Source: an optimization exercise on an open RTL-to-GDS flow (aim: small area and few clock cycles). Production flows keep margins and buffers that such runs may drop.
Where RTL was checked, it was by simulation tests only, not by an equivalence proof against the original.
Some runs may be left out. An edit can pass the tests and still lose a function that they never use.
No functional check of the RTL was part of runs 2 and 3.
No driver is modelled on the clock port, so clocking that relies on it looks cheaper here than on a real chip.
Power figures rest on the tool's default switching activity, not on a simulated workload.

<file path="flow/config.mk">
export PLATFORM = sky130hd
export DESIGN_NAME = SORT
export DESIGN_NICKNAME = SORT
export VERILOG_FILES = /design/flow/design.v
export SDC_FILE = /design/flow/constraint.sdc
export NUM_CORES = 4
export LEC_CHECK = 0
export CAP_MARGIN = 20
export CORE_MARGIN = 2
export CORE_UTILIZATION = 40
export SLEW_MARGIN = 20
</file>
<file path="flow/constraint.sdc">
create_clock -name core_clock -period 6.0 [get_ports {clk}]
set_input_delay 1.2000 -clock core_clock [delete_from_list [all_inputs] [get_ports {clk}]]
set_output_delay 1.2000 -clock core_clock [all_outputs]
set_load 0.01 [all_outputs]
</file>
<file path="flow/design.v">
module SORT(
  clk,
  rst_n,
  in_valid1,
  in_valid2,
  in,
  mode,
  op,
  out_valid,
  out
);
input clk;
input rst_n;
input in_valid1;
input in_valid2;
input mode;
input [1:0] op;
input [4:0] in;
output reg out_valid;
output [4:0] out;
wire clr  = in_valid2;
wire push = in_valid1 & op[0];
wire pop  = in_valid1 & ~op[1] & ~op[0];
wire srt  = in_valid1 & op[1];
reg        qmode;             
reg  [4:0] wp;                
reg  [4:0] rp;                
reg  [4:0] s [0:9];
function [9:0] jdec;
  input [4:0] q;
  begin
    jdec[0] = ~q[4] & ~q[0];
    jdec[1] =  q[0] & ~q[1];
    jdec[2] =  q[1] & ~q[2];
    jdec[3] =  q[2] & ~q[3];
    jdec[4] =  q[3] & ~q[4];
    jdec[5] =  q[4] &  q[0];
    jdec[6] = ~q[0] &  q[1];
    jdec[7] = ~q[1] &  q[2];
    jdec[8] = ~q[2] &  q[3];
    jdec[9] = ~q[3] &  q[4];
  end
endfunction
wire [9:0] dw = jdec(wp);
wire [9:0] dr = jdec(rp);
wire       last = rp[4] & ~rp[3];    
reg  [9:0] cand;
reg  [4:0] mx;
reg  [9:0] first;
reg        seen;
integer i, b;
always @(*) begin
  cand = 10'h3ff;
  for (b = 4; b >= 0; b = b - 1) begin
    mx[b] = 1'b0;
    for (i = 0; i < 10; i = i + 1)
      mx[b] = mx[b] | (cand[i] & s[i][b]);
    for (i = 0; i < 10; i = i + 1)
      cand[i] = cand[i] & (s[i][b] | ~mx[b]);
  end
  seen = 1'b0;
  for (i = 0; i < 10; i = i + 1) begin
    first[i] = cand[i] & ~seen;
    seen = seen | cand[i];
  end
end
assign out = mx & {5{out_valid}};
always @(posedge clk or negedge rst_n) begin
  if (!rst_n)
    out_valid <= 1'b0;
  else
    out_valid <= srt | (out_valid & ~last);
end
always @(posedge clk) begin
  if (clr)
    qmode <= mode;
end
always @(posedge clk) begin
  if (clr)
    wp <= 5'd0;
  else if (push)
    wp <= {wp[3:0], ~wp[4]};
  else if (pop & ~qmode)
    wp <= {~wp[0], wp[4:1]};
end
always @(posedge clk) begin
  if (clr | srt)
    rp <= 5'd0;
  else if (out_valid | (pop & qmode))
    rp <= {rp[3:0], ~rp[4]};
end
genvar g;
generate
  for (g = 0; g < 10; g = g + 1) begin : slot
    wire we = push & dw[g];
    wire z  = clr | (out_valid & first[g]) |
              (pop & (qmode ? dr[g] : dw[(g + 1) % 10]));
    always @(posedge clk) begin
      if (we)
        s[g] <= in;
      else if (z)
        s[g] <= 5'd0;
    end
  end
endgenerate
endmodule
</file>
<file path="flow/run.sh">
#!/bin/bash
# synth_recipe.tcl (not shown) runs the flow's synth.tcl, then flattens the netlist and writes it again
# the make line also repeats each setting of config.mk as NAME=value (left out here)
make -C /OpenROAD-flow-scripts/flow DESIGN_CONFIG=/design/flow/config.mk WORK_HOME=/design/flow/orfs CLKGATE_MAP_FILE= SYNTH_SCRIPT=/design/flow/synth_recipe.tcl finish
</file>
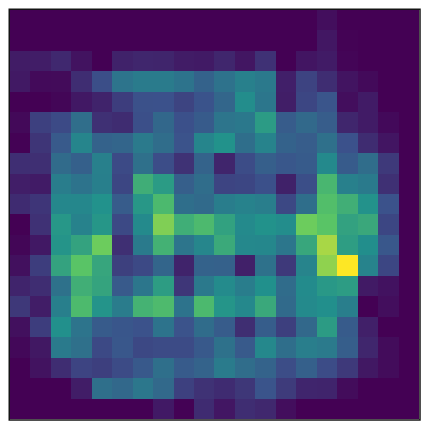
Run 1: wire density map
Drawn at 4 px/um. 20 x 20 tiles, from dark purple (low) to yellow (high), scaled to the fullest tile. Values are wire area over tile area, all layers added.
The fullest tile reaches 0.67. 12% of the tiles are over half the peak. 23% of the tiles are nearly empty. The mean over all tiles is 0.16.
wire length per cell: 20.6 um
final WL: 10.8 mm
Tot GR Track Use: 22.4%
via count: 3220

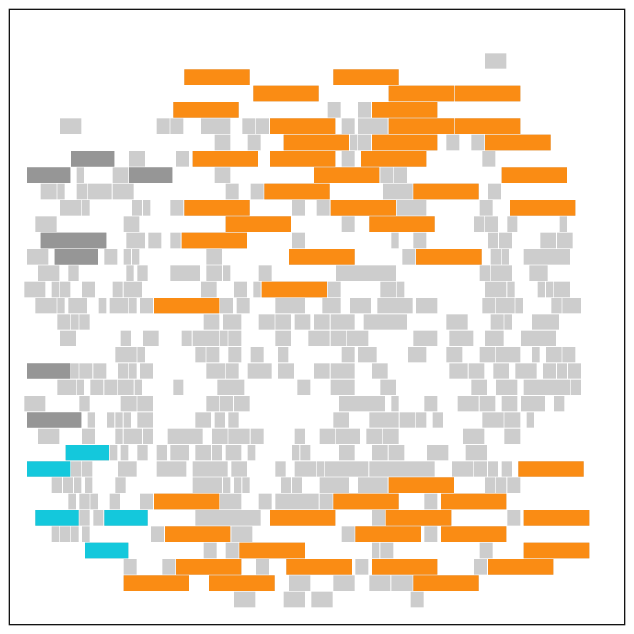
Run 1: sequential cells colored by netlist name
Drawn at 6 px/um. Other sequential cells in the stronger gray, the rest of the logic in the fainter gray.
Key: orange = s [flops 50]; cyan = rp [flops 5, where bottom left]
Another 7 sequential cells are not colored.
Layout Utilization: 47.3%
seq pwr: 0.580 mW

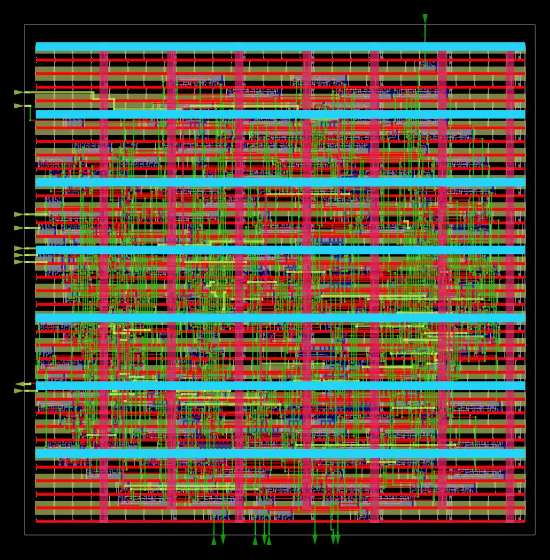
Run 1: top view of the die
IO Pins: 18
row count: 35
die height: 102 um
Post-Layout Cell Count: 525

==> notes.md, run 1 <==
switching power -> 0.444 mW
CP max stage cell -> or4_4
Yosys top cell area share -> 39.6%
first-pass GRT wire length -> 17.4 mm
flop2flop setup slack -> 870 ps
Syn Area/Cell -> 10.5 um2
most frequent cells in the layout -> 51 x edfxtp_1, 47 x and2_1, 35 x nor2_1
Synth Register Bits -> 62
Worst Hold End -> rp[2]
worst-path cell chain -> or4_4, nor2_1, o311ai_2, o31ai_4, a221o_2, a21oi_4, buf_12, o31a_1, nand4bb_4, nor2_4, o221a_2, a22oi_2, and3_1, nor2_1, clkdlybuf4s50_1
Post-Synth XOR/XNOR Area -> 0%
Worst Hold Path Cells -> 2
CP Capture Point -> out[0]
filler cell count -> 883
Final ANT Viol Nets -> 0
register share of the cell area -> 39.8%
clock buffer count -> 12
Synth Area in Adders -> 0%
Bufs and invs on worst path -> 2
clock network power share -> 30.6%
largest registers -> s (50), rp (5), wp (5)
# DRC -> 0
fin crit period -> 5750 ps
CORE AREA -> 9330 um2
EDFF count, synth -> 51
Power Internal -> 0.938 mW
complex-gate fraction of the synthesized area -> 24.6%
mux share of post-synthesis cell area -> 0.809%
clock-pin slew on the worst setup and hold paths -> 70 ps
Post-Place Cell Area -> 4140 um2
multi-input gates -> 291
Buffers, non-clock -> 24
Synth Flop Type -> edfxtp_1
Top delay family on crit path -> compound AO/OA/AOI/OAI gates
Worst VDD drop -> 0.123 mV
Worst-Skew Late Latency -> 350 ps
Max-cap violations -> 0
cells after synthesis -> 369
cts hold-fix bufs -> 0
Hold WS -> 489 ps
Synth area leaders -> edfxtp_1 40%, and2_1 7.6%, dfxtp_1 5.2%, nor2_1 3.5%, nand3_1 1.9%
Largest Register -> s
Netlist cell types -> 76
Mapped Nets -> 381
FMAX -> 174 MHz
Worst path depth -> 15
Max Clock Skew -> 6.75 ps
clock buffer count from CTS -> 9
register area -> 1760 um2
worst hold start -> rp[2]
P per Cell Area -> 313 nW/um2
Net count, final -> 403
Initial Util -> 41.5%
initial DRC count -> 242
Worst Setup Start Kind -> flop
Synth area leader -> edfxtp_1
Crit. End Element -> output pin
Comb pwr share -> 27.4%
worst-case clock buffer depth -> 2
area grow syn2layout -> 14.0%
Max Slew Vio Count -> 0
dpl cells -> 506
status -> complete, no violations
share of cells above drive strength 1 -> 15.7%
P_comb -> 0.379 mW
# setup viols final -> 0
Well Taps -> 129
placer congestion estimate -> 0.942
fraction of area in multi-input gates -> 45.8%
initial antenna violation count -> 0
DP Worst Slack -> 557 ps
worst path required time -> 4800 ps
Top Consumer -> sequential cells
largest net degree at the start of global routing -> 19
Reg power frac -> 42.0%
Top class by area -> multi-input combinational cells
sequential element share of the synthesized area -> 45.4%
area of the mapped netlist -> 3870 um2
via/cell ratio -> 6.13
Hold Path Class -> flop to flop
Initial DRT Pass Iterations -> 4
Leak -> 1.58 nW
CTS sink cnt -> 62
crit-path max FO -> 15
YS warnings -> 2
PortBufs -> 17
die area -> 10500 um2
H-tree Lvls -> 3
clock-cell share of area -> 5.11%
Max-slew headroom -> 32.8%
Simple-Gate Fraction of Synth Area -> 26.4%
largest family of logic cells by synthesized area -> simple AND/OR/NAND/NOR gates
vias in the first global route -> 3084
Critical Path Most Common Cell -> nor2_1
Slew @ Worst Pin -> 998 ps
Final Cycle Share -> 95.9%
Crit path arrival time -> 4550 ps
worst r2r src -> s[5][4]
Root Buffer -> clkbuf_8
most common cell after layout, fill and taps aside -> edfxtp_1
post-route worst setup slack -> 248 ps
Inverters excl. clock -> 3
Die Wd -> 102 um
Tot Pwr -> 1.38 mW
antenna diode instance count -> 0
asr flop ratio synth -> 1.61%
Post-Route Setup TNS -> 0 ps
Data buffer area share -> 5.33%
Testbench counts for the RTL of run 1, summed over its fixed seeds: cycles 5,225.
## run 1: per-layer routing
| metal | routed length [um] | track usage [%] | share of wire (%) | vias up |
|---|---|---|---|---|
| met4 | 178 | 5.95 | 1.6 | 0 |
| met2 | 5270 | 37.0 | 49 | 103 |
| li1 | - | - | - | 1510 |
| met3 | 491 | 4.79 | 4.5 | 20 |
| met5 | 0 | 0 | 0 | - |
| met1 | 4860 | 30.0 | 45 | 1587 |
## run 1: synthesized netlist by cell type, types with 6 or more instances
master / n
o211ai_1: 9
nand3_1: 15
o21ai_0: 15
and3_1: 11
o22a_2: 6
o21a_1: 7
nor2_1: 36
and2_1: 47
a22oi_1: 8
dfxtp_1: 10
a21oi_1: 9
nor3_1: 8
nor3b_1: 7
nand2_1: 15
edfxtp_1: 51
clkbuf_1: 7
## run 1: cell families (layout without fill, tap and decap cells)
group                  after synthesis  in the layout
buffers and inverters               17             43
AO/OA/AOI/OAI                      117            117
AND/OR/NAND/NOR                    170            171
flip-flops                          62             62
multiplexers                         3              3
## run 1: timing repair
| item | in CTS | in global routing |
|---|---|---|
| endpoints found under the setup margin | 0 | 1 |
| resized for setup | 0 | 2 |
| buffers inserted | 0 | 2 |
Run 1, the metal 3 layer:
Drawn at 6 px/um.
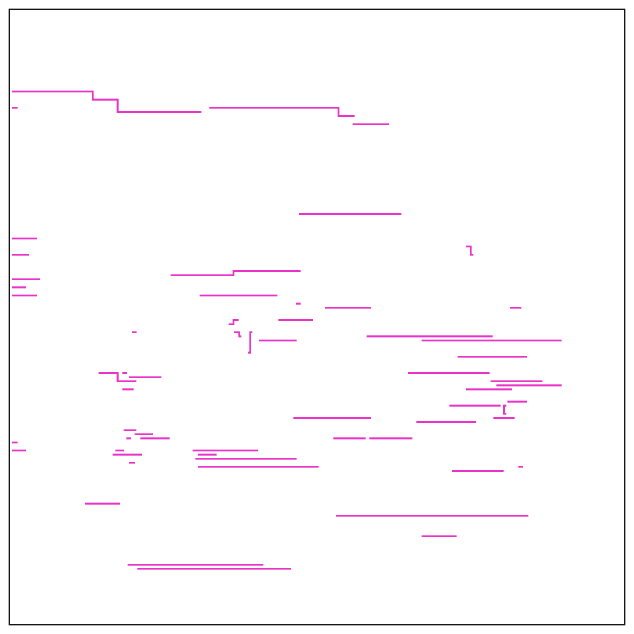

==> run 1 -> run 2 <==
--- a/flow/design.v
+++ b/flow/design.v
@@ -95,12 +95,9 @@
     wire we = push & dw[g];
     wire z  = clr | (out_valid & first[g]) |
               (pop & (qmode ? dr[g] : dw[(g + 1) % 10]));
-    always @(posedge clk) begin
-      if (we)
-        s[g] <= in;
-      else if (z)
-        s[g] <= 5'd0;
-    end
+    wire keep = ~we & ~z;
+    always @(posedge clk)
+      s[g] <= (in & {5{we}}) | (s[g] & {5{keep}});
   end
 endgenerate
 endmodule
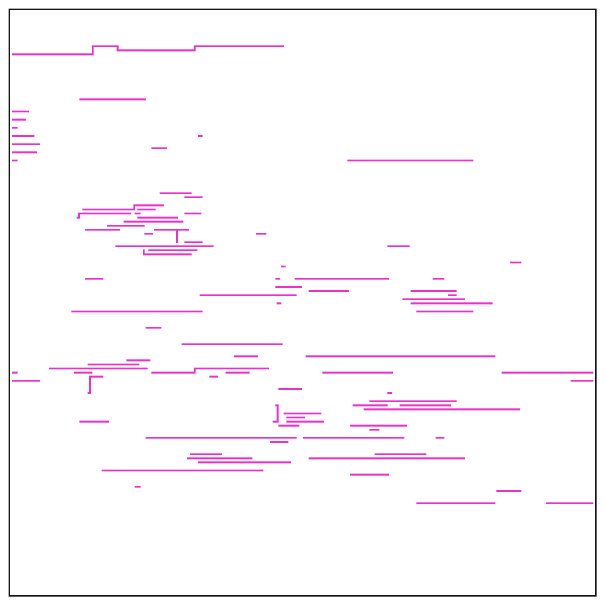
Run 2: the metal 3 layer
Drawn at 6 px/um.
72 nets have wire on it. The longest straight run is 31.3 um. The wires run mostly horizontal.
met3 Use GR: 3.31%
final WL: 11.1 mm
via count: 3475

==> notes.md, run 2 <==
worst hold start -> s[8][0]
EDFF count, synth -> 1
FMAX -> 173 MHz
worst r2r src -> s[1][4]
Bufs and invs on worst path -> 1
Setup Fix Bufs, Post-CTS -> 0
clock-net power -> 0.370 mW
largest net degree at the start of global routing -> 18
Comb pwr share -> 24.3%
vias in the first global route -> 3213
top-count cell post-synth -> dfxtp_1
commonest cells in the netlist -> 60 x dfxtp_1, 43 x nor2_1, 36 x nand2_1
sequential element share of the synthesized area -> 35.9%
asr flop ratio synth -> 1.61%
Reg power frac -> 40.8%
# DRC -> 0
Post-Route Setup TNS -> 0 ps
share of cells above drive strength 1 -> 11.6%
clock network power share -> 34.9%
Final ANT Viol Nets -> 0
DP Worst Slack -> 474 ps
Die Wd -> 97.5 um
YS warnings -> 2
# setup viols final -> 0
initial antenna violation count -> 0
CP peak stage delay -> 670 ps
Largest Register -> s
global routing usage on met1 -> 33.0%
Max-cap violations -> 0
placer congestion estimate -> 0.929
wire length per cell -> 20.8 um
H-tree Lvls -> 3
Slew @ Worst Pin -> 1090 ps
Worst-Skew Late Latency -> 350 ps
Sw Ratio -> 32.7%
IO Pins -> 18
clock buffer count from CTS -> 9
Crit. End Element -> output pin
clock-pin slew on the worst setup and hold paths -> 80 ps
Root Buffer -> clkbuf_8
Top delay family on crit path -> simple AND/OR/NAND/NOR gates
area of the mapped netlist -> 3500 um2
top routing layer used -> met4
Power Internal -> 0.713 mW
antenna diode instance count -> 0
crit-path max FO -> 11
fin crit period -> 5770 ps
Leak -> 1.50 nW
Crit path arrival time -> 4570 ps
first-pass GRT wire length -> 17.5 mm
largest registers -> s (50), rp (5), wp (5)
CP Capture Point -> out[0]
CTS sink cnt -> 62
Worst Setup Start Kind -> flop
critical path class -> flop to output pin
Final Cycle Share -> 96.2%
die area -> 9510 um2
worst-path cell chain -> or4_1, nor4_4, a211oi_1, and2_4, o221a_1, a32o_1, or4_4, a211o_1, nor2_2, o211ai_1, and3_1, nor2_1, clkdlybuf4s50_1
grt peak-use layer -> met2
dpl cells -> 513
max reg flops -> 50
Net count, final -> 431
Synth Register Bits -> 62
Mapped Nets -> 410
cts hold-fix bufs -> 0
Synth area leaders -> dfxtp_1 34%, a22o_1 7.8%, a32o_1 7.4%, nor2_1 4.6%, nand2_1 3.9%
Initial DRT Pass Iterations -> 5
Syn Area/Cell -> 8.79 um2
placed wire-length estimate -> 8.20 mm
Hold WS -> 514 ps
Worst Hold Path Cells -> 2
row count -> 34
met1 wire length -> 5.04 mm
Tot Pwr -> 1.06 mW
worst path required time -> 4800 ps
Tot GR Track Use -> 23.5%
Netlist cell types -> 70
CTS resizes -> 0
worst-case clock buffer depth -> 2
most frequent cells in the layout -> 60 x dfxtp_1, 43 x nor2_1, 36 x nand2_1
Worst Hold End -> s[8][0]
Yosys top cell area share -> 34.3%
worst flop-to-flop path endpoint -> s[8][4]
PortBufs -> 17
met2 Use GR -> 36.2%
Worst path depth -> 13
initial DRC count -> 351
filler cell count -> 853
area grow syn2layout -> 14.7%
switching power -> 0.347 mW
Worst VDD drop -> 0.0928 mV
most common cell after layout, fill and taps aside -> dfxtp_1
Top Consumer -> sequential cells
P_comb -> 0.258 mW
via/cell ratio -> 6.53
CORE AREA -> 8590 um2
DR WL met3 -> 736 um
Synth area leader -> dfxtp_1
P per Cell Area -> 264 nW/um2
Max Clock Skew -> 11.2 ps
Synth Flop Type -> dfxtp_1
Max-slew headroom -> 27.1%
post-route worst setup slack -> 225 ps
metal2 WL -> 5.02 mm
Hold Path Class -> flop to flop
Post-Place Cell Area -> 3780 um2
CP max stage cell -> or4_1
die height -> 97.5 um
Initial Util -> 40.7%
status -> complete, no violations
flop2flop setup slack -> 970 ps
cells after synthesis -> 398
Post-Layout Cell Count -> 532
Max Slew Vio Count -> 0
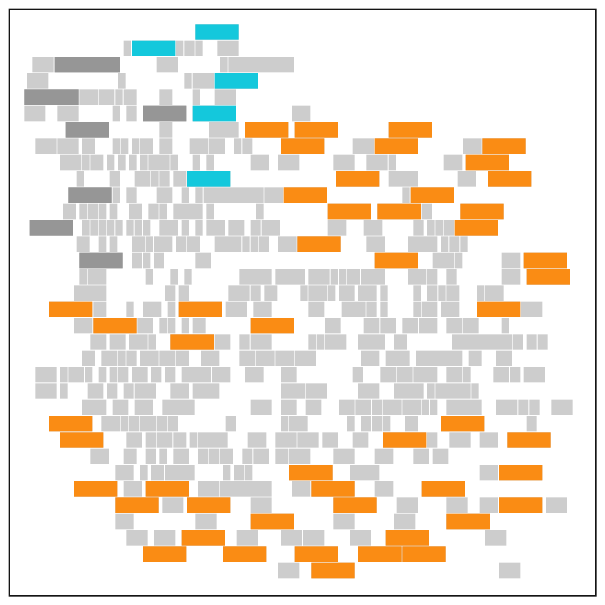
Run 2: sequential cells colored by netlist name
Drawn at 6 px/um. Other sequential cells in the stronger gray, the rest of the logic in the fainter gray.
Key: cyan = rp [flops 5]; orange = s [flops 50, where all over the die]
Another 7 sequential cells are not colored.
register share of the cell area: 31.3%
register area: 1260 um2
seq pwr: 0.433 mW
Layout Utilization: 46.7%

[run 2: cell types whose count changed after synthesis, sizes merged, moves of 15 or more]
cell and change:
dfxtp +50, edfxtp -50, and2 -43, a22o +30, a32o +26, nand2 +20
inv +15
[run 2: worst reg2reg max path, stage by stage, from the launching register on]
cell and delay (ps):
dfxtp_1 390, or4_1 670, nor4_4 300, a211oi_1 140
and2_4 200, o221a_1 290, a32o_1 220, or4_4 540
a211o_1 320, nor2_2 160, o211ai_1 170, and3_1 210
buf_4 170, o221ai_2 240, nor4b_4 410, nand2_1 210
a32o_1 290
[run 2: cell type report]
class                      instances  area, um2  area share [%]
tap                              108        135            3.37
clock buffer                      10        128            3.18
multi-input combinational        301       2120            52.8
clock inverter                     6       61.3            1.53
timing repair buffer              27        245            6.11
inverter                          18       67.6            1.68
sequential                        62       1260            31.3
[run 2: cells by family (layout without fill, tap and decap cells)]
logic type             after synthesis  in the layout  synth area share (%)
AND/OR/NAND/NOR                    129            129                  18.7
multiplexers                         4              4                  1.14
flip-flops                          62             62                  35.9
buffers and inverters               35             61                  4.15
AO/OA/AOI/OAI                      168            168                  40.1
Run 2, wire density map:
Drawn at 4 px/um. 20 x 20 tiles, from dark purple (low) to yellow (high), scaled to the fullest tile. Values are wire area over tile area, all layers added.
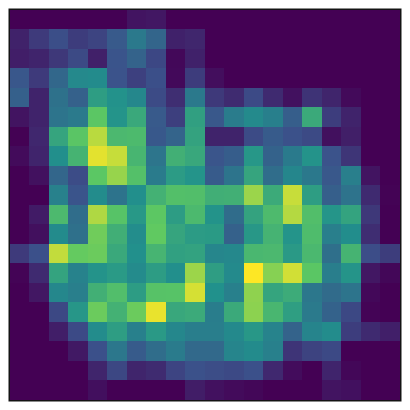

==> run 2 -> run 3 <==
--- a/flow/config.mk
+++ b/flow/config.mk
@@ -7,5 +7,5 @@
 export LEC_CHECK = 0
 export CAP_MARGIN = 20
 export CORE_MARGIN = 2
-export CORE_UTILIZATION = 40
+export CORE_UTILIZATION = 65
 export SLEW_MARGIN = 20
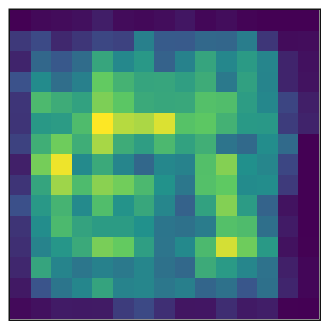
Run 3: wire density map
Drawn at 4 px/um. 15 x 15 tiles, from dark purple (low) to yellow (high), scaled to the fullest tile. Values are wire area over tile area, all layers added.
38% of the tiles are over half the peak. The emptiest ninth of the die: top right. The mean over all tiles is 0.33.
via count: 3723
wire length per cell: 22.7 um
Tot GR Track Use: 38.5%

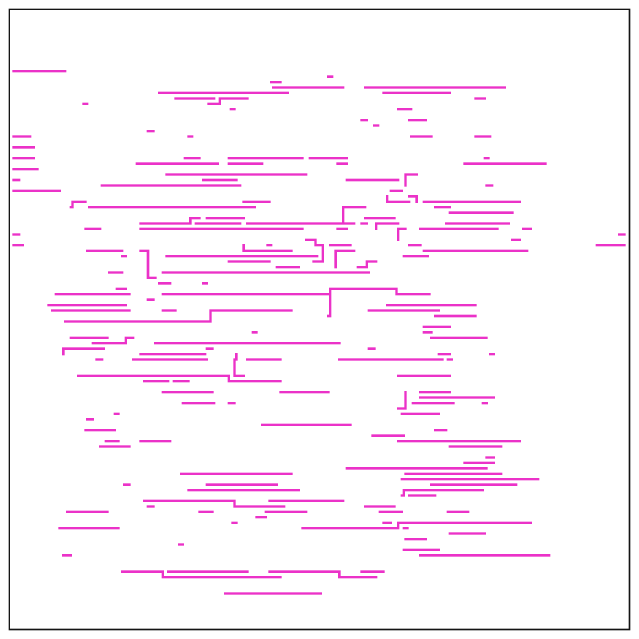
Run 3: the metal 3 layer
Drawn at 8 px/um.
108 nets have wire on it. The layer holds 9.6% of the routed length.
met3 Use GR: 6.16%
final WL: 11.2 mm

==> notes.md, run 3 <==
Final Cycle Share -> 97.2%
cts hold-fix bufs -> 0
clock network power share -> 37.6%
filler cell count -> 388
Top Consumer -> sequential cells
H-tree Lvls -> 3
YS warnings -> 2
most common cell after layout, fill and taps aside -> dfxtp_1
IO Pins -> 18
post-route worst setup slack -> 167 ps
metal2 WL -> 5.21 mm
PortBufs -> 17
Final ANT Viol Nets -> 0
multi-input logic area -> 2130 um2
Bufs and invs on worst path -> 1
Hold Path Class -> flop to flop
CP max stage cell -> or4_4
Critical Path Most Common Cell -> or4_4
unrepaired setup endpoints after global routing -> no
DR WL met3 -> 1.08 mm
via/cell ratio -> 7.57
vias in the first global route -> 3512
Sw Ratio -> 31.0%
Netlist cell types -> 70
initial DRC count -> 531
row count -> 26
Max-cap violations -> 0
Worst Hold End -> s[0][1]
worst r2r src -> s[5][4]
worst path required time -> 4800 ps
CTS tree -> built
top-count cell post-synth -> dfxtp_1
Max Slew Vio Count -> 0
asr flop ratio synth -> 1.61%
most frequent cells in the layout -> 60 x dfxtp_1, 43 x nor2_1, 36 x nand2_1
Max-slew headroom -> 21.0%
status -> complete, no violations
CTS sink cnt -> 62
area grow syn2layout -> 14.4%
Tot Pwr -> 1.11 mW
switching power -> 0.345 mW
final instance area -> 4000 um2
worst-case clock buffer depth -> 2
Reg power frac -> 39.0%
placer congestion estimate -> 1.03
cells after synthesis -> 398
Net count, final -> 430
DP Worst Slack -> 539 ps
Worst VDD drop -> 0.174 mV
Mapped Nets -> 410
met1 wire length -> 4.19 mm
crit-path max FO -> 11
Synth area leader -> dfxtp_1
placed wire-length estimate -> 8.23 mm
Initial Util -> 68.0%
CORE AREA -> 5140 um2
seq pwr -> 0.434 mW
FF-to-FF path depth -> 16
die height -> 77.4 um
max reg flops -> 50
Leak -> 1.51 nW
clock buffer count from CTS -> 9
top routing layer used -> met4
Hold WS -> 547 ps
Power Internal -> 0.767 mW
largest net degree at the start of global routing -> 18
dpl cells -> 475
Post-Route Setup TNS -> 0 ps
clock-pin slew on the worst setup and hold paths -> 70 ps
commonest cells in the netlist -> 60 x dfxtp_1, 43 x nor2_1, 36 x nand2_1
final hold viol count -> 0
Yosys top cell area share -> 34.3%
worst flop-to-flop path endpoint -> s[6][3]
Worst Hold Path Cells -> 2
Top delay family on crit path -> simple AND/OR/NAND/NOR gates
Die Wd -> 77.4 um
Crit path arrival time -> 4630 ps
Post-Layout Cell Count -> 492
EDFF count, synth -> 1
Syn Area/Cell -> 8.79 um2
Max Clock Skew -> 10.2 ps
Post-Place Cell Area -> 3730 um2
sequential element share of the synthesized area -> 35.9%
Worst-Skew Late Latency -> 350 ps
Root Buffer -> clkbuf_8
share of cells above drive strength 1 -> 11.8%
CP peak stage delay -> 610 ps
first-pass GRT wire length -> 17.9 mm
Crit. End Element -> output pin
antenna diode instance count -> 0
largest registers -> s (50), rp (5), wp (5)
worst-path cell chain -> or4_4, o41ai_4, o21ai_2, and2_4, o221a_1, a32o_1, or4_4, a211o_1, o22ai_1, a21oi_1, and3_1, nor2_1, clkdlybuf4s50_1
P_comb -> 0.261 mW
Largest Register -> s
critical path class -> flop to output pin
fin crit period -> 5830 ps
flop2flop setup slack -> 940 ps
Synth Register Bits -> 62
Worst setup startpoint -> s[5][4]
Slew @ Worst Pin -> 1170 ps
Worst path depth -> 13
# DRC -> 0
worst hold start -> s[0][1]
Worst Setup Start Kind -> flop
Synth Flop Type -> dfxtp_1
Layout Utilization -> 77.8%
register area -> 1260 um2
# setup viols final -> 0
Comb pwr share -> 23.4%
initial antenna violation count -> 0
P per Cell Area -> 278 nW/um2
Synth area leaders -> dfxtp_1 34%, a22o_1 7.8%, a32o_1 7.4%, nor2_1 4.6%, nand2_1 3.9%
clock-net power -> 0.417 mW
Initial DRT Pass Iterations -> 8
area of the mapped netlist -> 3500 um2
FMAX -> 171 MHz
die area -> 5980 um2
grt ovf -> 0
==> run 3: area by class of cell <==
class / instances / area share [%]
Sequential cell: 62 / 31.4
Tap cell: 70 / 2.19
Clock buffer: 10 / 3.44
Timing Repair Buffer: 26 / 5.94
Multi-Input combinational cell: 301 / 53.2
Clock inverter: 5 / 2.10
Inverter: 18 / 1.69
==> run 3: logic make-up (layout without fill, tap and decap cells) <==
family                 count (synthesis)  after routing  share of synthesized area (%)
AOI/OAI and AO/OA                    168            168                           40.1
buffers and inverters                 35             59                           4.15
DFF                                   62             62                           35.9
muxes                                  4              4                           1.14
and+or+nand+nor                      129            129                           18.7
==> run 3: worst max path at each step <==
stage	end	slack, ps
6_report	out[0]	170
5_1_grt	out[0]	30
4_1_cts	out[0]	170
3_5_place_dp	out[0]	540
3_3_place_gp	out[0]	610
2_1_floorplan	out[0]	1150
==> run 3: layer usage <==
metal,vias to the layer above,GRT usage (%)
met5,-,0
met4,0,26.4
met3,68,6.16
met2,305,61.7
met1,1734,47.5
li1,1616,-
==> run 3: timing repair <==
action,CTS,global route
setup endpoints to repair,0,1
buffers inserted,0,2
resized for setup,0,6
Run 3, selected gate families:
Drawn at 6 px/um.
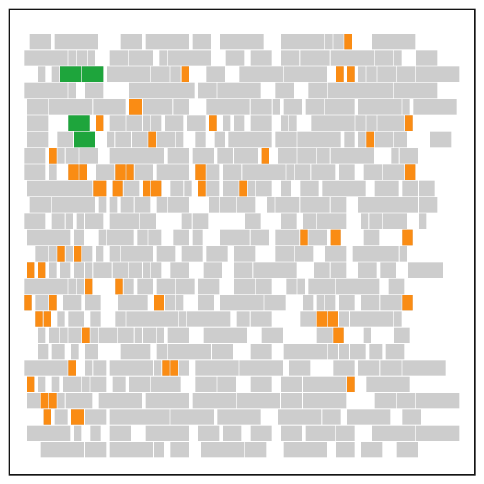

==> run 3 -> run 4 <==
--- a/flow/design.v
+++ b/flow/design.v
@@ -84,17 +84,20 @@
     wp <= {~wp[0], wp[4:1]};
 end
 always @(posedge clk) begin
-  if (clr | srt)
+  if (clr)
+    rp <= {~mode, 4'd0};
+  else if (srt)
     rp <= 5'd0;
-  else if (out_valid | (pop & qmode))
+  else if (out_valid | (pop & qmode) | (push & ~qmode))
     rp <= {rp[3:0], ~rp[4]};
+  else if (pop)
+    rp <= {~rp[0], rp[4:1]};
 end
 genvar g;
 generate
   for (g = 0; g < 10; g = g + 1) begin : slot
     wire we = push & dw[g];
-    wire z  = clr | (out_valid & first[g]) |
-              (pop & (qmode ? dr[g] : dw[(g + 1) % 10]));
+    wire z  = clr | (out_valid & first[g]) | (pop & dr[g]);
     wire keep = ~we & ~z;
     always @(posedge clk)
       s[g] <= (in & {5{we}}) | (s[g] & {5{keep}});
==> flow/flow/run.sh (new file) <==
#!/bin/bash
# Layout flow: the standard flow, with two changes:
#  - synthesis maps the logic with ABC's area-oriented mapper (flow/area.abc)
#    instead of ORFS's script; registers come out exactly as in the standard
#    synthesis, since ABC only maps the logic between them;
#  - ports are buffered with sky130_fd_sc_hd__buf_1 cells.
set -euo pipefail
W=$PWD
{ head -1 synth_recipe.tcl; cat flow/abc_override.tcl; tail -n +2 synth_recipe.tcl; } > my_synth.tcl
sed -e "s#SYNTH_SCRIPT=[^ ]*#SYNTH_SCRIPT=$W/my_synth.tcl#" standard.sh > my_standard.sh
export MY_ABC_SCRIPT=$W/flow/area.abc
export BUFFER_PORTS_ARGS="-buffer_cell sky130_fd_sc_hd__buf_1"
bash my_standard.sh > flow_make.log 2>&1
==> flow/flow/abc_override.tcl (new file) <==
# Run ABC with the script named by MY_ABC_SCRIPT in place of ORFS's.
proc abc {args} {
  set i [lsearch -exact $args -script]
  if {$i >= 0 && [info exists ::env(MY_ABC_SCRIPT)]} {
    set args [lreplace $args [expr {$i + 1}] [expr {$i + 1}] $::env(MY_ABC_SCRIPT)]
  }
  yosys abc {*}$args
}
==> flow/flow/area.abc (new file) <==
strash
dch
amap
==> flow/standard.sh (new file) <==
#!/bin/bash
# synth_recipe.tcl (not shown) runs the flow's synth.tcl, then flattens the netlist and writes it again
# the make line also repeats each setting of config.mk as NAME=value (left out here)
make -C /OpenROAD-flow-scripts/flow DESIGN_CONFIG=/design/flow/config.mk WORK_HOME=/design/flow/orfs CLKGATE_MAP_FILE= SYNTH_SCRIPT=/design/flow/synth_recipe.tcl "${@:-finish}"
--- a/flow/config.mk
+++ b/flow/config.mk
@@ -7,5 +7,5 @@
 export LEC_CHECK = 0
 export CAP_MARGIN = 20
 export CORE_MARGIN = 2
-export CORE_UTILIZATION = 65
+export CORE_UTILIZATION = 40
 export SLEW_MARGIN = 20
removed: flow/run.sh
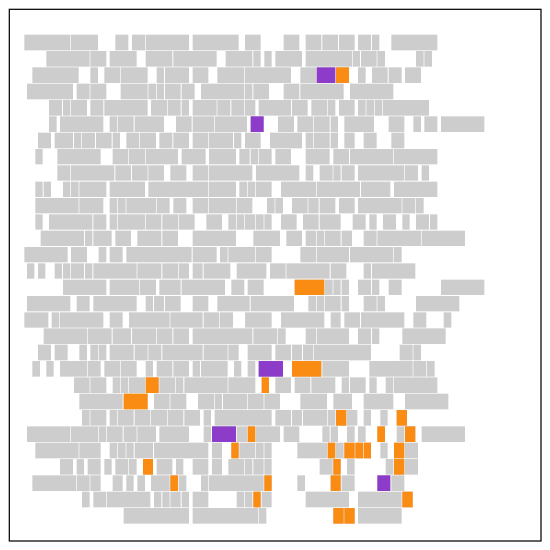
Run 4: selected gate families
Drawn at 6 px/um.
Key: purple = and/or cells [cells 5]; orange = nand cells [cells 27]
fraction of area in multi-input gates: 39.2%
most common cell after layout, fill and taps aside: buf_4
Post-Layout Cell Count: 599

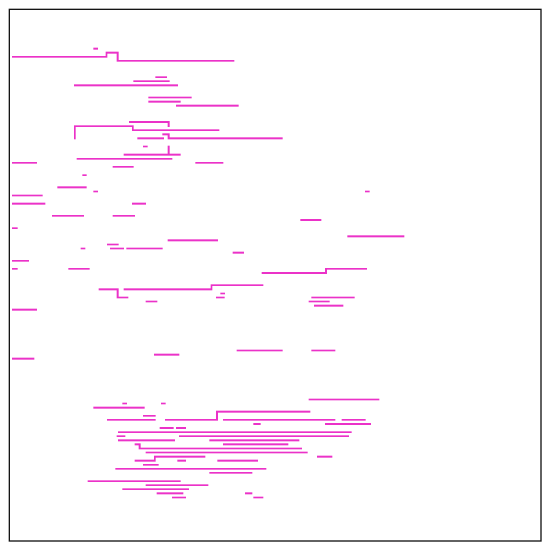
Run 4: the metal 3 layer
Drawn at 6 px/um.
The longest straight run is 38.6 um. 65 nets have wire on it. The wires run mostly horizontal. The layer carries 681 um of wire. The layer holds 6.3% of the routed length.
via count: 3403
met3 Use GR: 7.00%

==> notes.md, run 4 <==
status -> complete, but fails checks
Blocking Checks -> negative setup slack
Initial DRT Pass Iterations -> 4
Well Taps -> 96
CP peak stage delay -> 480 ps
Worst Hold Path Cells -> 2
Critical Path Most Common Cell -> o221ai_2
EDFF count, synth -> 2
fin crit period -> 6970 ps
CP max stage cell -> a222oi_1
Net count, final -> 510
Synth Register Bits -> 62
crit-path max FO -> 8
Synth area leaders -> dfxtp_1 41%, o22ai_1 14%, clkinv_1 10%, nor2_1 8.2%, o21ai_0 3.2%
CTS resizes -> 43
global routing usage on met1 -> 36.0%
sequential element share of the synthesized area -> 44.5%
Hold WS -> 472 ps
flop2flop setup slack -> -940 ps
share of cells above drive strength 1 -> 39.0%
Slew @ Worst Pin -> 822 ps
multi-input gates -> 230
critical path class -> flop to output pin
clock-pin slew on the worst setup and hold paths -> 80 ps
Crit path arrival time -> 5770 ps
sequential cells -> 62
Initial Util -> 41.7%
Post-Place Cell Area -> 3570 um2
YS warnings -> 2
Tot GR Track Use -> 26.1%
first-pass GRT wire length -> 15.6 mm
CORE AREA -> 6830 um2
die height -> 88.4 um
# setup viols final -> 52
Worst VDD drop -> 0.217 mV
post-route worst setup slack -> -972 ps
# DRC -> 0
Root Buffer -> clkbuf_8
Syn Area/Cell -> 7.70 um2
Hold Path Class -> flop to flop
Top class by area -> multi-input combinational cells
Worst-Skew Late Latency -> 360 ps
final WL -> 10.9 mm
final hold viol count -> 0
Worst Setup Start Kind -> flop
wire length per cell -> 18.1 um
multi-input logic area -> 1780 um2
worst-case clock buffer depth -> 2
PortBufs -> 17
max reg flops -> 50
cells after synthesis -> 370
clock-cell share of area -> 4.76%
Layout Utilization -> 66.6%
IO Pins -> 18
Max Slew Vio Count -> 0
register share of the cell area -> 28.0%
initial DRC count -> 192
Setup Fix Bufs, Post-CTS -> 25
die area -> 7810 um2
FMAX -> 143 MHz
dpl cells -> 545
register area -> 1270 um2
grt peak-use layer -> met2
largest registers -> s (50), rp (5), wp (5)
area grow syn2layout -> 59.7%
Synth Flop Type -> dfxtp_1
H-tree Lvls -> 3
Mapped Nets -> 382
Crit. End Element -> output pin
commonest cells in the netlist -> 78 x clkinv_1, 64 x o22ai_1, 62 x nor2_1
asr flop ratio synth -> 1.61%
P per Cell Area -> 300 nW/um2
antenna diode instance count -> 0
Netlist cell types -> 35
vias in the first global route -> 3148
via/cell ratio -> 5.68
top-count cell post-synth -> clkinv_1
Post-Route Setup TNS -> -32950 ps
final instance area -> 4550 um2
Tot Pwr -> 1.36 mW
grt ovf -> 0
Final Cycle Share -> 116%
row count -> 30
clock buffer count from CTS -> 9
met2 Use GR -> 39.2%
Inverters excl. clock -> 78
area of the mapped netlist -> 2850 um2
placer congestion estimate -> 0.849
Largest Register -> s
Worst path depth -> 31
Buffers, non-clock -> 117
CTS sink cnt -> 62
initial antenna violation count -> 0
FF-to-FF path depth -> 41
Synth area leader -> dfxtp_1
Yosys top cell area share -> 41.5%
Die Wd -> 88.4 um
most frequent cells in the layout -> 90 x buf_4, 76 x clkinv_1, 52 x dfxtp_1
Final ANT Viol Nets -> 0
largest net degree at the start of global routing -> 15
Top delay family on crit path -> compound AO/OA/AOI/OAI gates
filler cell count -> 529
Max-slew headroom -> 45.1%
Testbench counts for the RTL of run 4, summed over its fixed seeds: cycles 5,225.
-- run 4: where the power goes --
| group | internal [mW] | switching [mW] |
|---|---|---|
| clock | 0.218 | 0.181 |
| sequential | 0.427 | 0.0124 |
| combinational | 0.259 | 0.263 |
| total | 0.905 | 0.457 |
-- run 4: final timing paths --
path                          from   endpoint
setup / recovery           s[1][4]     out[0]
hold / removal             s[9][0]    s[9][0]
setup reg to reg           s[1][4]    s[0][0]
hold reg to reg            s[9][0]    s[9][0]
max in group asynchronous    rst_n  out_valid
min in group asynchronous    rst_n  out_valid
-- run 4: metal layers --
metal  wire length [um]  vias up  share of wire (%)
met5                  0        -                  0
met4                344        0                3.2
met3                681       31                6.3
met2               5180      146                 48
met1               4650     1627                 43
li1                   -     1599                  -
-- run 4: logic make-up (layout without fill, tap and decap cells) --
kind of cell    count (synthesis)  count (layout)  share of synthesized area, %
flops                          62              62                          44.5
buf+inv                        78             211                          10.3
simple gates                  103             103                          15.6
compound gates                127             127                          29.7
-- run 4: worst register-to-register path: cells and delay by family, from the launching register on --
kind            cells  cell delay (ps)
simple gates       10             1310
buf+inv            13             1890
compound gates     18             3250
flops               1              350
Run 4, sequential cells colored by netlist name:
Drawn at 6 px/um. Other sequential cells in the stronger gray, the rest of the logic in the fainter gray.
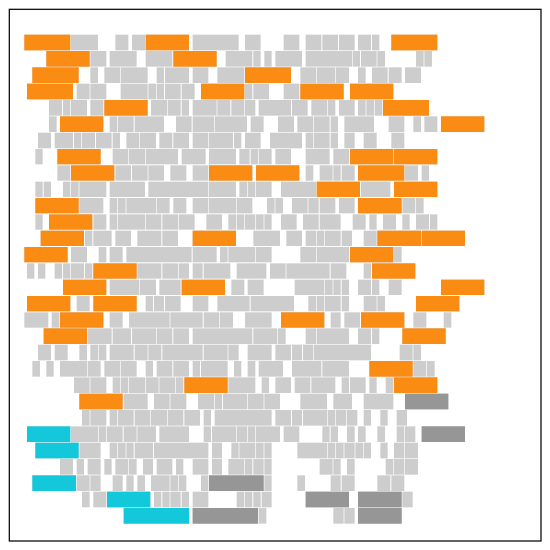

==> run 4 -> run 5 <==
==> flow/flow/area.abc (replaced) <==
strash
dch
map -a
topo
stime -c
buffer -c
upsize -c
dnsize -c
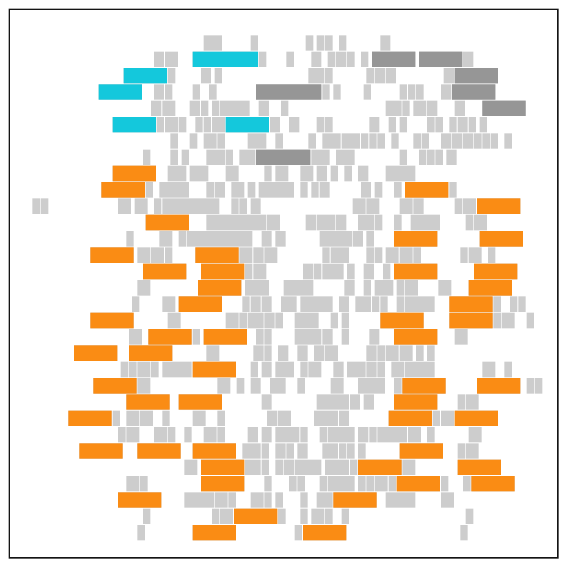
Run 5: sequential cells colored by netlist name
Drawn at 6 px/um. Other sequential cells in the stronger gray, the rest of the logic in the fainter gray.
Key: orange = s [flops 50]; cyan = rp [flops 5, where top left]
Layout Utilization: 47.4%
register area: 1270 um2
register share of the cell area: 36.6%
seq pwr: 0.442 mW

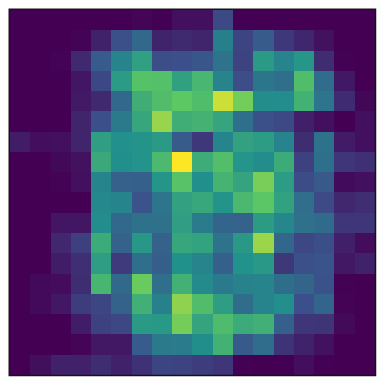
Run 5: wire density map
Drawn at 4 px/um. 18 x 18 tiles, from dark purple (low) to yellow (high), scaled to the fullest tile. Values are wire area over tile area, all layers added.
The densest ninth of the die: middle. The mean over all tiles is 0.16. 24% of the tiles are nearly empty. The emptiest ninth of the die: top left. 22% of the tiles are over half the peak.
wire length per cell: 15.9 um
final WL: 8.41 mm

==> notes.md, run 5 <==
flop2flop setup slack -> 670 ps
Post-Route Setup TNS -> 0 ps
dpl cells -> 510
share of cells above drive strength 1 -> 10.5%
top routing layer used -> met4
crit-path max FO -> 10
Sw Ratio -> 32.9%
top-count cell post-synth -> inv_1
clock network power share -> 35.1%
H-tree Lvls -> 3
Worst-Skew Late Latency -> 350 ps
Syn Area/Cell -> 7.66 um2
Post-Place Cell Area -> 3220 um2
FF-to-FF path depth -> 34
die height -> 91.2 um
most frequent cells in the layout -> 91 x inv_1, 59 x dfxtp_1, 57 x o22ai_1
CTS sink cnt -> 62
max reg flops -> 50
area grow syn2layout -> 13.7%
grt peak-use layer -> met1
Max Clock Skew -> 10.1 ps
fin crit period -> 5660 ps
commonest cells in the netlist -> 91 x inv_1, 59 x dfxtp_1, 57 x o22ai_1
worst hold start -> s[5][1]
switching power -> 0.352 mW
Die Wd -> 91.2 um
largest net degree at the start of global routing -> 15
Hold Path Class -> flop to flop
Crit path arrival time -> 4460 ps
post-route worst setup slack -> 343 ps
Yosys top cell area share -> 38.8%
final hold viol count -> 0
Max-cap violations -> 0
cells after synthesis -> 397
sequential element share of the synthesized area -> 41.6%
row count -> 31
area of the mapped netlist -> 3040 um2
IO Pins -> 18
Root Buffer -> clkbuf_8
Synth Flop Type -> dfxtp_1
Netlist cell types -> 46
CP Capture Point -> out[0]
most common cell after layout, fill and taps aside -> inv_1
final instance area -> 3460 um2
critical path class -> flop to output pin
global routing usage on met1 -> 30.0%
Initial Util -> 41.7%
Max-slew headroom -> 35.2%
Slew @ Worst Pin -> 964 ps
Worst Setup Start Kind -> flop
YS warnings -> 2
via/cell ratio -> 5.57
P_comb -> 0.251 mW
Critical Path Most Common Cell -> nor2_4
Worst Hold Path Cells -> 2
Comb pwr share -> 23.5%
Power Internal -> 0.716 mW
Final ANT Viol Nets -> 0
vias in the first global route -> 2636
# DRC -> 0
worst path required time -> 4800 ps
Largest Register -> s
first-pass GRT wire length -> 13.4 mm
worst r2r src -> s[6][4]
Leak -> 1.23 nW
CTS tree -> built
asr flop ratio synth -> 1.61%
Max Slew Vio Count -> 0
met2 Use GR -> 29.6%
Mapped Nets -> 409
initial DRC count -> 215
Crit. End Element -> output pin
unrepaired setup endpoints after global routing -> no
Reg power frac -> 41.4%
clock-net power -> 0.375 mW
worst-case clock buffer depth -> 2
met1 wire length -> 4.14 mm
Tot Pwr -> 1.07 mW
status -> complete, no violations
Hold WS -> 489 ps
Net count, final -> 437
Initial DRT Pass Iterations -> 5
placed wire-length estimate -> 6.34 mm
Worst Hold End -> s[5][1]
CP max stage cell -> dfxtp_1
die area -> 8310 um2
CORE AREA -> 7290 um2
Synth area leaders -> dfxtp_1 39%, o22ai_1 12%, inv_1 11%, nor2_1 4.8%, a21oi_1 4.0%
CP peak stage delay -> 340 ps
antenna diode instance count -> 0
Worst setup startpoint -> s[1][4]
DR WL met3 -> 479 um
cts hold-fix bufs -> 0
Synth area leader -> dfxtp_1
EDFF count, synth -> 2
placer congestion estimate -> 0.906
Post-Layout Cell Count -> 529
via count -> 2948
grt ovf -> 0
DP Worst Slack -> 812 ps
initial antenna violation count -> 0
met3 Use GR -> 5.15%
P per Cell Area -> 309 nW/um2
Tot GR Track Use -> 20.6%
Synth Register Bits -> 62
Top Consumer -> sequential cells
FMAX -> 177 MHz
Worst VDD drop -> 0.120 mV
Final Cycle Share -> 94.3%
clock buffer count from CTS -> 9
PortBufs -> 17
metal2 WL -> 3.67 mm
worst flop-to-flop path endpoint -> s[9][0]
clock-pin slew on the worst setup and hold paths -> 70 ps
largest registers -> s (50), rp (5), wp (5)
# setup viols final -> 0
[run 5: cell types whose count changed after synthesis, moves of 6 or more]
| cell | change |
|---|---|
| inv_1 | +91 |
| clkinv_1 | -71 |
| nor2_1 | -23 |
| a21oi_1 | +21 |
| o21ai_1 | +14 |
| o22ai_1 | -7 |
| nand2_1 | +6 |
[run 5: cell type report]
class / instances / area (um2)
Clock inverter: 3 / 42.5
Fill cell: 787 / 3830
Tap cell: 99 / 124
Inverter: 104 / 393
Multi-Input combinational cell: 229 / 1390
Sequential cell: 62 / 1270
Clock buffer: 13 / 159
Timing Repair Buffer: 19 / 78.8
[run 5: cell families (layout without fill, tap and decap cells)]
group / Yosys count / count (layout) / share of synthesized area [%]
flops: 62 / 62 / 41.6
buf+inv: 107 / 139 / 13.3
compound gates: 148 / 148 / 32.3
simple gates: 80 / 81 / 12.8
[run 5: timing repair]
action / 4_1_cts / 5_1_grt
endpoints found under the setup margin: 0 / 1
endpoints found under the hold margin: 0 / 0
gates resized for setup: 0 / 4
buffers inserted: 0 / 2
[run 5: worst max-delay path: cells and delay by family, from the launching register on]
family	cells	cell delay [ps]
AOI/OAI and AO/OA	10	1600
and+or+nand+nor	10	1440
buffers and inverters	6	720
DFF	1	340
Run 5, top view of the die:
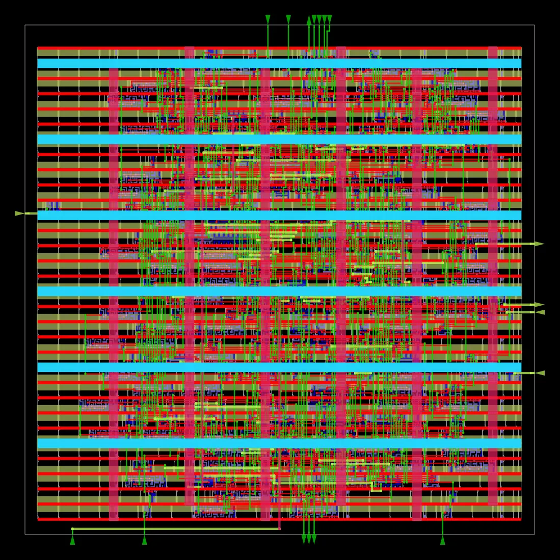

==> run 5 -> run 6 <==
==> flow/flow/run.sh (replaced) <==
#!/bin/bash
# Layout flow: the standard flow (standard.sh), with these changes:
#  - synthesis maps the logic with ABC's area-recovering mapper (flow/area.abc)
#    instead of ORFS's script; ABC only maps the logic between registers, so the
#    registers come out exactly as in the standard synthesis;
#  - ports are buffered with sky130_fd_sc_hd__buf_1 cells;
#  - a small fixed clock tree (flow/clkroot.tcl, run before CTS): the clock
#    port drives one root buffer, which drives four leaf buffers, each feeding
#    a quarter of the registers; TritonCTS is then given only the clock port's
#    net, which has a single sink, so it adds nothing.
# The make output goes to flow_make.log; each ORFS step logs to orfs/logs/.
set -euo pipefail
W=$PWD
{ head -1 synth_recipe.tcl; cat flow/abc_override.tcl; tail -n +2 synth_recipe.tcl; } > my_synth.tcl
sed -e "s#SYNTH_SCRIPT=[^ ]*#SYNTH_SCRIPT=$W/my_synth.tcl#" standard.sh > my_standard.sh
export MY_ABC_SCRIPT=$W/flow/area.abc
export BUFFER_PORTS_ARGS="-buffer_cell sky130_fd_sc_hd__buf_1"
export PRE_CTS_TCL=$W/flow/clkroot.tcl
export MY_CLK_BUF=sky130_fd_sc_hd__clkbuf_8
export MY_CLK_ROOT=sky130_fd_sc_hd__clkbuf_4
export CTS_ARGS="-clk_nets clk"
bash my_standard.sh > flow_make.log 2>&1
==> flow/flow/clkroot.tcl (new file) <==
# Clock distribution: split the registers into four groups by position (halves
# by x, then each half by y, so the groups are of equal size) and drive each
# group from its own clock buffer (MY_CLK_BUF) placed at the group's centroid.
# The clock port drives one root buffer (MY_CLK_ROOT) that drives those four,
# so every register sees the same two buffer stages.
set block [ord::get_db_block]
set clknet [$block findNet clk]
set master [[ord::get_db] findMaster $::env(MY_CLK_BUF)]
set sinks {}
foreach it [$clknet getITerms] {
  set loc [[$it getInst] getLocation]
  lappend sinks [list $it [lindex $loc 0] [lindex $loc 1]]
}
set sinks [lsort -integer -index 1 $sinks]
set h [expr {[llength $sinks] / 2}]
set groups {}
foreach half [list [lrange $sinks 0 [expr {$h - 1}]] [lrange $sinks $h end]] {
  set half [lsort -integer -index 2 $half]
  set q [expr {[llength $half] / 2}]
  lappend groups [lrange $half 0 [expr {$q - 1}]] [lrange $half $q end]
}
set rmaster [[ord::get_db] findMaster $::env(MY_CLK_ROOT)]
set root [odb::dbInst_create $block $rmaster clkroot_r]
set rnet [odb::dbNet_create $block clknet_root_r]
$rnet setSigType CLOCK
[$root findITerm A] connect $clknet
[$root findITerm X] connect $rnet
set k 0
set rx 0; set ry 0
foreach g $groups {
  set inst [odb::dbInst_create $block $master clkroot_$k]
  set net [odb::dbNet_create $block clknet_root_$k]
  $net setSigType CLOCK
  set sx 0; set sy 0
  foreach s $g {
    set it [lindex $s 0]
    $it disconnect
    $it connect $net
    incr sx [lindex $s 1]; incr sy [lindex $s 2]
  }
  [$inst findITerm A] connect $rnet
  [$inst findITerm X] connect $net
  $inst setLocation [expr {$sx / [llength $g]}] [expr {$sy / [llength $g]}]
  $inst setPlacementStatus PLACED
  puts "clkroot_$k: drives [llength $g] clock pins"
  incr k
  set loc [$inst getLocation]
  incr rx [lindex $loc 0]; incr ry [lindex $loc 1]
}
$root setLocation [expr {$rx / $k}] [expr {$ry / $k}]
$root setPlacementStatus PLACED
--- a/flow/config.mk
+++ b/flow/config.mk
@@ -7,5 +7,5 @@
 export LEC_CHECK = 0
 export CAP_MARGIN = 20
 export CORE_MARGIN = 2
-export CORE_UTILIZATION = 40
+export CORE_UTILIZATION = 60
 export SLEW_MARGIN = 20
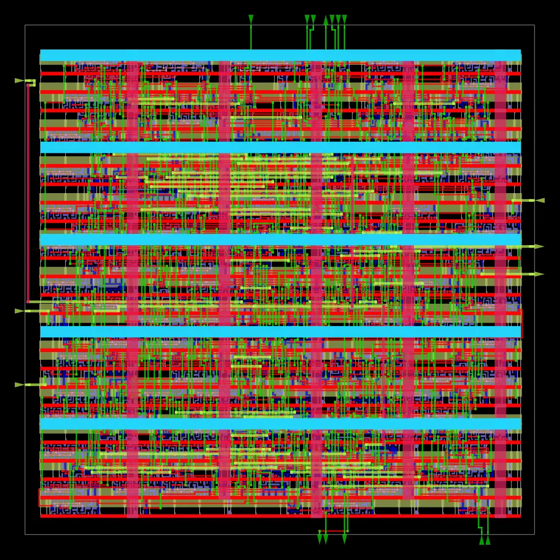
Run 6: top view of the die
final instance area: 3250 um2
die area: 5650 um2

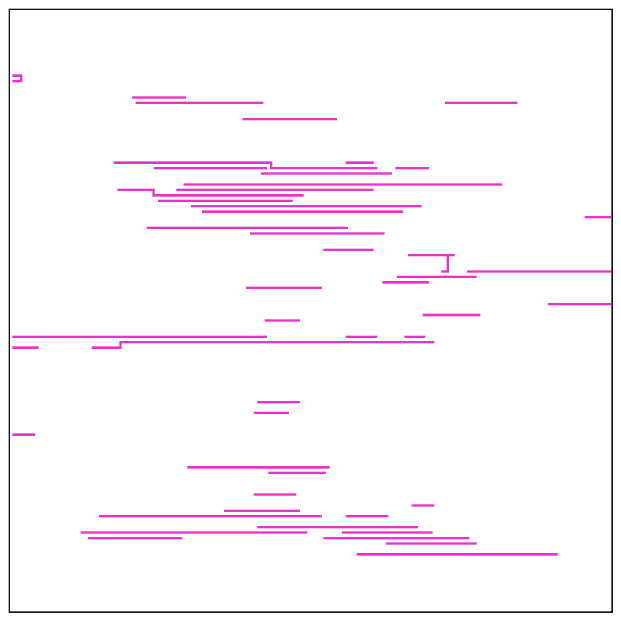
Run 6: the metal 3 layer
Drawn at 8 px/um.
The longest straight run is 39.6 um. The layer carries 686 um of wire. 46 nets have wire on it. The layer holds 8.9% of the routed length. The wires run mostly horizontal.
via count: 2842
final WL: 7.67 mm
met3 Use GR: 5.09%

==> notes.md, run 6 <==
status -> complete, no violations
Worst Setup Start Kind -> flop
Tot Pwr -> 0.877 mW
multi-input logic area -> 1380 um2
Hold Path Class -> flop to flop
die height -> 75.2 um
cells after synthesis -> 397
# DRC -> 0
Setup Fix Bufs, Post-CTS -> 0
Final ANT Viol Nets -> 0
Die Wd -> 75.2 um
Layout Utilization -> 67.4%
Max-cap violations -> 0
clock-pin slew on the worst setup and hold paths -> 100 ps
antenna diode instance count -> 0
Inverters excl. clock -> 104
Worst setup startpoint -> s[1][4]
Worst Hold Path Cells -> 2
Simple-Gate Fraction of Synth Area -> 12.8%
initial DRC count -> 247
wire length per cell -> 15.8 um
Post-Place Cell Area -> 3180 um2
Largest Register -> s
dpl cells -> 478
Tot GR Track Use -> 27.9%
Post-Layout Cell Count -> 484
most common cell after layout, fill and taps aside -> inv_1
fraction of area in multi-input gates -> 42.4%
Final Cycle Share -> 93.2%
CTS resizes -> 0
Synth Register Bits -> 62
placed wire-length estimate -> 6.01 mm
post-route worst setup slack -> 410 ps
Hold WS -> 489 ps
filler cell count -> 457
Net count, final -> 431
Worst-Skew Late Latency -> 380 ps
Synth area leader -> dfxtp_1
initial antenna violation count -> 0
top-count cell post-synth -> inv_1
area grow syn2layout -> 6.75%
Syn Area/Cell -> 7.66 um2
vias in the first global route -> 2532
crit-path max FO -> 10
most frequent cells in the layout -> 91 x inv_1, 59 x dfxtp_1, 57 x o22ai_1
max reg flops -> 50
Slew @ Worst Pin -> 942 ps
P per Cell Area -> 270 nW/um2
largest family of logic cells by synthesized area -> compound AO/OA/AOI/OAI gates
global routing usage on met1 -> 44.3%
worst path required time -> 4800 ps
register area -> 1270 um2
Crit path arrival time -> 4390 ps
Crit. End Element -> output pin
worst-path cell chain -> nor4_1, nand4_2, nor2_2, nor2_1, inv_1, a22oi_1, o221ai_1, nor2_4, inv_2, a21oi_1, o2bb2ai_1, nor4_2, nand2_2, inv_4, o21ai_0, o2111ai_2, nor2_4, o21ai_1, o22ai_1, a221oi_1, nand3_2, inv_2, nor2_1, buf_1
CP peak stage delay -> 340 ps
Post-Synth XOR/XNOR Area -> 0%
register share of the cell area -> 39.0%
worst hold start -> s[0][3]
grt peak-use layer -> met1
Max Slew Vio Count -> 0
EDFF count, synth -> 2
Netlist cell types -> 46
met2 Use GR -> 40.5%
grt ovf -> 0
Leak -> 1.15 nW
Max Clock Skew -> 19.3 ps
multi-input gates -> 229
asr flop ratio synth -> 1.61%
critical path class -> flop to output pin
FF-to-FF path depth -> 33
complex-gate fraction of the synthesized area -> 32.3%
sequential element share of the synthesized area -> 41.6%
FMAX -> 179 MHz
Synth area leaders -> dfxtp_1 39%, o22ai_1 12%, inv_1 11%, nor2_1 4.8%, a21oi_1 4.0%
DP Worst Slack -> 847 ps
Yosys top cell area share -> 38.8%
mux share of post-synthesis cell area -> 0%
commonest cells in the netlist -> 91 x inv_1, 59 x dfxtp_1, 57 x o22ai_1
largest net degree at the start of global routing -> 17
worst r2r src -> s[6][4]
Synth Area in Adders -> 0%
IO Pins -> 18
final hold viol count -> 0
Mapped Nets -> 409
Max-slew headroom -> 36.7%
Initial Util -> 63.1%
# setup viols final -> 0
largest registers -> s (50), rp (5), wp (5)
CORE AREA -> 4820 um2
Top class by area -> multi-input combinational cells
Worst VDD drop -> 0.226 mV
cts hold-fix bufs -> 0
Initial DRT Pass Iterations -> 5
Post-Route Setup TNS -> 0 ps
PortBufs -> 17
CP max stage cell -> dfxtp_1
first-pass GRT wire length -> 12.3 mm
share of cells above drive strength 1 -> 7.67%
YS warnings -> 2
Synth Flop Type -> dfxtp_1
area of the mapped netlist -> 3040 um2
Well Taps -> 67
via/cell ratio -> 5.87
row count -> 25
fin crit period -> 5590 ps
sequential cells -> 62
placer congestion estimate -> 1.00
==> run 6: cell counts after synthesis <==
No cell type changed its count.
==> run 6: logic make-up after synthesis <==
family / after synthesis
flip-flops: 62
AND/OR/NAND/NOR: 80
AO/OA/AOI/OAI: 148
buffers and inverters: 107
==> run 6: layer usage <==
| layer | up-vias | wire (um) |
|---|---|---|
| li1 | 1425 | - |
| met1 | 1314 | 3700 |
| met2 | 97 | 3210 |
| met3 | 6 | 685 |
| met4 | 0 | 74 |
| met5 | - | 0 |
==> run 6: final timing paths <==
path,endpoint,slack (ps)
hold reg to reg,s[0][3],490
setup reg to reg,s[9][4],850
hold / removal,s[0][3],490
min in group asynchronous,out_valid,560
setup / recovery,out[0],410
max in group asynchronous,out_valid,5330
==> run 6: worst max-delay path: cells and delay by family, from the launching register on <==
family	cells	cell delay, ps
DFF	1	340
AOI/OAI and AO/OA	9	1380
and+or+nand+nor	10	1750
buffers and inverters	5	570
==> run 6: power by group <==
| group | total, mW | leakage [nW] | internal (mW) | switching, mW |
|---|---|---|---|---|
| logic | 0.241 | 0.608 | 0.0710 | 0.170 |
| registers | 0.441 | 0.509 | 0.427 | 0.0137 |
| clock network | 0.195 | 0.0334 | 0.0682 | 0.127 |
Run 6, selected gate families:
Drawn at 6 px/um.
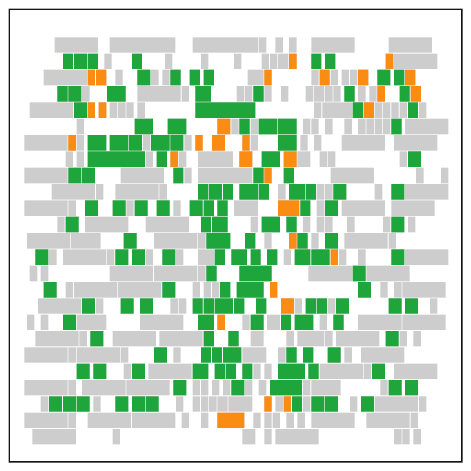

==> run 6 -> run 7 <==
--- a/flow/design.v
+++ b/flow/design.v
@@ -47,17 +47,28 @@
 reg  [9:0] cand;
 reg  [4:0] mx;
 reg  [9:0] first;
-reg        seen;
+reg        seen, a11, a01;
 integer i, b;
 always @(*) begin
   cand = 10'h3ff;
-  for (b = 4; b >= 0; b = b - 1) begin
+  for (b = 4; b >= 2; b = b - 2) begin
     mx[b] = 1'b0;
+    a11 = 1'b0;
+    a01 = 1'b0;
+    for (i = 0; i < 10; i = i + 1) begin
+      mx[b] = mx[b] | (cand[i] & s[i][b]);
+      a11   = a11   | (cand[i] & s[i][b] & s[i][b-1]);
+      a01   = a01   | (cand[i] & s[i][b-1]);
+    end
+    mx[b-1] = mx[b] ? a11 : a01;
     for (i = 0; i < 10; i = i + 1)
-      mx[b] = mx[b] | (cand[i] & s[i][b]);
-    for (i = 0; i < 10; i = i + 1)
-      cand[i] = cand[i] & (s[i][b] | ~mx[b]);
+      cand[i] = cand[i] & (s[i][b] | ~mx[b]) & (s[i][b-1] | ~mx[b-1]);
   end
+  mx[0] = 1'b0;
+  for (i = 0; i < 10; i = i + 1)
+    mx[0] = mx[0] | (cand[i] & s[i][0]);
+  for (i = 0; i < 10; i = i + 1)
+    cand[i] = cand[i] & (s[i][0] | ~mx[0]);
   seen = 1'b0;
   for (i = 0; i < 10; i = i + 1) begin
     first[i] = cand[i] & ~seen;
--- a/flow/flow/run.sh
+++ b/flow/flow/run.sh
@@ -1,6 +1,6 @@
 #!/bin/bash
 # Layout flow: the standard flow (standard.sh), with these changes:
-#  - synthesis maps the logic with ABC's area-recovering mapper (flow/area.abc)
+#  - synthesis maps the logic with ABC's &nf mapper (flow/area.abc)
 #    instead of ORFS's script; ABC only maps the logic between registers, so the
 #    registers come out exactly as in the standard synthesis;
 #  - ports are buffered with sky130_fd_sc_hd__buf_1 cells;
==> flow/flow/area.abc (replaced) <==
&get -n
&st
&dch
&nf -R 1000
&put
topo
stime -c
buffer -c
upsize -c
dnsize -c
--- a/flow/config.mk
+++ b/flow/config.mk
@@ -7,5 +7,5 @@
 export LEC_CHECK = 0
 export CAP_MARGIN = 20
 export CORE_MARGIN = 2
-export CORE_UTILIZATION = 60
+export CORE_UTILIZATION = 75
 export SLEW_MARGIN = 20
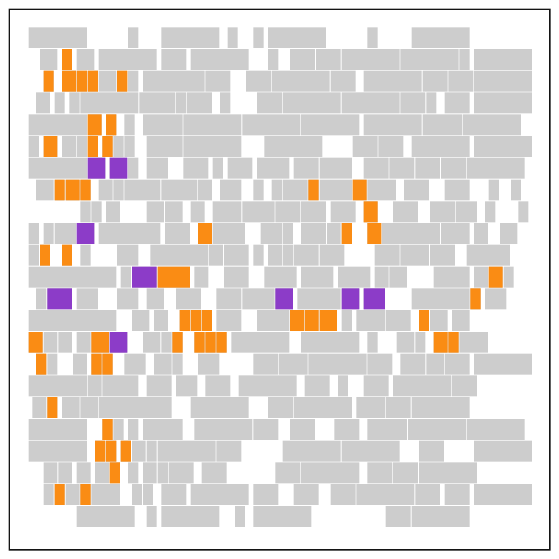
Run 7: selected gate families
Drawn at 8 px/um.
Key: orange = nand cells [cells 51]; purple = and/or cells [cells 9]
fraction of area in multi-input gates: 52.3%
most common cell after layout, fill and taps aside: dfxtp_1
Post-Layout Cell Count: 386

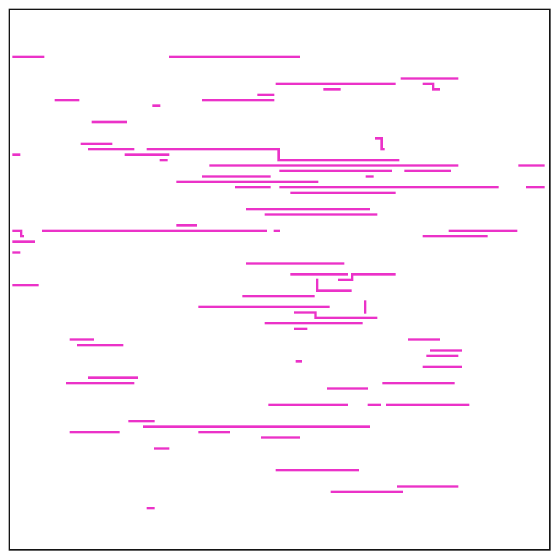
Run 7: the metal 3 layer
Drawn at 8 px/um.
The layer holds 7.3% of the routed length. The layer carries 553 um of wire.
via count: 2765
met3 Use GR: 3.50%
final WL: 7.60 mm

==> notes.md, run 7 <==
status -> complete, no violations
Worst Setup Start Kind -> flop
Slew @ Worst Pin -> 945 ps
Synth Flop Type -> dfxtp_1
Top class by area -> multi-input combinational cells
met2 Use GR -> 59.0%
CORE AREA -> 3940 um2
Worst Hold Path Cells -> 1
sequential cells -> 62
P per Cell Area -> 272 nW/um2
Crit. End Element -> output pin
cts hold-fix bufs -> 0
multi-input logic area -> 1650 um2
Yosys top cell area share -> 39.2%
filler cell count -> 261
switching power -> 0.273 mW
Well Taps -> 50
clock-net power -> 0.187 mW
cells after synthesis -> 324
met1 wire length -> 3.08 mm
placer congestion estimate -> 0.885
wire length per cell -> 19.7 um
asr flop ratio synth -> 1.61%
clock-pin slew on the worst setup and hold paths -> 100 ps
final instance area -> 3170 um2
Initial DRT Pass Iterations -> 5
unrepaired setup endpoints after global routing -> no
antenna diode instance count -> 0
share of cells above drive strength 1 -> 11.3%
Die Wd -> 67.4 um
via/cell ratio -> 7.16
DR WL met3 -> 553 um
Sw Ratio -> 31.7%
# DRC -> 0
Setup Fix Bufs, Post-CTS -> 0
register area -> 1270 um2
EDFF count, synth -> 2
dpl cells -> 381
die height -> 67.4 um
grt ovf -> 0
YS warnings -> 2
top routing layer used -> met4
commonest cells in the netlist -> 59 x dfxtp_1, 51 x a22o_1, 35 x nand2_1
global routing usage on met1 -> 45.0%
Largest Register -> s
Post-Place Cell Area -> 3100 um2
DP Worst Slack -> 580 ps
Netlist cell types -> 50
Max-slew headroom -> 37.0%
PortBufs -> 17
top-count cell post-synth -> dfxtp_1
Worst-Skew Late Latency -> 370 ps
Mapped Nets -> 336
Leak -> 1.17 nW
Net count, final -> 350
Synth area leader -> dfxtp_1
largest net degree at the start of global routing -> 18
placed wire-length estimate -> 5.65 mm
Tot GR Track Use -> 33.8%
area grow syn2layout -> 5.07%
final hold viol count -> 0
FMAX -> 175 MHz
Final Cycle Share -> 95.3%
Final ANT Viol Nets -> 0
Worst VDD drop -> 0.241 mV
initial DRC count -> 289
metal2 WL -> 3.76 mm
crit-path max FO -> 13
largest registers -> s (50), rp (5), wp (5)
Hold Path Class -> flop to flop
seq pwr -> 0.443 mW
Synth Register Bits -> 62
multi-input gates -> 241
row count -> 23
critical path class -> flop to output pin
grt peak-use layer -> met2
Power Internal -> 0.587 mW
Reg power frac -> 51.5%
Synth area leaders -> dfxtp_1 39%, a22o_1 15%, nand2_1 4.4%, nor2_1 3.9%, o221a_2 2.2%
most frequent cells in the layout -> 59 x dfxtp_1, 51 x a22o_1, 35 x nand2_1
fin crit period -> 5720 ps
Initial Util -> 76.4%
register share of the cell area -> 40.0%
die area -> 4540 um2
Crit path arrival time -> 4520 ps
P_comb -> 0.230 mW
Comb pwr share -> 26.7%
Syn Area/Cell -> 9.30 um2
Hold WS -> 500 ps
first-pass GRT wire length -> 12.0 mm
max reg flops -> 50
Tot Pwr -> 0.860 mW
post-route worst setup slack -> 281 ps
# setup viols final -> 0
FF-to-FF path depth -> 25
Layout Utilization -> 80.3%
Top Consumer -> sequential cells
Max-cap violations -> 0
CTS resizes -> 0
worst path required time -> 4800 ps
initial antenna violation count -> 0
clock network power share -> 21.8%
area of the mapped netlist -> 3010 um2
Max Clock Skew -> 7.64 ps
Post-Route Setup TNS -> 0 ps
IO Pins -> 18
vias in the first global route -> 2495
sequential element share of the synthesized area -> 42.0%
Inverters excl. clock -> 7
Max Slew Vio Count -> 0
Testbench counts for the RTL of run 7, summed over its fixed seeds: cycles 5,225.
-- run 7: cell types whose count changed after synthesis, moves of 8 or more --
cell | before | now
a22o_1 | 0 | 51
o22ai_1 | 57 | 3
nand2_1 | 18 | 35
a21oi_1 | 24 | 8
nor2_1 | 39 | 31
o21ai_1 | 14 | 0
inv_1 | 91 | 4
-- run 7: path summary, 6_finish.rpt --
path | startpoint | end | slack, ps
max | s[0][3] | out[0] | 280
min | s[9][0] | s[9][0] | 500
max reg2reg | s[0][3] | s[8][3] | 650
min reg2reg | s[9][0] | s[9][0] | 500
max in group asynchronous | rst_n | out_valid | 5310
min in group asynchronous | rst_n | out_valid | 580
-- run 7: logic make-up after synthesis --
group                  share of synthesized area (%)
muxes                                          0.332
DFF                                             42.0
and+or+nand+nor                                 21.5
buffers and inverters                           3.16
AOI/OAI and AO/OA                               33.0
-- run 7: critical path, stage by stage (launching register included) --
cell,delay [ps]
dfxtp_1,350
a222oi_1,350
nand3_1,130
a221o_1,270
a221o_1,270
a221oi_2,180
buf_4,210
o22ai_1,170
nor2_1,220
a221oi_1,80
and3_2,310
a41o_2,320
o221a_2,280
a22o_1,220
a221oi_1,250
o21ai_2,120
nor2_4,190
nor2_1,80
buf_1,130
Run 7, top view of the die:
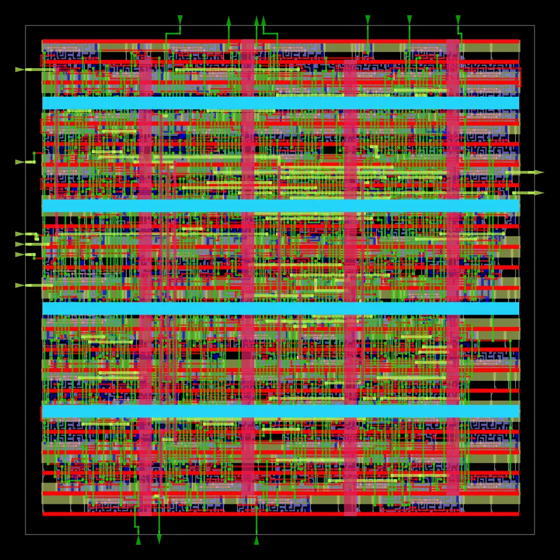

==> run 7 -> run 8 <==
--- a/flow/flow/run.sh
+++ b/flow/flow/run.sh
@@ -7,7 +7,9 @@
 #  - a small fixed clock tree (flow/clkroot.tcl, run before CTS): the clock
 #    port drives one root buffer, which drives four leaf buffers, each feeding
 #    a quarter of the registers; TritonCTS is then given only the clock port's
-#    net, which has a single sink, so it adds nothing.
+#    net, which has a single sink, so it adds nothing. After CTS,
+#    flow/clkfix.tcl swaps a leaf buffer for sky130_fd_sc_hd__clkbuf_16 if its
+#    registers' estimated clock slew is over MY_CLK_SLEW ns.
 # The make output goes to flow_make.log; each ORFS step logs to orfs/logs/.
 set -euo pipefail
 W=$PWD
@@ -16,6 +18,8 @@
 export MY_ABC_SCRIPT=$W/flow/area.abc
 export BUFFER_PORTS_ARGS="-buffer_cell sky130_fd_sc_hd__buf_1"
 export PRE_CTS_TCL=$W/flow/clkroot.tcl
+export POST_CTS_TCL=$W/flow/clkfix.tcl
+export MY_CLK_SLEW=0.115
 export MY_CLK_BUF=sky130_fd_sc_hd__clkbuf_8
 export MY_CLK_ROOT=sky130_fd_sc_hd__clkbuf_4
 export CTS_ARGS="-clk_nets clk"
==> flow/flow/area.abc (replaced) <==
&get -n
&st
&dch
&nf -R 1000
&put
==> flow/flow/clkfix.tcl (new file) <==
# After CTS: a leaf clock buffer (from flow/clkroot.tcl) whose registers see a
# clock slew over MY_CLK_SLEW (ns, estimated from the placement) is swapped
# for sky130_fd_sc_hd__clkbuf_16, and the placement legalized again.
set block [ord::get_db_block]
set_propagated_clock [all_clocks]
estimate_parasitics -placement
set changed 0
for {set j 0} {[$block findInst clkroot_$j] ne "NULL"} {incr j} {
  set worst 0
  foreach it [[$block findNet clknet_root_$j] getITerms] {
    set i [$it getInst]
    if {[$i getName] eq "clkroot_$j"} { continue }
    set sl [get_property [get_pins "[$i getName]/[[$it getMTerm] getName]"] slew_max]
    if {$sl > $worst} { set worst $sl }
  }
  puts "clkroot_$j: worst estimated clock slew $worst"
  if {$worst > $::env(MY_CLK_SLEW)} {
    replace_cell clkroot_$j sky130_fd_sc_hd__clkbuf_16
    puts "clkroot_$j: replaced by sky130_fd_sc_hd__clkbuf_16"
    set changed 1
  }
}
if {$changed} {
  detailed_placement
  check_placement -verbose
  estimate_parasitics -placement
}
--- a/flow/flow/clkroot.tcl
+++ b/flow/flow/clkroot.tcl
@@ -2,7 +2,8 @@
 # by x, then each half by y, so the groups are of equal size) and drive each
 # group from its own clock buffer (MY_CLK_BUF) placed at the group's centroid.
 # The clock port drives one root buffer (MY_CLK_ROOT) that drives those four,
-# so every register sees the same two buffer stages.
+# so every register sees the same two buffer stages. flow/clkfix.tcl, run
+# after CTS, upsizes any leaf buffer whose clock slew is too high.
 set block [ord::get_db_block]
 set clknet [$block findNet clk]
 set master [[ord::get_db] findMaster $::env(MY_CLK_BUF)]
@@ -49,3 +50,4 @@
 }
 $root setLocation [expr {$rx / $k}] [expr {$ry / $k}]
 $root setPlacementStatus PLACED
+
--- a/flow/config.mk
+++ b/flow/config.mk
@@ -8,4 +8,5 @@
 export CAP_MARGIN = 20
 export CORE_MARGIN = 2
 export CORE_UTILIZATION = 75
+export SETUP_SLACK_MARGIN = 0.1
 export SLEW_MARGIN = 20
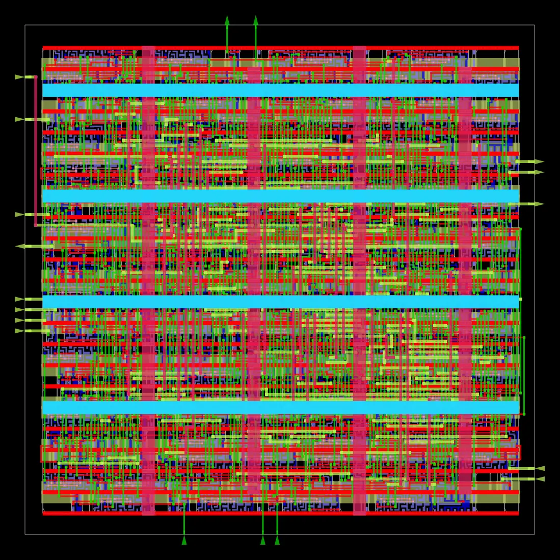
Run 8: top view of the die
die height: 65.5 um
Die Wd: 65.5 um

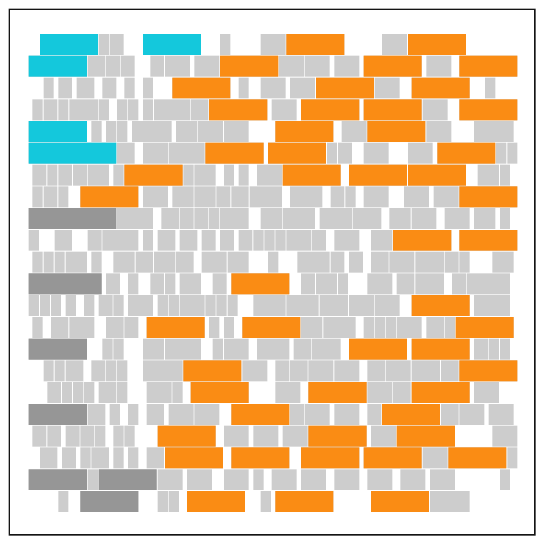
Run 8: sequential cells colored by netlist name
Drawn at 8 px/um. Other sequential cells in the stronger gray, the rest of the logic in the fainter gray.
Key: cyan = rp [flops 5, where top left]; orange = s [flops 50]
Another 7 sequential cells are not colored.
seq pwr: 0.443 mW
register share of the cell area: 40.5%
Layout Utilization: 85.4%

==> notes.md, run 8 <==
fin crit period -> 5790 ps
CORE AREA -> 3660 um2
fraction of area in multi-input gates -> 51.0%
Slew @ Worst Pin -> 967 ps
switching power -> 0.290 mW
Max Slew Vio Count -> 0
multi-input gates -> 242
Leak -> 1.14 nW
EDFF count, synth -> 2
PortBufs -> 17
CP max stage cell -> a222oi_1
worst path required time -> 4800 ps
Final Cycle Share -> 96.6%
critical path class -> flop to output pin
row count -> 22
P_comb -> 0.234 mW
Top Consumer -> sequential cells
clock network power share -> 22.5%
worst hold start -> s[9][0]
worst-path cell chain -> a222oi_1, nand3_1, a221o_1, a221o_1, a221oi_2, buf_4, o22ai_1, clkinv_1, and2_0, a221o_1, a221oi_1, o21ai_0, a221oi_1, a41o_2, o221a_1, a22o_1, a221oi_1, o21ai_1, nor2_2, nor2_1, buf_1
Final ANT Viol Nets -> 0
most frequent cells in the layout -> 59 x dfxtp_1, 51 x a22o_1, 36 x nand2_1
Inverters excl. clock -> 7
Post-Route Setup TNS -> 0 ps
Mapped Nets -> 322
Worst setup startpoint -> s[0][3]
max reg flops -> 50
wire length per cell -> 22.0 um
Reg power frac -> 50.7%
area of the mapped netlist -> 2840 um2
YS warnings -> 2
placer congestion estimate -> 0.965
sequential element share of the synthesized area -> 44.6%
Max-slew headroom -> 35.0%
unrepaired setup endpoints after global routing -> no
Yosys top cell area share -> 41.6%
Sw Ratio -> 33.2%
Synth area leader -> dfxtp_1
area grow syn2layout -> 10.2%
Comb pwr share -> 26.8%
Syn Area/Cell -> 9.15 um2
multi-input logic area -> 1600 um2
clock-net power -> 0.197 mW
FMAX -> 173 MHz
Top delay family on crit path -> compound AO/OA/AOI/OAI gates
Worst Hold End -> s[9][0]
final hold viol count -> 0
Netlist cell types -> 33
crit-path max FO -> 8
Well Taps -> 48
Top class by area -> multi-input combinational cells
Synth Register Bits -> 62
Max Clock Skew -> 12.5 ps
Worst VDD drop -> 0.219 mV
top-count cell post-synth -> dfxtp_1
CP peak stage delay -> 370 ps
Synth area leaders -> dfxtp_1 42%, a22o_1 16%, nand2_1 4.8%, nor2_1 4.2%, o221a_1 3.2%
largest registers -> s (50), rp (5), wp (5)
worst r2r src -> s[0][3]
Initial DRT Pass Iterations -> 6
Bufs and invs on worst path -> 3
vias in the first global route -> 2716
Crit path arrival time -> 4590 ps
Synth Flop Type -> dfxtp_1
Worst Hold Path Cells -> 1
most common cell after layout, fill and taps aside -> dfxtp_1
Initial Util -> 77.5%
placed wire-length estimate -> 5.98 mm
largest net degree at the start of global routing -> 18
cells after synthesis -> 310
final WL -> 8.53 mm
Largest Register -> s
antenna diode instance count -> 0
Worst Setup Start Kind -> flop
Worst-Skew Late Latency -> 410 ps
initial antenna violation count -> 0
Hold Path Class -> flop to flop
Crit. End Element -> output pin
Max-cap violations -> 0
worst flop-to-flop path endpoint -> s[6][0]
IO Pins -> 18
flop2flop setup slack -> 330 ps
sequential cells -> 62
Tot Pwr -> 0.874 mW
via count -> 3008
Tot GR Track Use -> 39.0%
# setup viols final -> 0
Power Internal -> 0.584 mW
grt ovf -> 0
clock-pin slew on the worst setup and hold paths -> 100 ps
filler cell count -> 229
FF-to-FF path depth -> 26
first-pass GRT wire length -> 13.1 mm
share of cells above drive strength 1 -> 6.47%
asr flop ratio synth -> 1.61%
# DRC -> 0
Net count, final -> 354
P per Cell Area -> 280 nW/um2
die area -> 4290 um2
Hold WS -> 515 ps
via/cell ratio -> 7.75
register area -> 1270 um2
initial DRC count -> 447
status -> complete, no violations
commonest cells in the netlist -> 59 x dfxtp_1, 51 x a22o_1, 36 x nand2_1
==> run 8: per-layer routing <==
metal,wire length [um],vias to the layer above,GRT usage [%]
li1,-,1311,-
met1,3190,1376,49.3
met2,3930,262,63.4
met3,864,59,5.82
met4,541,0,22.9
met5,0,-,0
==> run 8: worst max-delay path by stage <==
stage	slack, ps	end	cells past startpoint
2_1_floorplan	260	s[8][0]	25
3_3_place_gp	320	s[8][3]	26
3_5_place_dp	120	s[8][1]	26
5_1_grt	0.6	out[0]	21
6_report	210	out[0]	21
==> run 8: metrics by stage <==
stage | worst slack [ps] | cells | area (um2) | util (%)
after global routing | 0.618 | 388 | 3130 | 85.4
final | 207 | 388 | 3130 | 85.4
after global placement | 317 | 380 | 3010 | 82.1
after detailed placement | 122 | 380 | 3010 | 82.1
after floorplan | 264 | 310 | 2840 | -
==> run 8: logic make-up (layout without fill, tap and decap cells) <==
family / count (synthesis) / count (layout) / share of synthesized area [%]
simple gates: 120 / 121 / 19.9
flops: 62 / 62 / 44.6
compound gates: 120 / 120 / 34.2
mux: 1 / 1 / 0.353
buf+inv: 7 / 36 / 0.926
Run 8, wire density map:
Drawn at 6 px/um. 13 x 13 tiles, from dark purple (low) to yellow (high), scaled to the fullest tile. Values are wire area over tile area, all layers added.
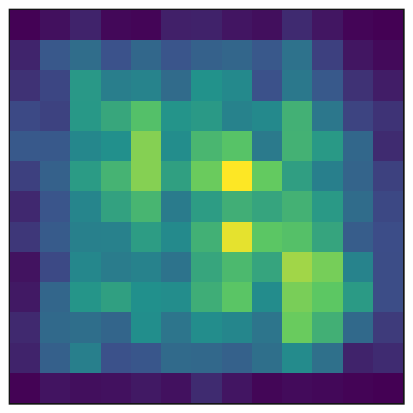

==> run 8 -> run 9 <==
--- a/flow/design.v
+++ b/flow/design.v
@@ -109,9 +109,8 @@
   for (g = 0; g < 10; g = g + 1) begin : slot
     wire we = push & dw[g];
     wire z  = clr | (out_valid & first[g]) | (pop & dr[g]);
-    wire keep = ~we & ~z;
     always @(posedge clk)
-      s[g] <= (in & {5{we}}) | (s[g] & {5{keep}});
+      s[g] <= (in & {5{we}}) | (s[g] & {5{~z}});
   end
 endgenerate
 endmodule
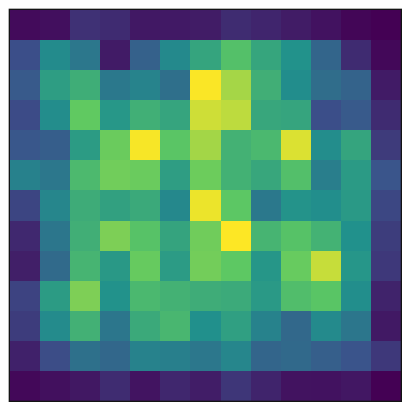
Run 9: wire density map
Drawn at 6 px/um. 13 x 13 tiles, from dark purple (low) to yellow (high), scaled to the fullest tile. Values are wire area over tile area, all layers added.
1.8% of the tiles are nearly empty. 44% of the tiles are over half the peak. The mean over all tiles is 0.31. The emptiest ninth of the die: top right.
wire length per cell: 20.7 um
final WL: 7.72 mm
via count: 2843
Tot GR Track Use: 36.3%

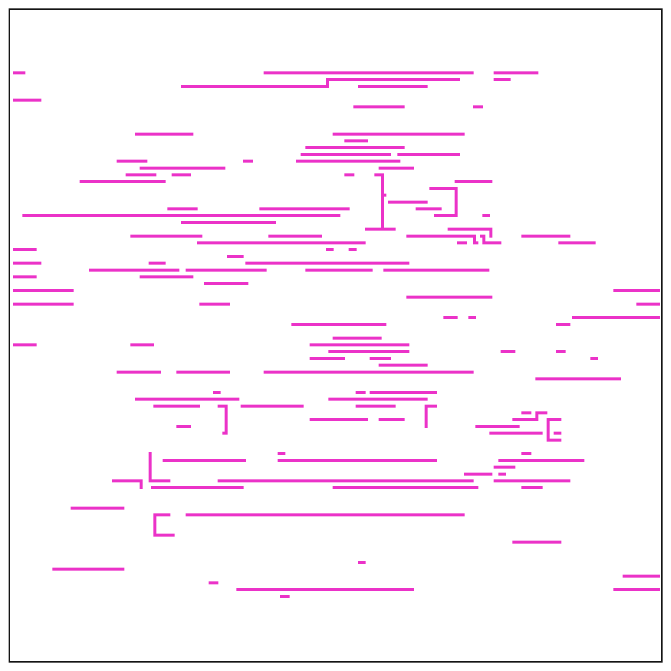
Run 9: the metal 3 layer
Drawn at 10 px/um.
The layer carries 732 um of wire. The layer holds 9.5% of the routed length. 90 nets have wire on it. The wires run mostly horizontal. The longest straight run is 31.5 um.
met3 Use GR: 4.45%

==> notes.md, run 9 <==
sequential element share of the synthesized area -> 45.2%
complex-gate fraction of the synthesized area -> 36.0%
Die Wd -> 65.1 um
worst path required time -> 4800 ps
largest family of logic cells by synthesized area -> compound AO/OA/AOI/OAI gates
Hold Path Class -> flop to flop
EDFF count, synth -> 2
mux share of post-synthesis cell area -> 0%
most common cell after layout, fill and taps aside -> dfxtp_1
DP Worst Slack -> 419 ps
# setup viols final -> 0
multi-input logic area -> 1540 um2
top routing layer used -> met4
die area -> 4240 um2
via/cell ratio -> 7.62
DR WL met3 -> 731 um
area grow syn2layout -> 8.58%
Top class by area -> multi-input combinational cells
crit-path max FO -> 13
Initial DRT Pass Iterations -> 6
Crit. End Element -> output pin
Worst-Skew Late Latency -> 380 ps
Well Taps -> 48
critical path class -> flop to output pin
Syn Area/Cell -> 9.40 um2
initial DRC count -> 377
post-route worst setup slack -> 298 ps
worst flop-to-flop path endpoint -> s[5][4]
fraction of area in multi-input gates -> 50.5%
grt ovf -> 0
area of the mapped netlist -> 2800 um2
largest net degree at the start of global routing -> 17
filler cell count -> 239
PortBufs -> 17
CORE AREA -> 3630 um2
register area -> 1270 um2
Synth Area in Adders -> 0%
met1 wire length -> 3.03 mm
Net count, final -> 339
cells after synthesis -> 298
clock-pin slew on the worst setup and hold paths -> 90 ps
die height -> 65.1 um
Yosys top cell area share -> 42.2%
metal2 WL -> 3.63 mm
Largest Register -> s
Post-Place Cell Area -> 2960 um2
Max-cap violations -> 0
final hold viol count -> 0
final instance area -> 3040 um2
Crit path arrival time -> 4500 ps
Worst setup startpoint -> s[0][3]
multi-input gates -> 232
FMAX -> 175 MHz
Netlist cell types -> 33
register share of the cell area -> 41.6%
asr flop ratio synth -> 1.61%
vias in the first global route -> 2526
global routing usage on met1 -> 48.5%
max reg flops -> 50
Worst Setup Start Kind -> flop
Synth Register Bits -> 62
antenna diode instance count -> 0
Max-slew headroom -> 36.1%
dpl cells -> 368
P per Cell Area -> 285 nW/um2
Max Clock Skew -> 14.8 ps
Simple-Gate Fraction of Synth Area -> 18.2%
largest registers -> s (50), rp (5), wp (5)
Hold WS -> 526 ps
status -> complete, no violations
Slew @ Worst Pin -> 953 ps
FF-to-FF path depth -> 22
Final Cycle Share -> 95.0%
# DRC -> 0
top-count cell post-synth -> dfxtp_1
Worst VDD drop -> 0.211 mV
share of cells above drive strength 1 -> 4.31%
placer congestion estimate -> 0.965
grt peak-use layer -> met2
YS warnings -> 2
Synth area leader -> dfxtp_1
Inverters excl. clock -> 4
initial antenna violation count -> 0
Post-Route Setup TNS -> 0 ps
Layout Utilization -> 83.7%
fin crit period -> 5700 ps
Synth Flop Type -> dfxtp_1
flop2flop setup slack -> 510 ps
Synth area leaders -> dfxtp_1 42%, a22o_1 16%, nand2_1 4.0%, o221a_1 4.0%, nand3_1 3.6%
most frequent cells in the layout -> 59 x dfxtp_1, 50 x a22o_1, 30 x nand2_1
IO Pins -> 18
met2 Use GR -> 60.4%
Final ANT Viol Nets -> 0
CP Capture Point -> out[0]
sequential cells -> 62
row count -> 22
worst r2r src -> s[0][3]
placed wire-length estimate -> 5.64 mm
Leak -> 1.11 nW
Max Slew Vio Count -> 0
commonest cells in the netlist -> 59 x dfxtp_1, 50 x a22o_1, 30 x nand2_1
unrepaired setup endpoints after global routing -> no
first-pass GRT wire length -> 12.3 mm
Post-Layout Cell Count -> 373
Post-Synth XOR/XNOR Area -> 0%
Tot Pwr -> 0.868 mW
Mapped Nets -> 310
Initial Util -> 77.1%
Testbench counts for the RTL of run 9, summed over its fixed seeds: cycles 5,225.
-- run 9: cell count changes after synthesis, sizes merged, moves of 3 or more --
cell | previous run | this run
nor3b | 7 | 4
nor2 | 32 | 26
a32oi | 3 | 0
nand3 | 13 | 20
clkinv | 7 | 4
nor4 | 12 | 6
a311oi | 0 | 3
nand2 | 36 | 30
a22oi | 0 | 5
-- run 9: worst min path at each step --
stage / startpoint / depth (start not counted) / to
after floorplan: s[9][0] / 1 / s[9][0]
after global routing: s[5][2] / 1 / s[5][2]
final: s[5][2] / 1 / s[5][2]
after detailed placement: s[9][0] / 1 / s[9][0]
after global placement: s[9][0] / 1 / s[9][0]
-- run 9: worst max-delay path, cell delays in order (launching register included) --
cell,delay (ps)
dfxtp_1,370
a222oi_1,360
nand3_1,150
a221o_1,270
a221o_1,290
a221oi_2,250
buf_4,200
o22a_1,220
a222oi_1,110
a21boi_0,130
and3_2,270
nand4_1,90
o21ai_0,80
buf_4,190
o221a_1,260
a222oi_1,370
and3_4,310
nor2_1,60
buf_1,130
-- run 9: where the power goes --
group          internal (mW)  switching, mW  total (mW)
clock                 0.0680          0.121       0.189
combinational         0.0914          0.142       0.234
sequential             0.427         0.0187       0.445
total                  0.586          0.282       0.868
Run 9, selected gate families:
Drawn at 8 px/um.
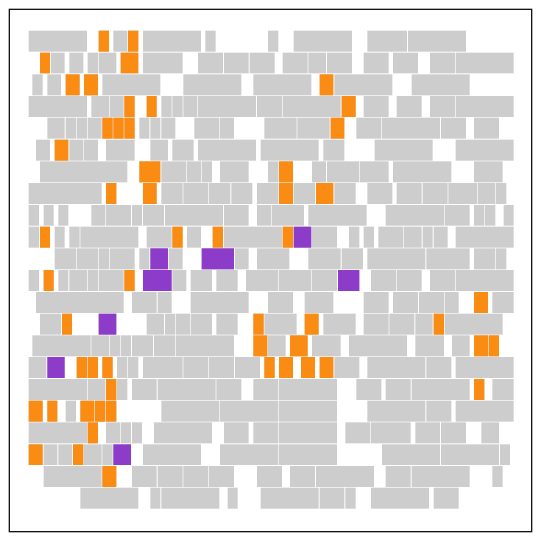

==> run 9 -> run 10 <==
--- a/flow/config.mk
+++ b/flow/config.mk
@@ -8,5 +8,6 @@
 export CAP_MARGIN = 20
 export CORE_MARGIN = 2
 export CORE_UTILIZATION = 75
+export GPL_ROUTABILITY_DRIVEN = 0
 export SETUP_SLACK_MARGIN = 0.1
 export SLEW_MARGIN = 20
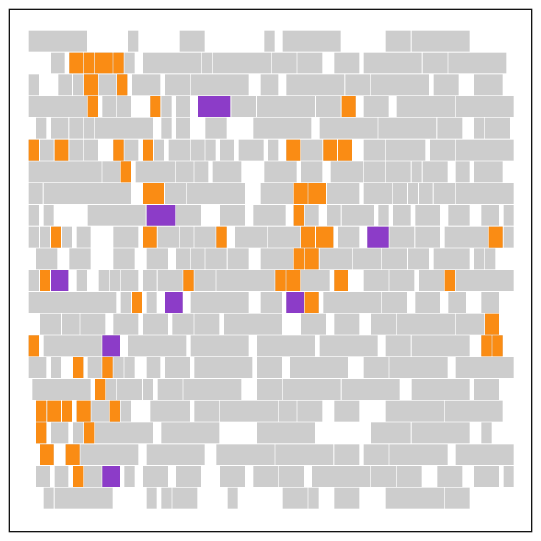
Run 10: selected gate families
Drawn at 8 px/um.
Key: orange = nand cells [cells 54]; purple = and/or cells [cells 8]
fraction of area in multi-input gates: 50.3%
Post-Layout Cell Count: 375

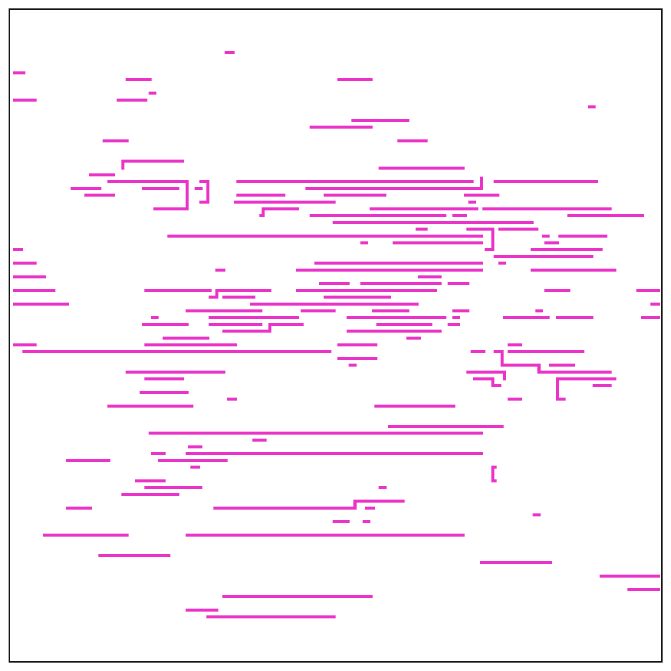
Run 10: the metal 3 layer
Drawn at 10 px/um.
The layer carries 850 um of wire. The wires run mostly horizontal. The layer holds 10% of the routed length. The longest straight run is 33.1 um. 97 nets have wire on it.
met3 Use GR: 5.65%
via count: 2891
final WL: 8.27 mm

==> notes.md, run 10 <==
status -> complete, no violations
Post-Synth XOR/XNOR Area -> 0%
YS warnings -> 2
final instance area -> 3060 um2
die area -> 4240 um2
Post-Place Cell Area -> 2950 um2
Bufs and invs on worst path -> 3
via/cell ratio -> 7.71
cells after synthesis -> 298
Synth Flop Type -> dfxtp_1
Top delay family on crit path -> compound AO/OA/AOI/OAI gates
Leak -> 1.12 nW
Initial Util -> 77.1%
Synth area leader -> dfxtp_1
asr flop ratio synth -> 1.61%
Net count, final -> 341
fin crit period -> 5760 ps
grt ovf -> 0
first-pass GRT wire length -> 12.6 mm
CORE AREA -> 3630 um2
largest net degree at the start of global routing -> 17
worst r2r src -> s[0][3]
row count -> 22
Crit path arrival time -> 4560 ps
final hold viol count -> 0
P per Cell Area -> 287 nW/um2
post-route worst setup slack -> 236 ps
antenna diode instance count -> 0
Worst Setup Start Kind -> flop
Layout Utilization -> 84.1%
placed wire-length estimate -> 5.91 mm
Tot GR Track Use -> 37.9%
Max-slew headroom -> 32.7%
largest family of logic cells by synthesized area -> compound AO/OA/AOI/OAI gates
Initial DRT Pass Iterations -> 8
Slew @ Worst Pin -> 1000 ps
mux share of post-synthesis cell area -> 0%
dpl cells -> 367
worst path required time -> 4800 ps
complex-gate fraction of the synthesized area -> 36.0%
Hold WS -> 534 ps
top-count cell post-synth -> dfxtp_1
unrepaired setup endpoints after global routing -> no
flop2flop setup slack -> 410 ps
Worst Hold Path Cells -> 2
largest registers -> s (50), rp (5), wp (5)
max reg flops -> 50
CP peak stage delay -> 360 ps
most frequent cells in the layout -> 59 x dfxtp_1, 50 x a22o_1, 30 x nand2_1
sequential element share of the synthesized area -> 45.2%
Die Wd -> 65.1 um
Worst VDD drop -> 0.256 mV
Worst-Skew Late Latency -> 380 ps
FMAX -> 173 MHz
DP Worst Slack -> 397 ps
share of cells above drive strength 1 -> 4.89%
die height -> 65.1 um
PortBufs -> 17
Synth Register Bits -> 62
Crit. End Element -> output pin
Max-cap violations -> 0
Final ANT Viol Nets -> 0
commonest cells in the netlist -> 59 x dfxtp_1, 50 x a22o_1, 30 x nand2_1
initial antenna violation count -> 0
Max Clock Skew -> 16.2 ps
wire length per cell -> 22.1 um
crit-path max FO -> 13
Max Slew Vio Count -> 0
Simple-Gate Fraction of Synth Area -> 18.2%
initial DRC count -> 444
Hold Path Class -> flop to flop
Syn Area/Cell -> 9.40 um2
EDFF count, synth -> 2
area grow syn2layout -> 9.12%
worst flop-to-flop path endpoint -> s[9][3]
area of the mapped netlist -> 2800 um2
CP max stage cell -> dfxtp_1
IO Pins -> 18
worst-path cell chain -> a222oi_1, nand3_1, a221o_1, a221o_1, a221oi_2, buf_4, o22a_1, a222oi_1, a21boi_0, and3_2, nand4_1, o21ai_0, buf_4, o221a_1, a222oi_1, and3_4, nor2_1, buf_1
FF-to-FF path depth -> 26
Worst Hold End -> rp[0]
# DRC -> 0
worst hold start -> rp[1]
Final Cycle Share -> 96.1%
Post-Route Setup TNS -> 0 ps
Critical Path Most Common Cell -> a222oi_1
Largest Register -> s
Synth Area in Adders -> 0%
most common cell after layout, fill and taps aside -> dfxtp_1
Netlist cell types -> 33
critical path class -> flop to output pin
Tot Pwr -> 0.877 mW
Yosys top cell area share -> 42.2%
Synth area leaders -> dfxtp_1 42%, a22o_1 16%, nand2_1 4.0%, o221a_1 4.0%, nand3_1 3.6%
# setup viols final -> 0
vias in the first global route -> 2564
clock-pin slew on the worst setup and hold paths -> 100 ps
Mapped Nets -> 310
-- run 10: cell counts after synthesis --
Identical to the previous run, type by type.
-- run 10: worst min-delay path, stage by stage (launching register included) --
cell	delay, ps
dfxtp_1	370
nand3_1	80
a21oi_1	50
-- run 10: power by group --
part | internal, mW | switching (mW)
Sequential | 0.427 | 0.0193
Clock | 0.0682 | 0.123
Combinational | 0.0940 | 0.146
-- run 10: area by class of cell --
| type | instances | area, um2 |
|---|---|---|
| sequential | 62 | 1270 |
| fill | 225 | 578 |
| timing repair buffer | 24 | 114 |
| tap | 48 | 60.1 |
| multi-input combinational | 232 | 1540 |
| inverter | 4 | 15.0 |
| buffer | 5 | 62.6 |
-- run 10: how the worst max path moves through the flow --
stage	startpoint	depth (start not counted)	to
finish	s[0][3]	18	out[0]
global route	s[0][3]	20	out[0]
detailed placement	s[0][3]	24	s[5][4]
global placement	s[0][3]	26	s[9][0]
floorplan	s[1][4]	24	s[9][0]
-- run 10: layer usage --
layer	share of wire, %	track usage [%]	vias to the layer above	routed length [um]
li1	-	-	1272	-
met5	0	0	-	0
met4	5.8	16.4	0	481
met3	10	5.65	54	850
met1	37	48.9	1319	3090
met2	47	63.7	246	3850
Run 10, sequential cells colored by netlist name:
Drawn at 10 px/um. Other sequential cells in the stronger gray, the rest of the logic in the fainter gray.
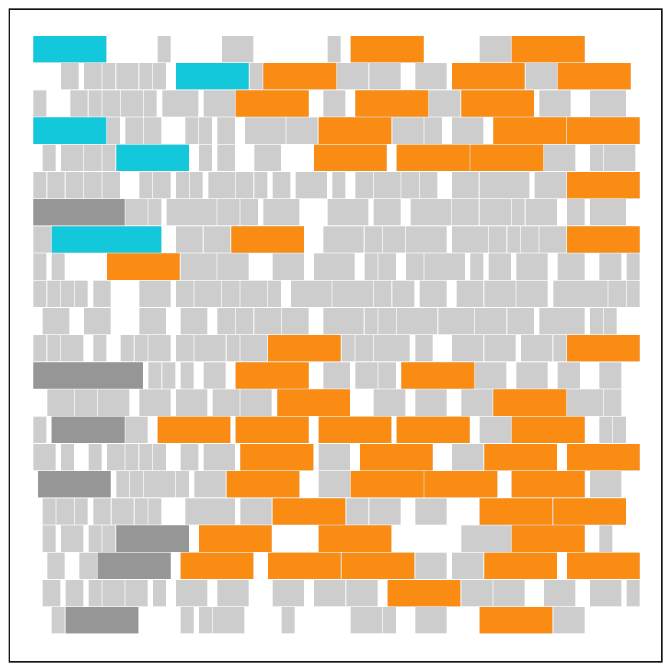

==> run 10 -> run 11 <==
--- a/flow/flow/run.sh
+++ b/flow/flow/run.sh
@@ -9,7 +9,8 @@
 #    a quarter of the registers; TritonCTS is then given only the clock port's
 #    net, which has a single sink, so it adds nothing. After CTS,
 #    flow/clkfix.tcl swaps a leaf buffer for sky130_fd_sc_hd__clkbuf_16 if its
-#    registers' estimated clock slew is over MY_CLK_SLEW ns.
+#    registers' estimated clock slew is over MY_CLK_SLEW ns, and then removes
+#    the root buffer so that the clock port drives the four leaf buffers.
 # The make output goes to flow_make.log; each ORFS step logs to orfs/logs/.
 set -euo pipefail
 W=$PWD
@@ -20,6 +21,7 @@
 export PRE_CTS_TCL=$W/flow/clkroot.tcl
 export POST_CTS_TCL=$W/flow/clkfix.tcl
 export MY_CLK_SLEW=0.115
+export MY_CLK_NOROOT=1
 export MY_CLK_BUF=sky130_fd_sc_hd__clkbuf_8
 export MY_CLK_ROOT=sky130_fd_sc_hd__clkbuf_4
 export CTS_ARGS="-clk_nets clk"
--- a/flow/flow/clkfix.tcl
+++ b/flow/flow/clkfix.tcl
@@ -25,3 +25,23 @@
   check_placement -verbose
   estimate_parasitics -placement
 }
+
+# The root buffer is only there so that TritonCTS, given the clock port's net,
+# finds a single sink and adds nothing; with MY_CLK_NOROOT=1 it is removed now
+# and the clock port drives the leaf buffers directly.
+if {[info exists ::env(MY_CLK_NOROOT)] && $::env(MY_CLK_NOROOT)} {
+  set clknet [$block findNet clk]
+  set rnet [$block findNet clknet_root_r]
+  set root [$block findInst clkroot_r]
+  foreach it [$rnet getITerms] {
+    if {[[$it getInst] getName] eq "clkroot_r"} { continue }
+    $it disconnect
+    $it connect $clknet
+  }
+  odb::dbInst_destroy $root
+  odb::dbNet_destroy $rnet
+  puts "clkroot_r: removed; the clock port drives the leaf buffers"
+  detailed_placement
+  check_placement -verbose
+  estimate_parasitics -placement
+}
--- a/flow/config.mk
+++ b/flow/config.mk
@@ -8,6 +8,5 @@
 export CAP_MARGIN = 20
 export CORE_MARGIN = 2
 export CORE_UTILIZATION = 75
-export GPL_ROUTABILITY_DRIVEN = 0
 export SETUP_SLACK_MARGIN = 0.1
 export SLEW_MARGIN = 20
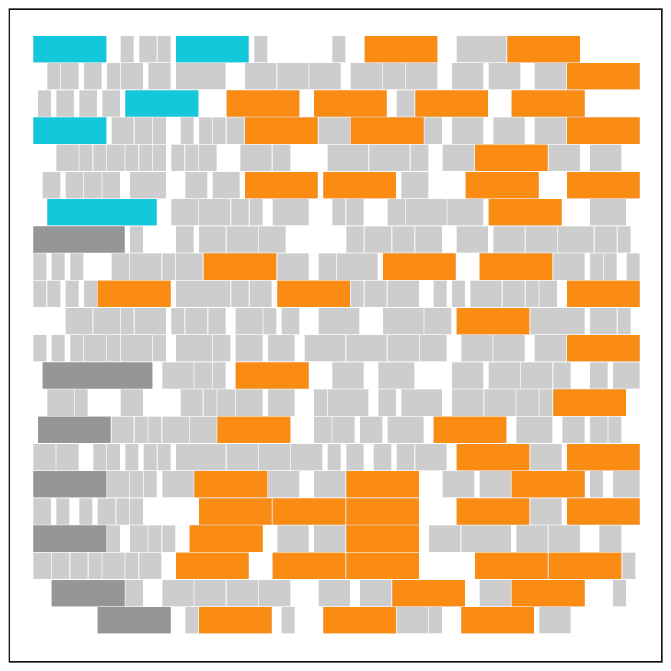
Run 11: sequential cells colored by netlist name
Drawn at 10 px/um. Other sequential cells in the stronger gray, the rest of the logic in the fainter gray.
Key: cyan = rp [flops 5, where top left]; orange = s [flops 50]
register share of the cell area: 41.7%
seq pwr: 0.446 mW
Layout Utilization: 83.5%

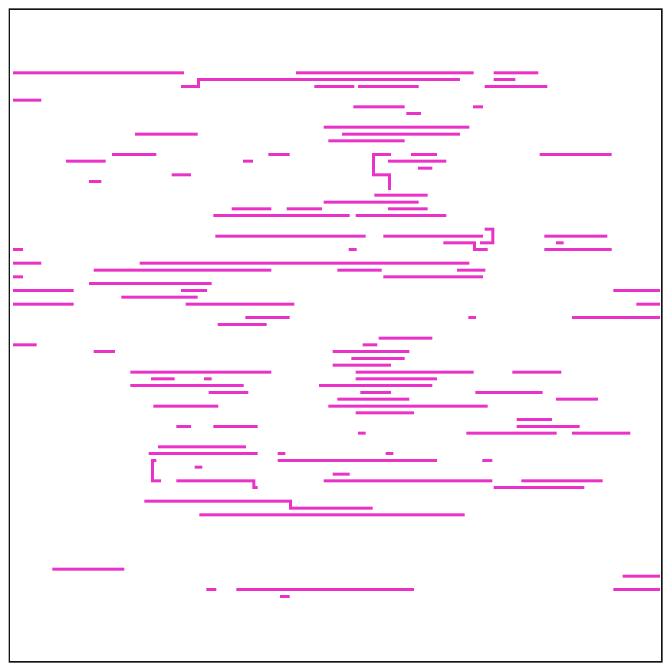
Run 11: the metal 3 layer
Drawn at 10 px/um.
The layer holds 9.6% of the routed length. 83 nets have wire on it. The longest straight run is 32.7 um. The layer carries 733 um of wire.
via count: 2809
met3 Use GR: 3.25%

==> notes.md, run 11 <==
Max Clock Skew -> 12.6 ps
Top delay family on crit path -> compound AO/OA/AOI/OAI gates
YS warnings -> 2
Net count, final -> 338
asr flop ratio synth -> 1.61%
largest registers -> s (50), rp (5), wp (5)
Synth area leader -> dfxtp_1
worst-path cell chain -> a222oi_1, nand3_1, a221o_1, a221o_1, a221oi_2, buf_4, o22a_1, a222oi_1, a21boi_0, and3_2, nand4_1, o21ai_0, buf_4, o221a_1, a222oi_1, and3_1, nor2_1, buf_1
Initial Util -> 77.1%
sequential element share of the synthesized area -> 45.2%
max reg flops -> 50
placed wire-length estimate -> 5.64 mm
Post-Route Setup TNS -> 0 ps
final hold viol count -> 0
IO Pins -> 18
largest net degree at the start of global routing -> 17
share of cells above drive strength 1 -> 4.01%
most common cell after layout, fill and taps aside -> dfxtp_1
Bufs and invs on worst path -> 3
die height -> 65.1 um
Worst path depth -> 18
Max-cap violations -> 0
Mapped Nets -> 310
FF-to-FF path depth -> 23
Tot GR Track Use -> 36.2%
Worst VDD drop -> 0.214 mV
Final ANT Viol Nets -> 0
CP max stage cell -> and3_1
Leak -> 1.10 nW
worst r2r src -> s[0][3]
PortBufs -> 17
row count -> 22
worst flop-to-flop path endpoint -> s[7][4]
CORE AREA -> 3630 um2
cells after synthesis -> 298
CP Capture Point -> out[0]
commonest cells in the netlist -> 59 x dfxtp_1, 50 x a22o_1, 30 x nand2_1
CP peak stage delay -> 400 ps
crit-path max FO -> 13
wire length per cell -> 20.6 um
Netlist cell types -> 33
FMAX -> 179 MHz
clock-pin slew on the worst setup and hold paths -> 100 ps
Worst Hold End -> s[9][0]
Largest Register -> s
Worst Hold Path Cells -> 1
Synth Register Bits -> 62
critical path class -> flop to output pin
Worst Setup Start Kind -> flop
# DRC -> 0
placer congestion estimate -> 0.965
die area -> 4240 um2
Slew @ Worst Pin -> 920 ps
area grow syn2layout -> 8.36%
worst hold start -> s[9][0]
worst path required time -> 4800 ps
EDFF count, synth -> 2
Worst setup startpoint -> s[0][3]
Hold WS -> 521 ps
initial DRC count -> 364
Synth Flop Type -> dfxtp_1
Yosys top cell area share -> 42.2%
P per Cell Area -> 278 nW/um2
unrepaired setup endpoints after global routing -> no
first-pass GRT wire length -> 12.2 mm
Worst-Skew Late Latency -> 160 ps
area of the mapped netlist -> 2800 um2
# setup viols final -> 0
top-count cell post-synth -> dfxtp_1
Crit path arrival time -> 4380 ps
Synth area leaders -> dfxtp_1 42%, a22o_1 16%, nand2_1 4.0%, o221a_1 4.0%, nand3_1 3.6%
status -> complete, no violations
flop2flop setup slack -> 490 ps
Syn Area/Cell -> 9.40 um2
final WL -> 7.67 mm
Initial DRT Pass Iterations -> 8
Max Slew Vio Count -> 0
run 11: where the power goes:
| part | internal, mW | switching [mW] |
|---|---|---|
| clock network | 0.0617 | 0.103 |
| registers | 0.427 | 0.0190 |
| logic | 0.0905 | 0.142 |
run 11: stage by stage:
| step | instance area [um2] | total power [mW] | utilization [%] | worst slack, ps | cells |
|---|---|---|---|---|---|
| global route | 3030 | 0.874 | 83.5 | 125 | 372 |
| global placement | 2960 | 0.666 | 81.5 | 661 | 368 |
| detailed placement | 2960 | 0.673 | 81.5 | 419 | 368 |
| floorplan | 2800 | 0.608 | - | 164 | 298 |
| finish | 3030 | 0.843 | 83.5 | 419 | 372 |
run 11: cells by family after synthesis:
kind of cell,share of synthesized area (%)
AND/OR/NAND/NOR,18.2
AO/OA/AOI/OAI,36.0
buffers and inverters,0.536
flip-flops,45.2
run 11: cell type report:
type	count	area, um2
sequential	62	1270
fill	238	599
buffer	4	55.1
tap	48	60.1
timing repair buffer	22	101
multi-input combinational	232	1540
inverter	4	15.0
run 11: metal layers:
metal  GRT usage, %  share of wire, %  wire length, um
met3           3.25               9.5              732
met4           13.0               3.4              261
met1           49.0                39             3020
met2           60.7                48             3660
met5              0                 0                0

## what the ideal ports hide
No port has a modelled driver above. Below, the same layouts with a new extraction and two added sets of constraints.
Step 1 sets driving cells, clkbuf_16 on the clock port and buf_2 on the other inputs (assumed; they add their load-dependent delay and slew).
Step 2 adds t to the input delays and takes it off the output delays; t is the mean of the earliest and latest rising clock arrival at the registers after step 1. Input paths then give back, and output paths get back, about the clock's delay inside the block.
a / b / c = ideal ports / drivers / drivers and shift; a / b = the first two.
run | t, ns | setup WS [ns] | worst setup path after step 2 | clock arrival spread, ns | slew at the worst register clock pin (ns)
run 1 | 0.374 | 0.248 / 0.218 / 0.592 | register to output | 0.007 / 0.006 | 0.07 / 0.07
run 2 | 0.378 | 0.225 / 0.193 / 0.570 | register to output | 0.012 / 0.011 | 0.08 / 0.08
run 3 | 0.376 | 0.167 / 0.136 / 0.512 | register to output | 0.011 / 0.010 | 0.08 / 0.08
run 4 | 0.381 | -0.972 / -1.003 / -0.940 | register to register | 0.013 / 0.013 | 0.08 / 0.08
run 5 | 0.380 | 0.343 / 0.313 / 0.668 | register to register | 0.010 / 0.010 | 0.07 / 0.07
run 6 | 0.400 | 0.410 / 0.384 / 0.784 | register to output | 0.020 / 0.020 | 0.11 / 0.11
run 7 | 0.395 | 0.281 / 0.255 / 0.650 | register to output | 0.007 / 0.008 | 0.10 / 0.10
run 8 | 0.425 | 0.207 / 0.181 / 0.331 | register to register | 0.012 / 0.013 | 0.10 / 0.10
run 9 | 0.399 | 0.298 / 0.273 / 0.505 | register to register | 0.015 / 0.015 | 0.10 / 0.10
run 10 | 0.394 | 0.236 / 0.209 / 0.409 | register to register | 0.016 / 0.016 | 0.10 / 0.10
run 11 | 0.211 | 0.419 / 0.360 / 0.486 | register to register | 0.012 / 0.013 | 0.10 / 0.10
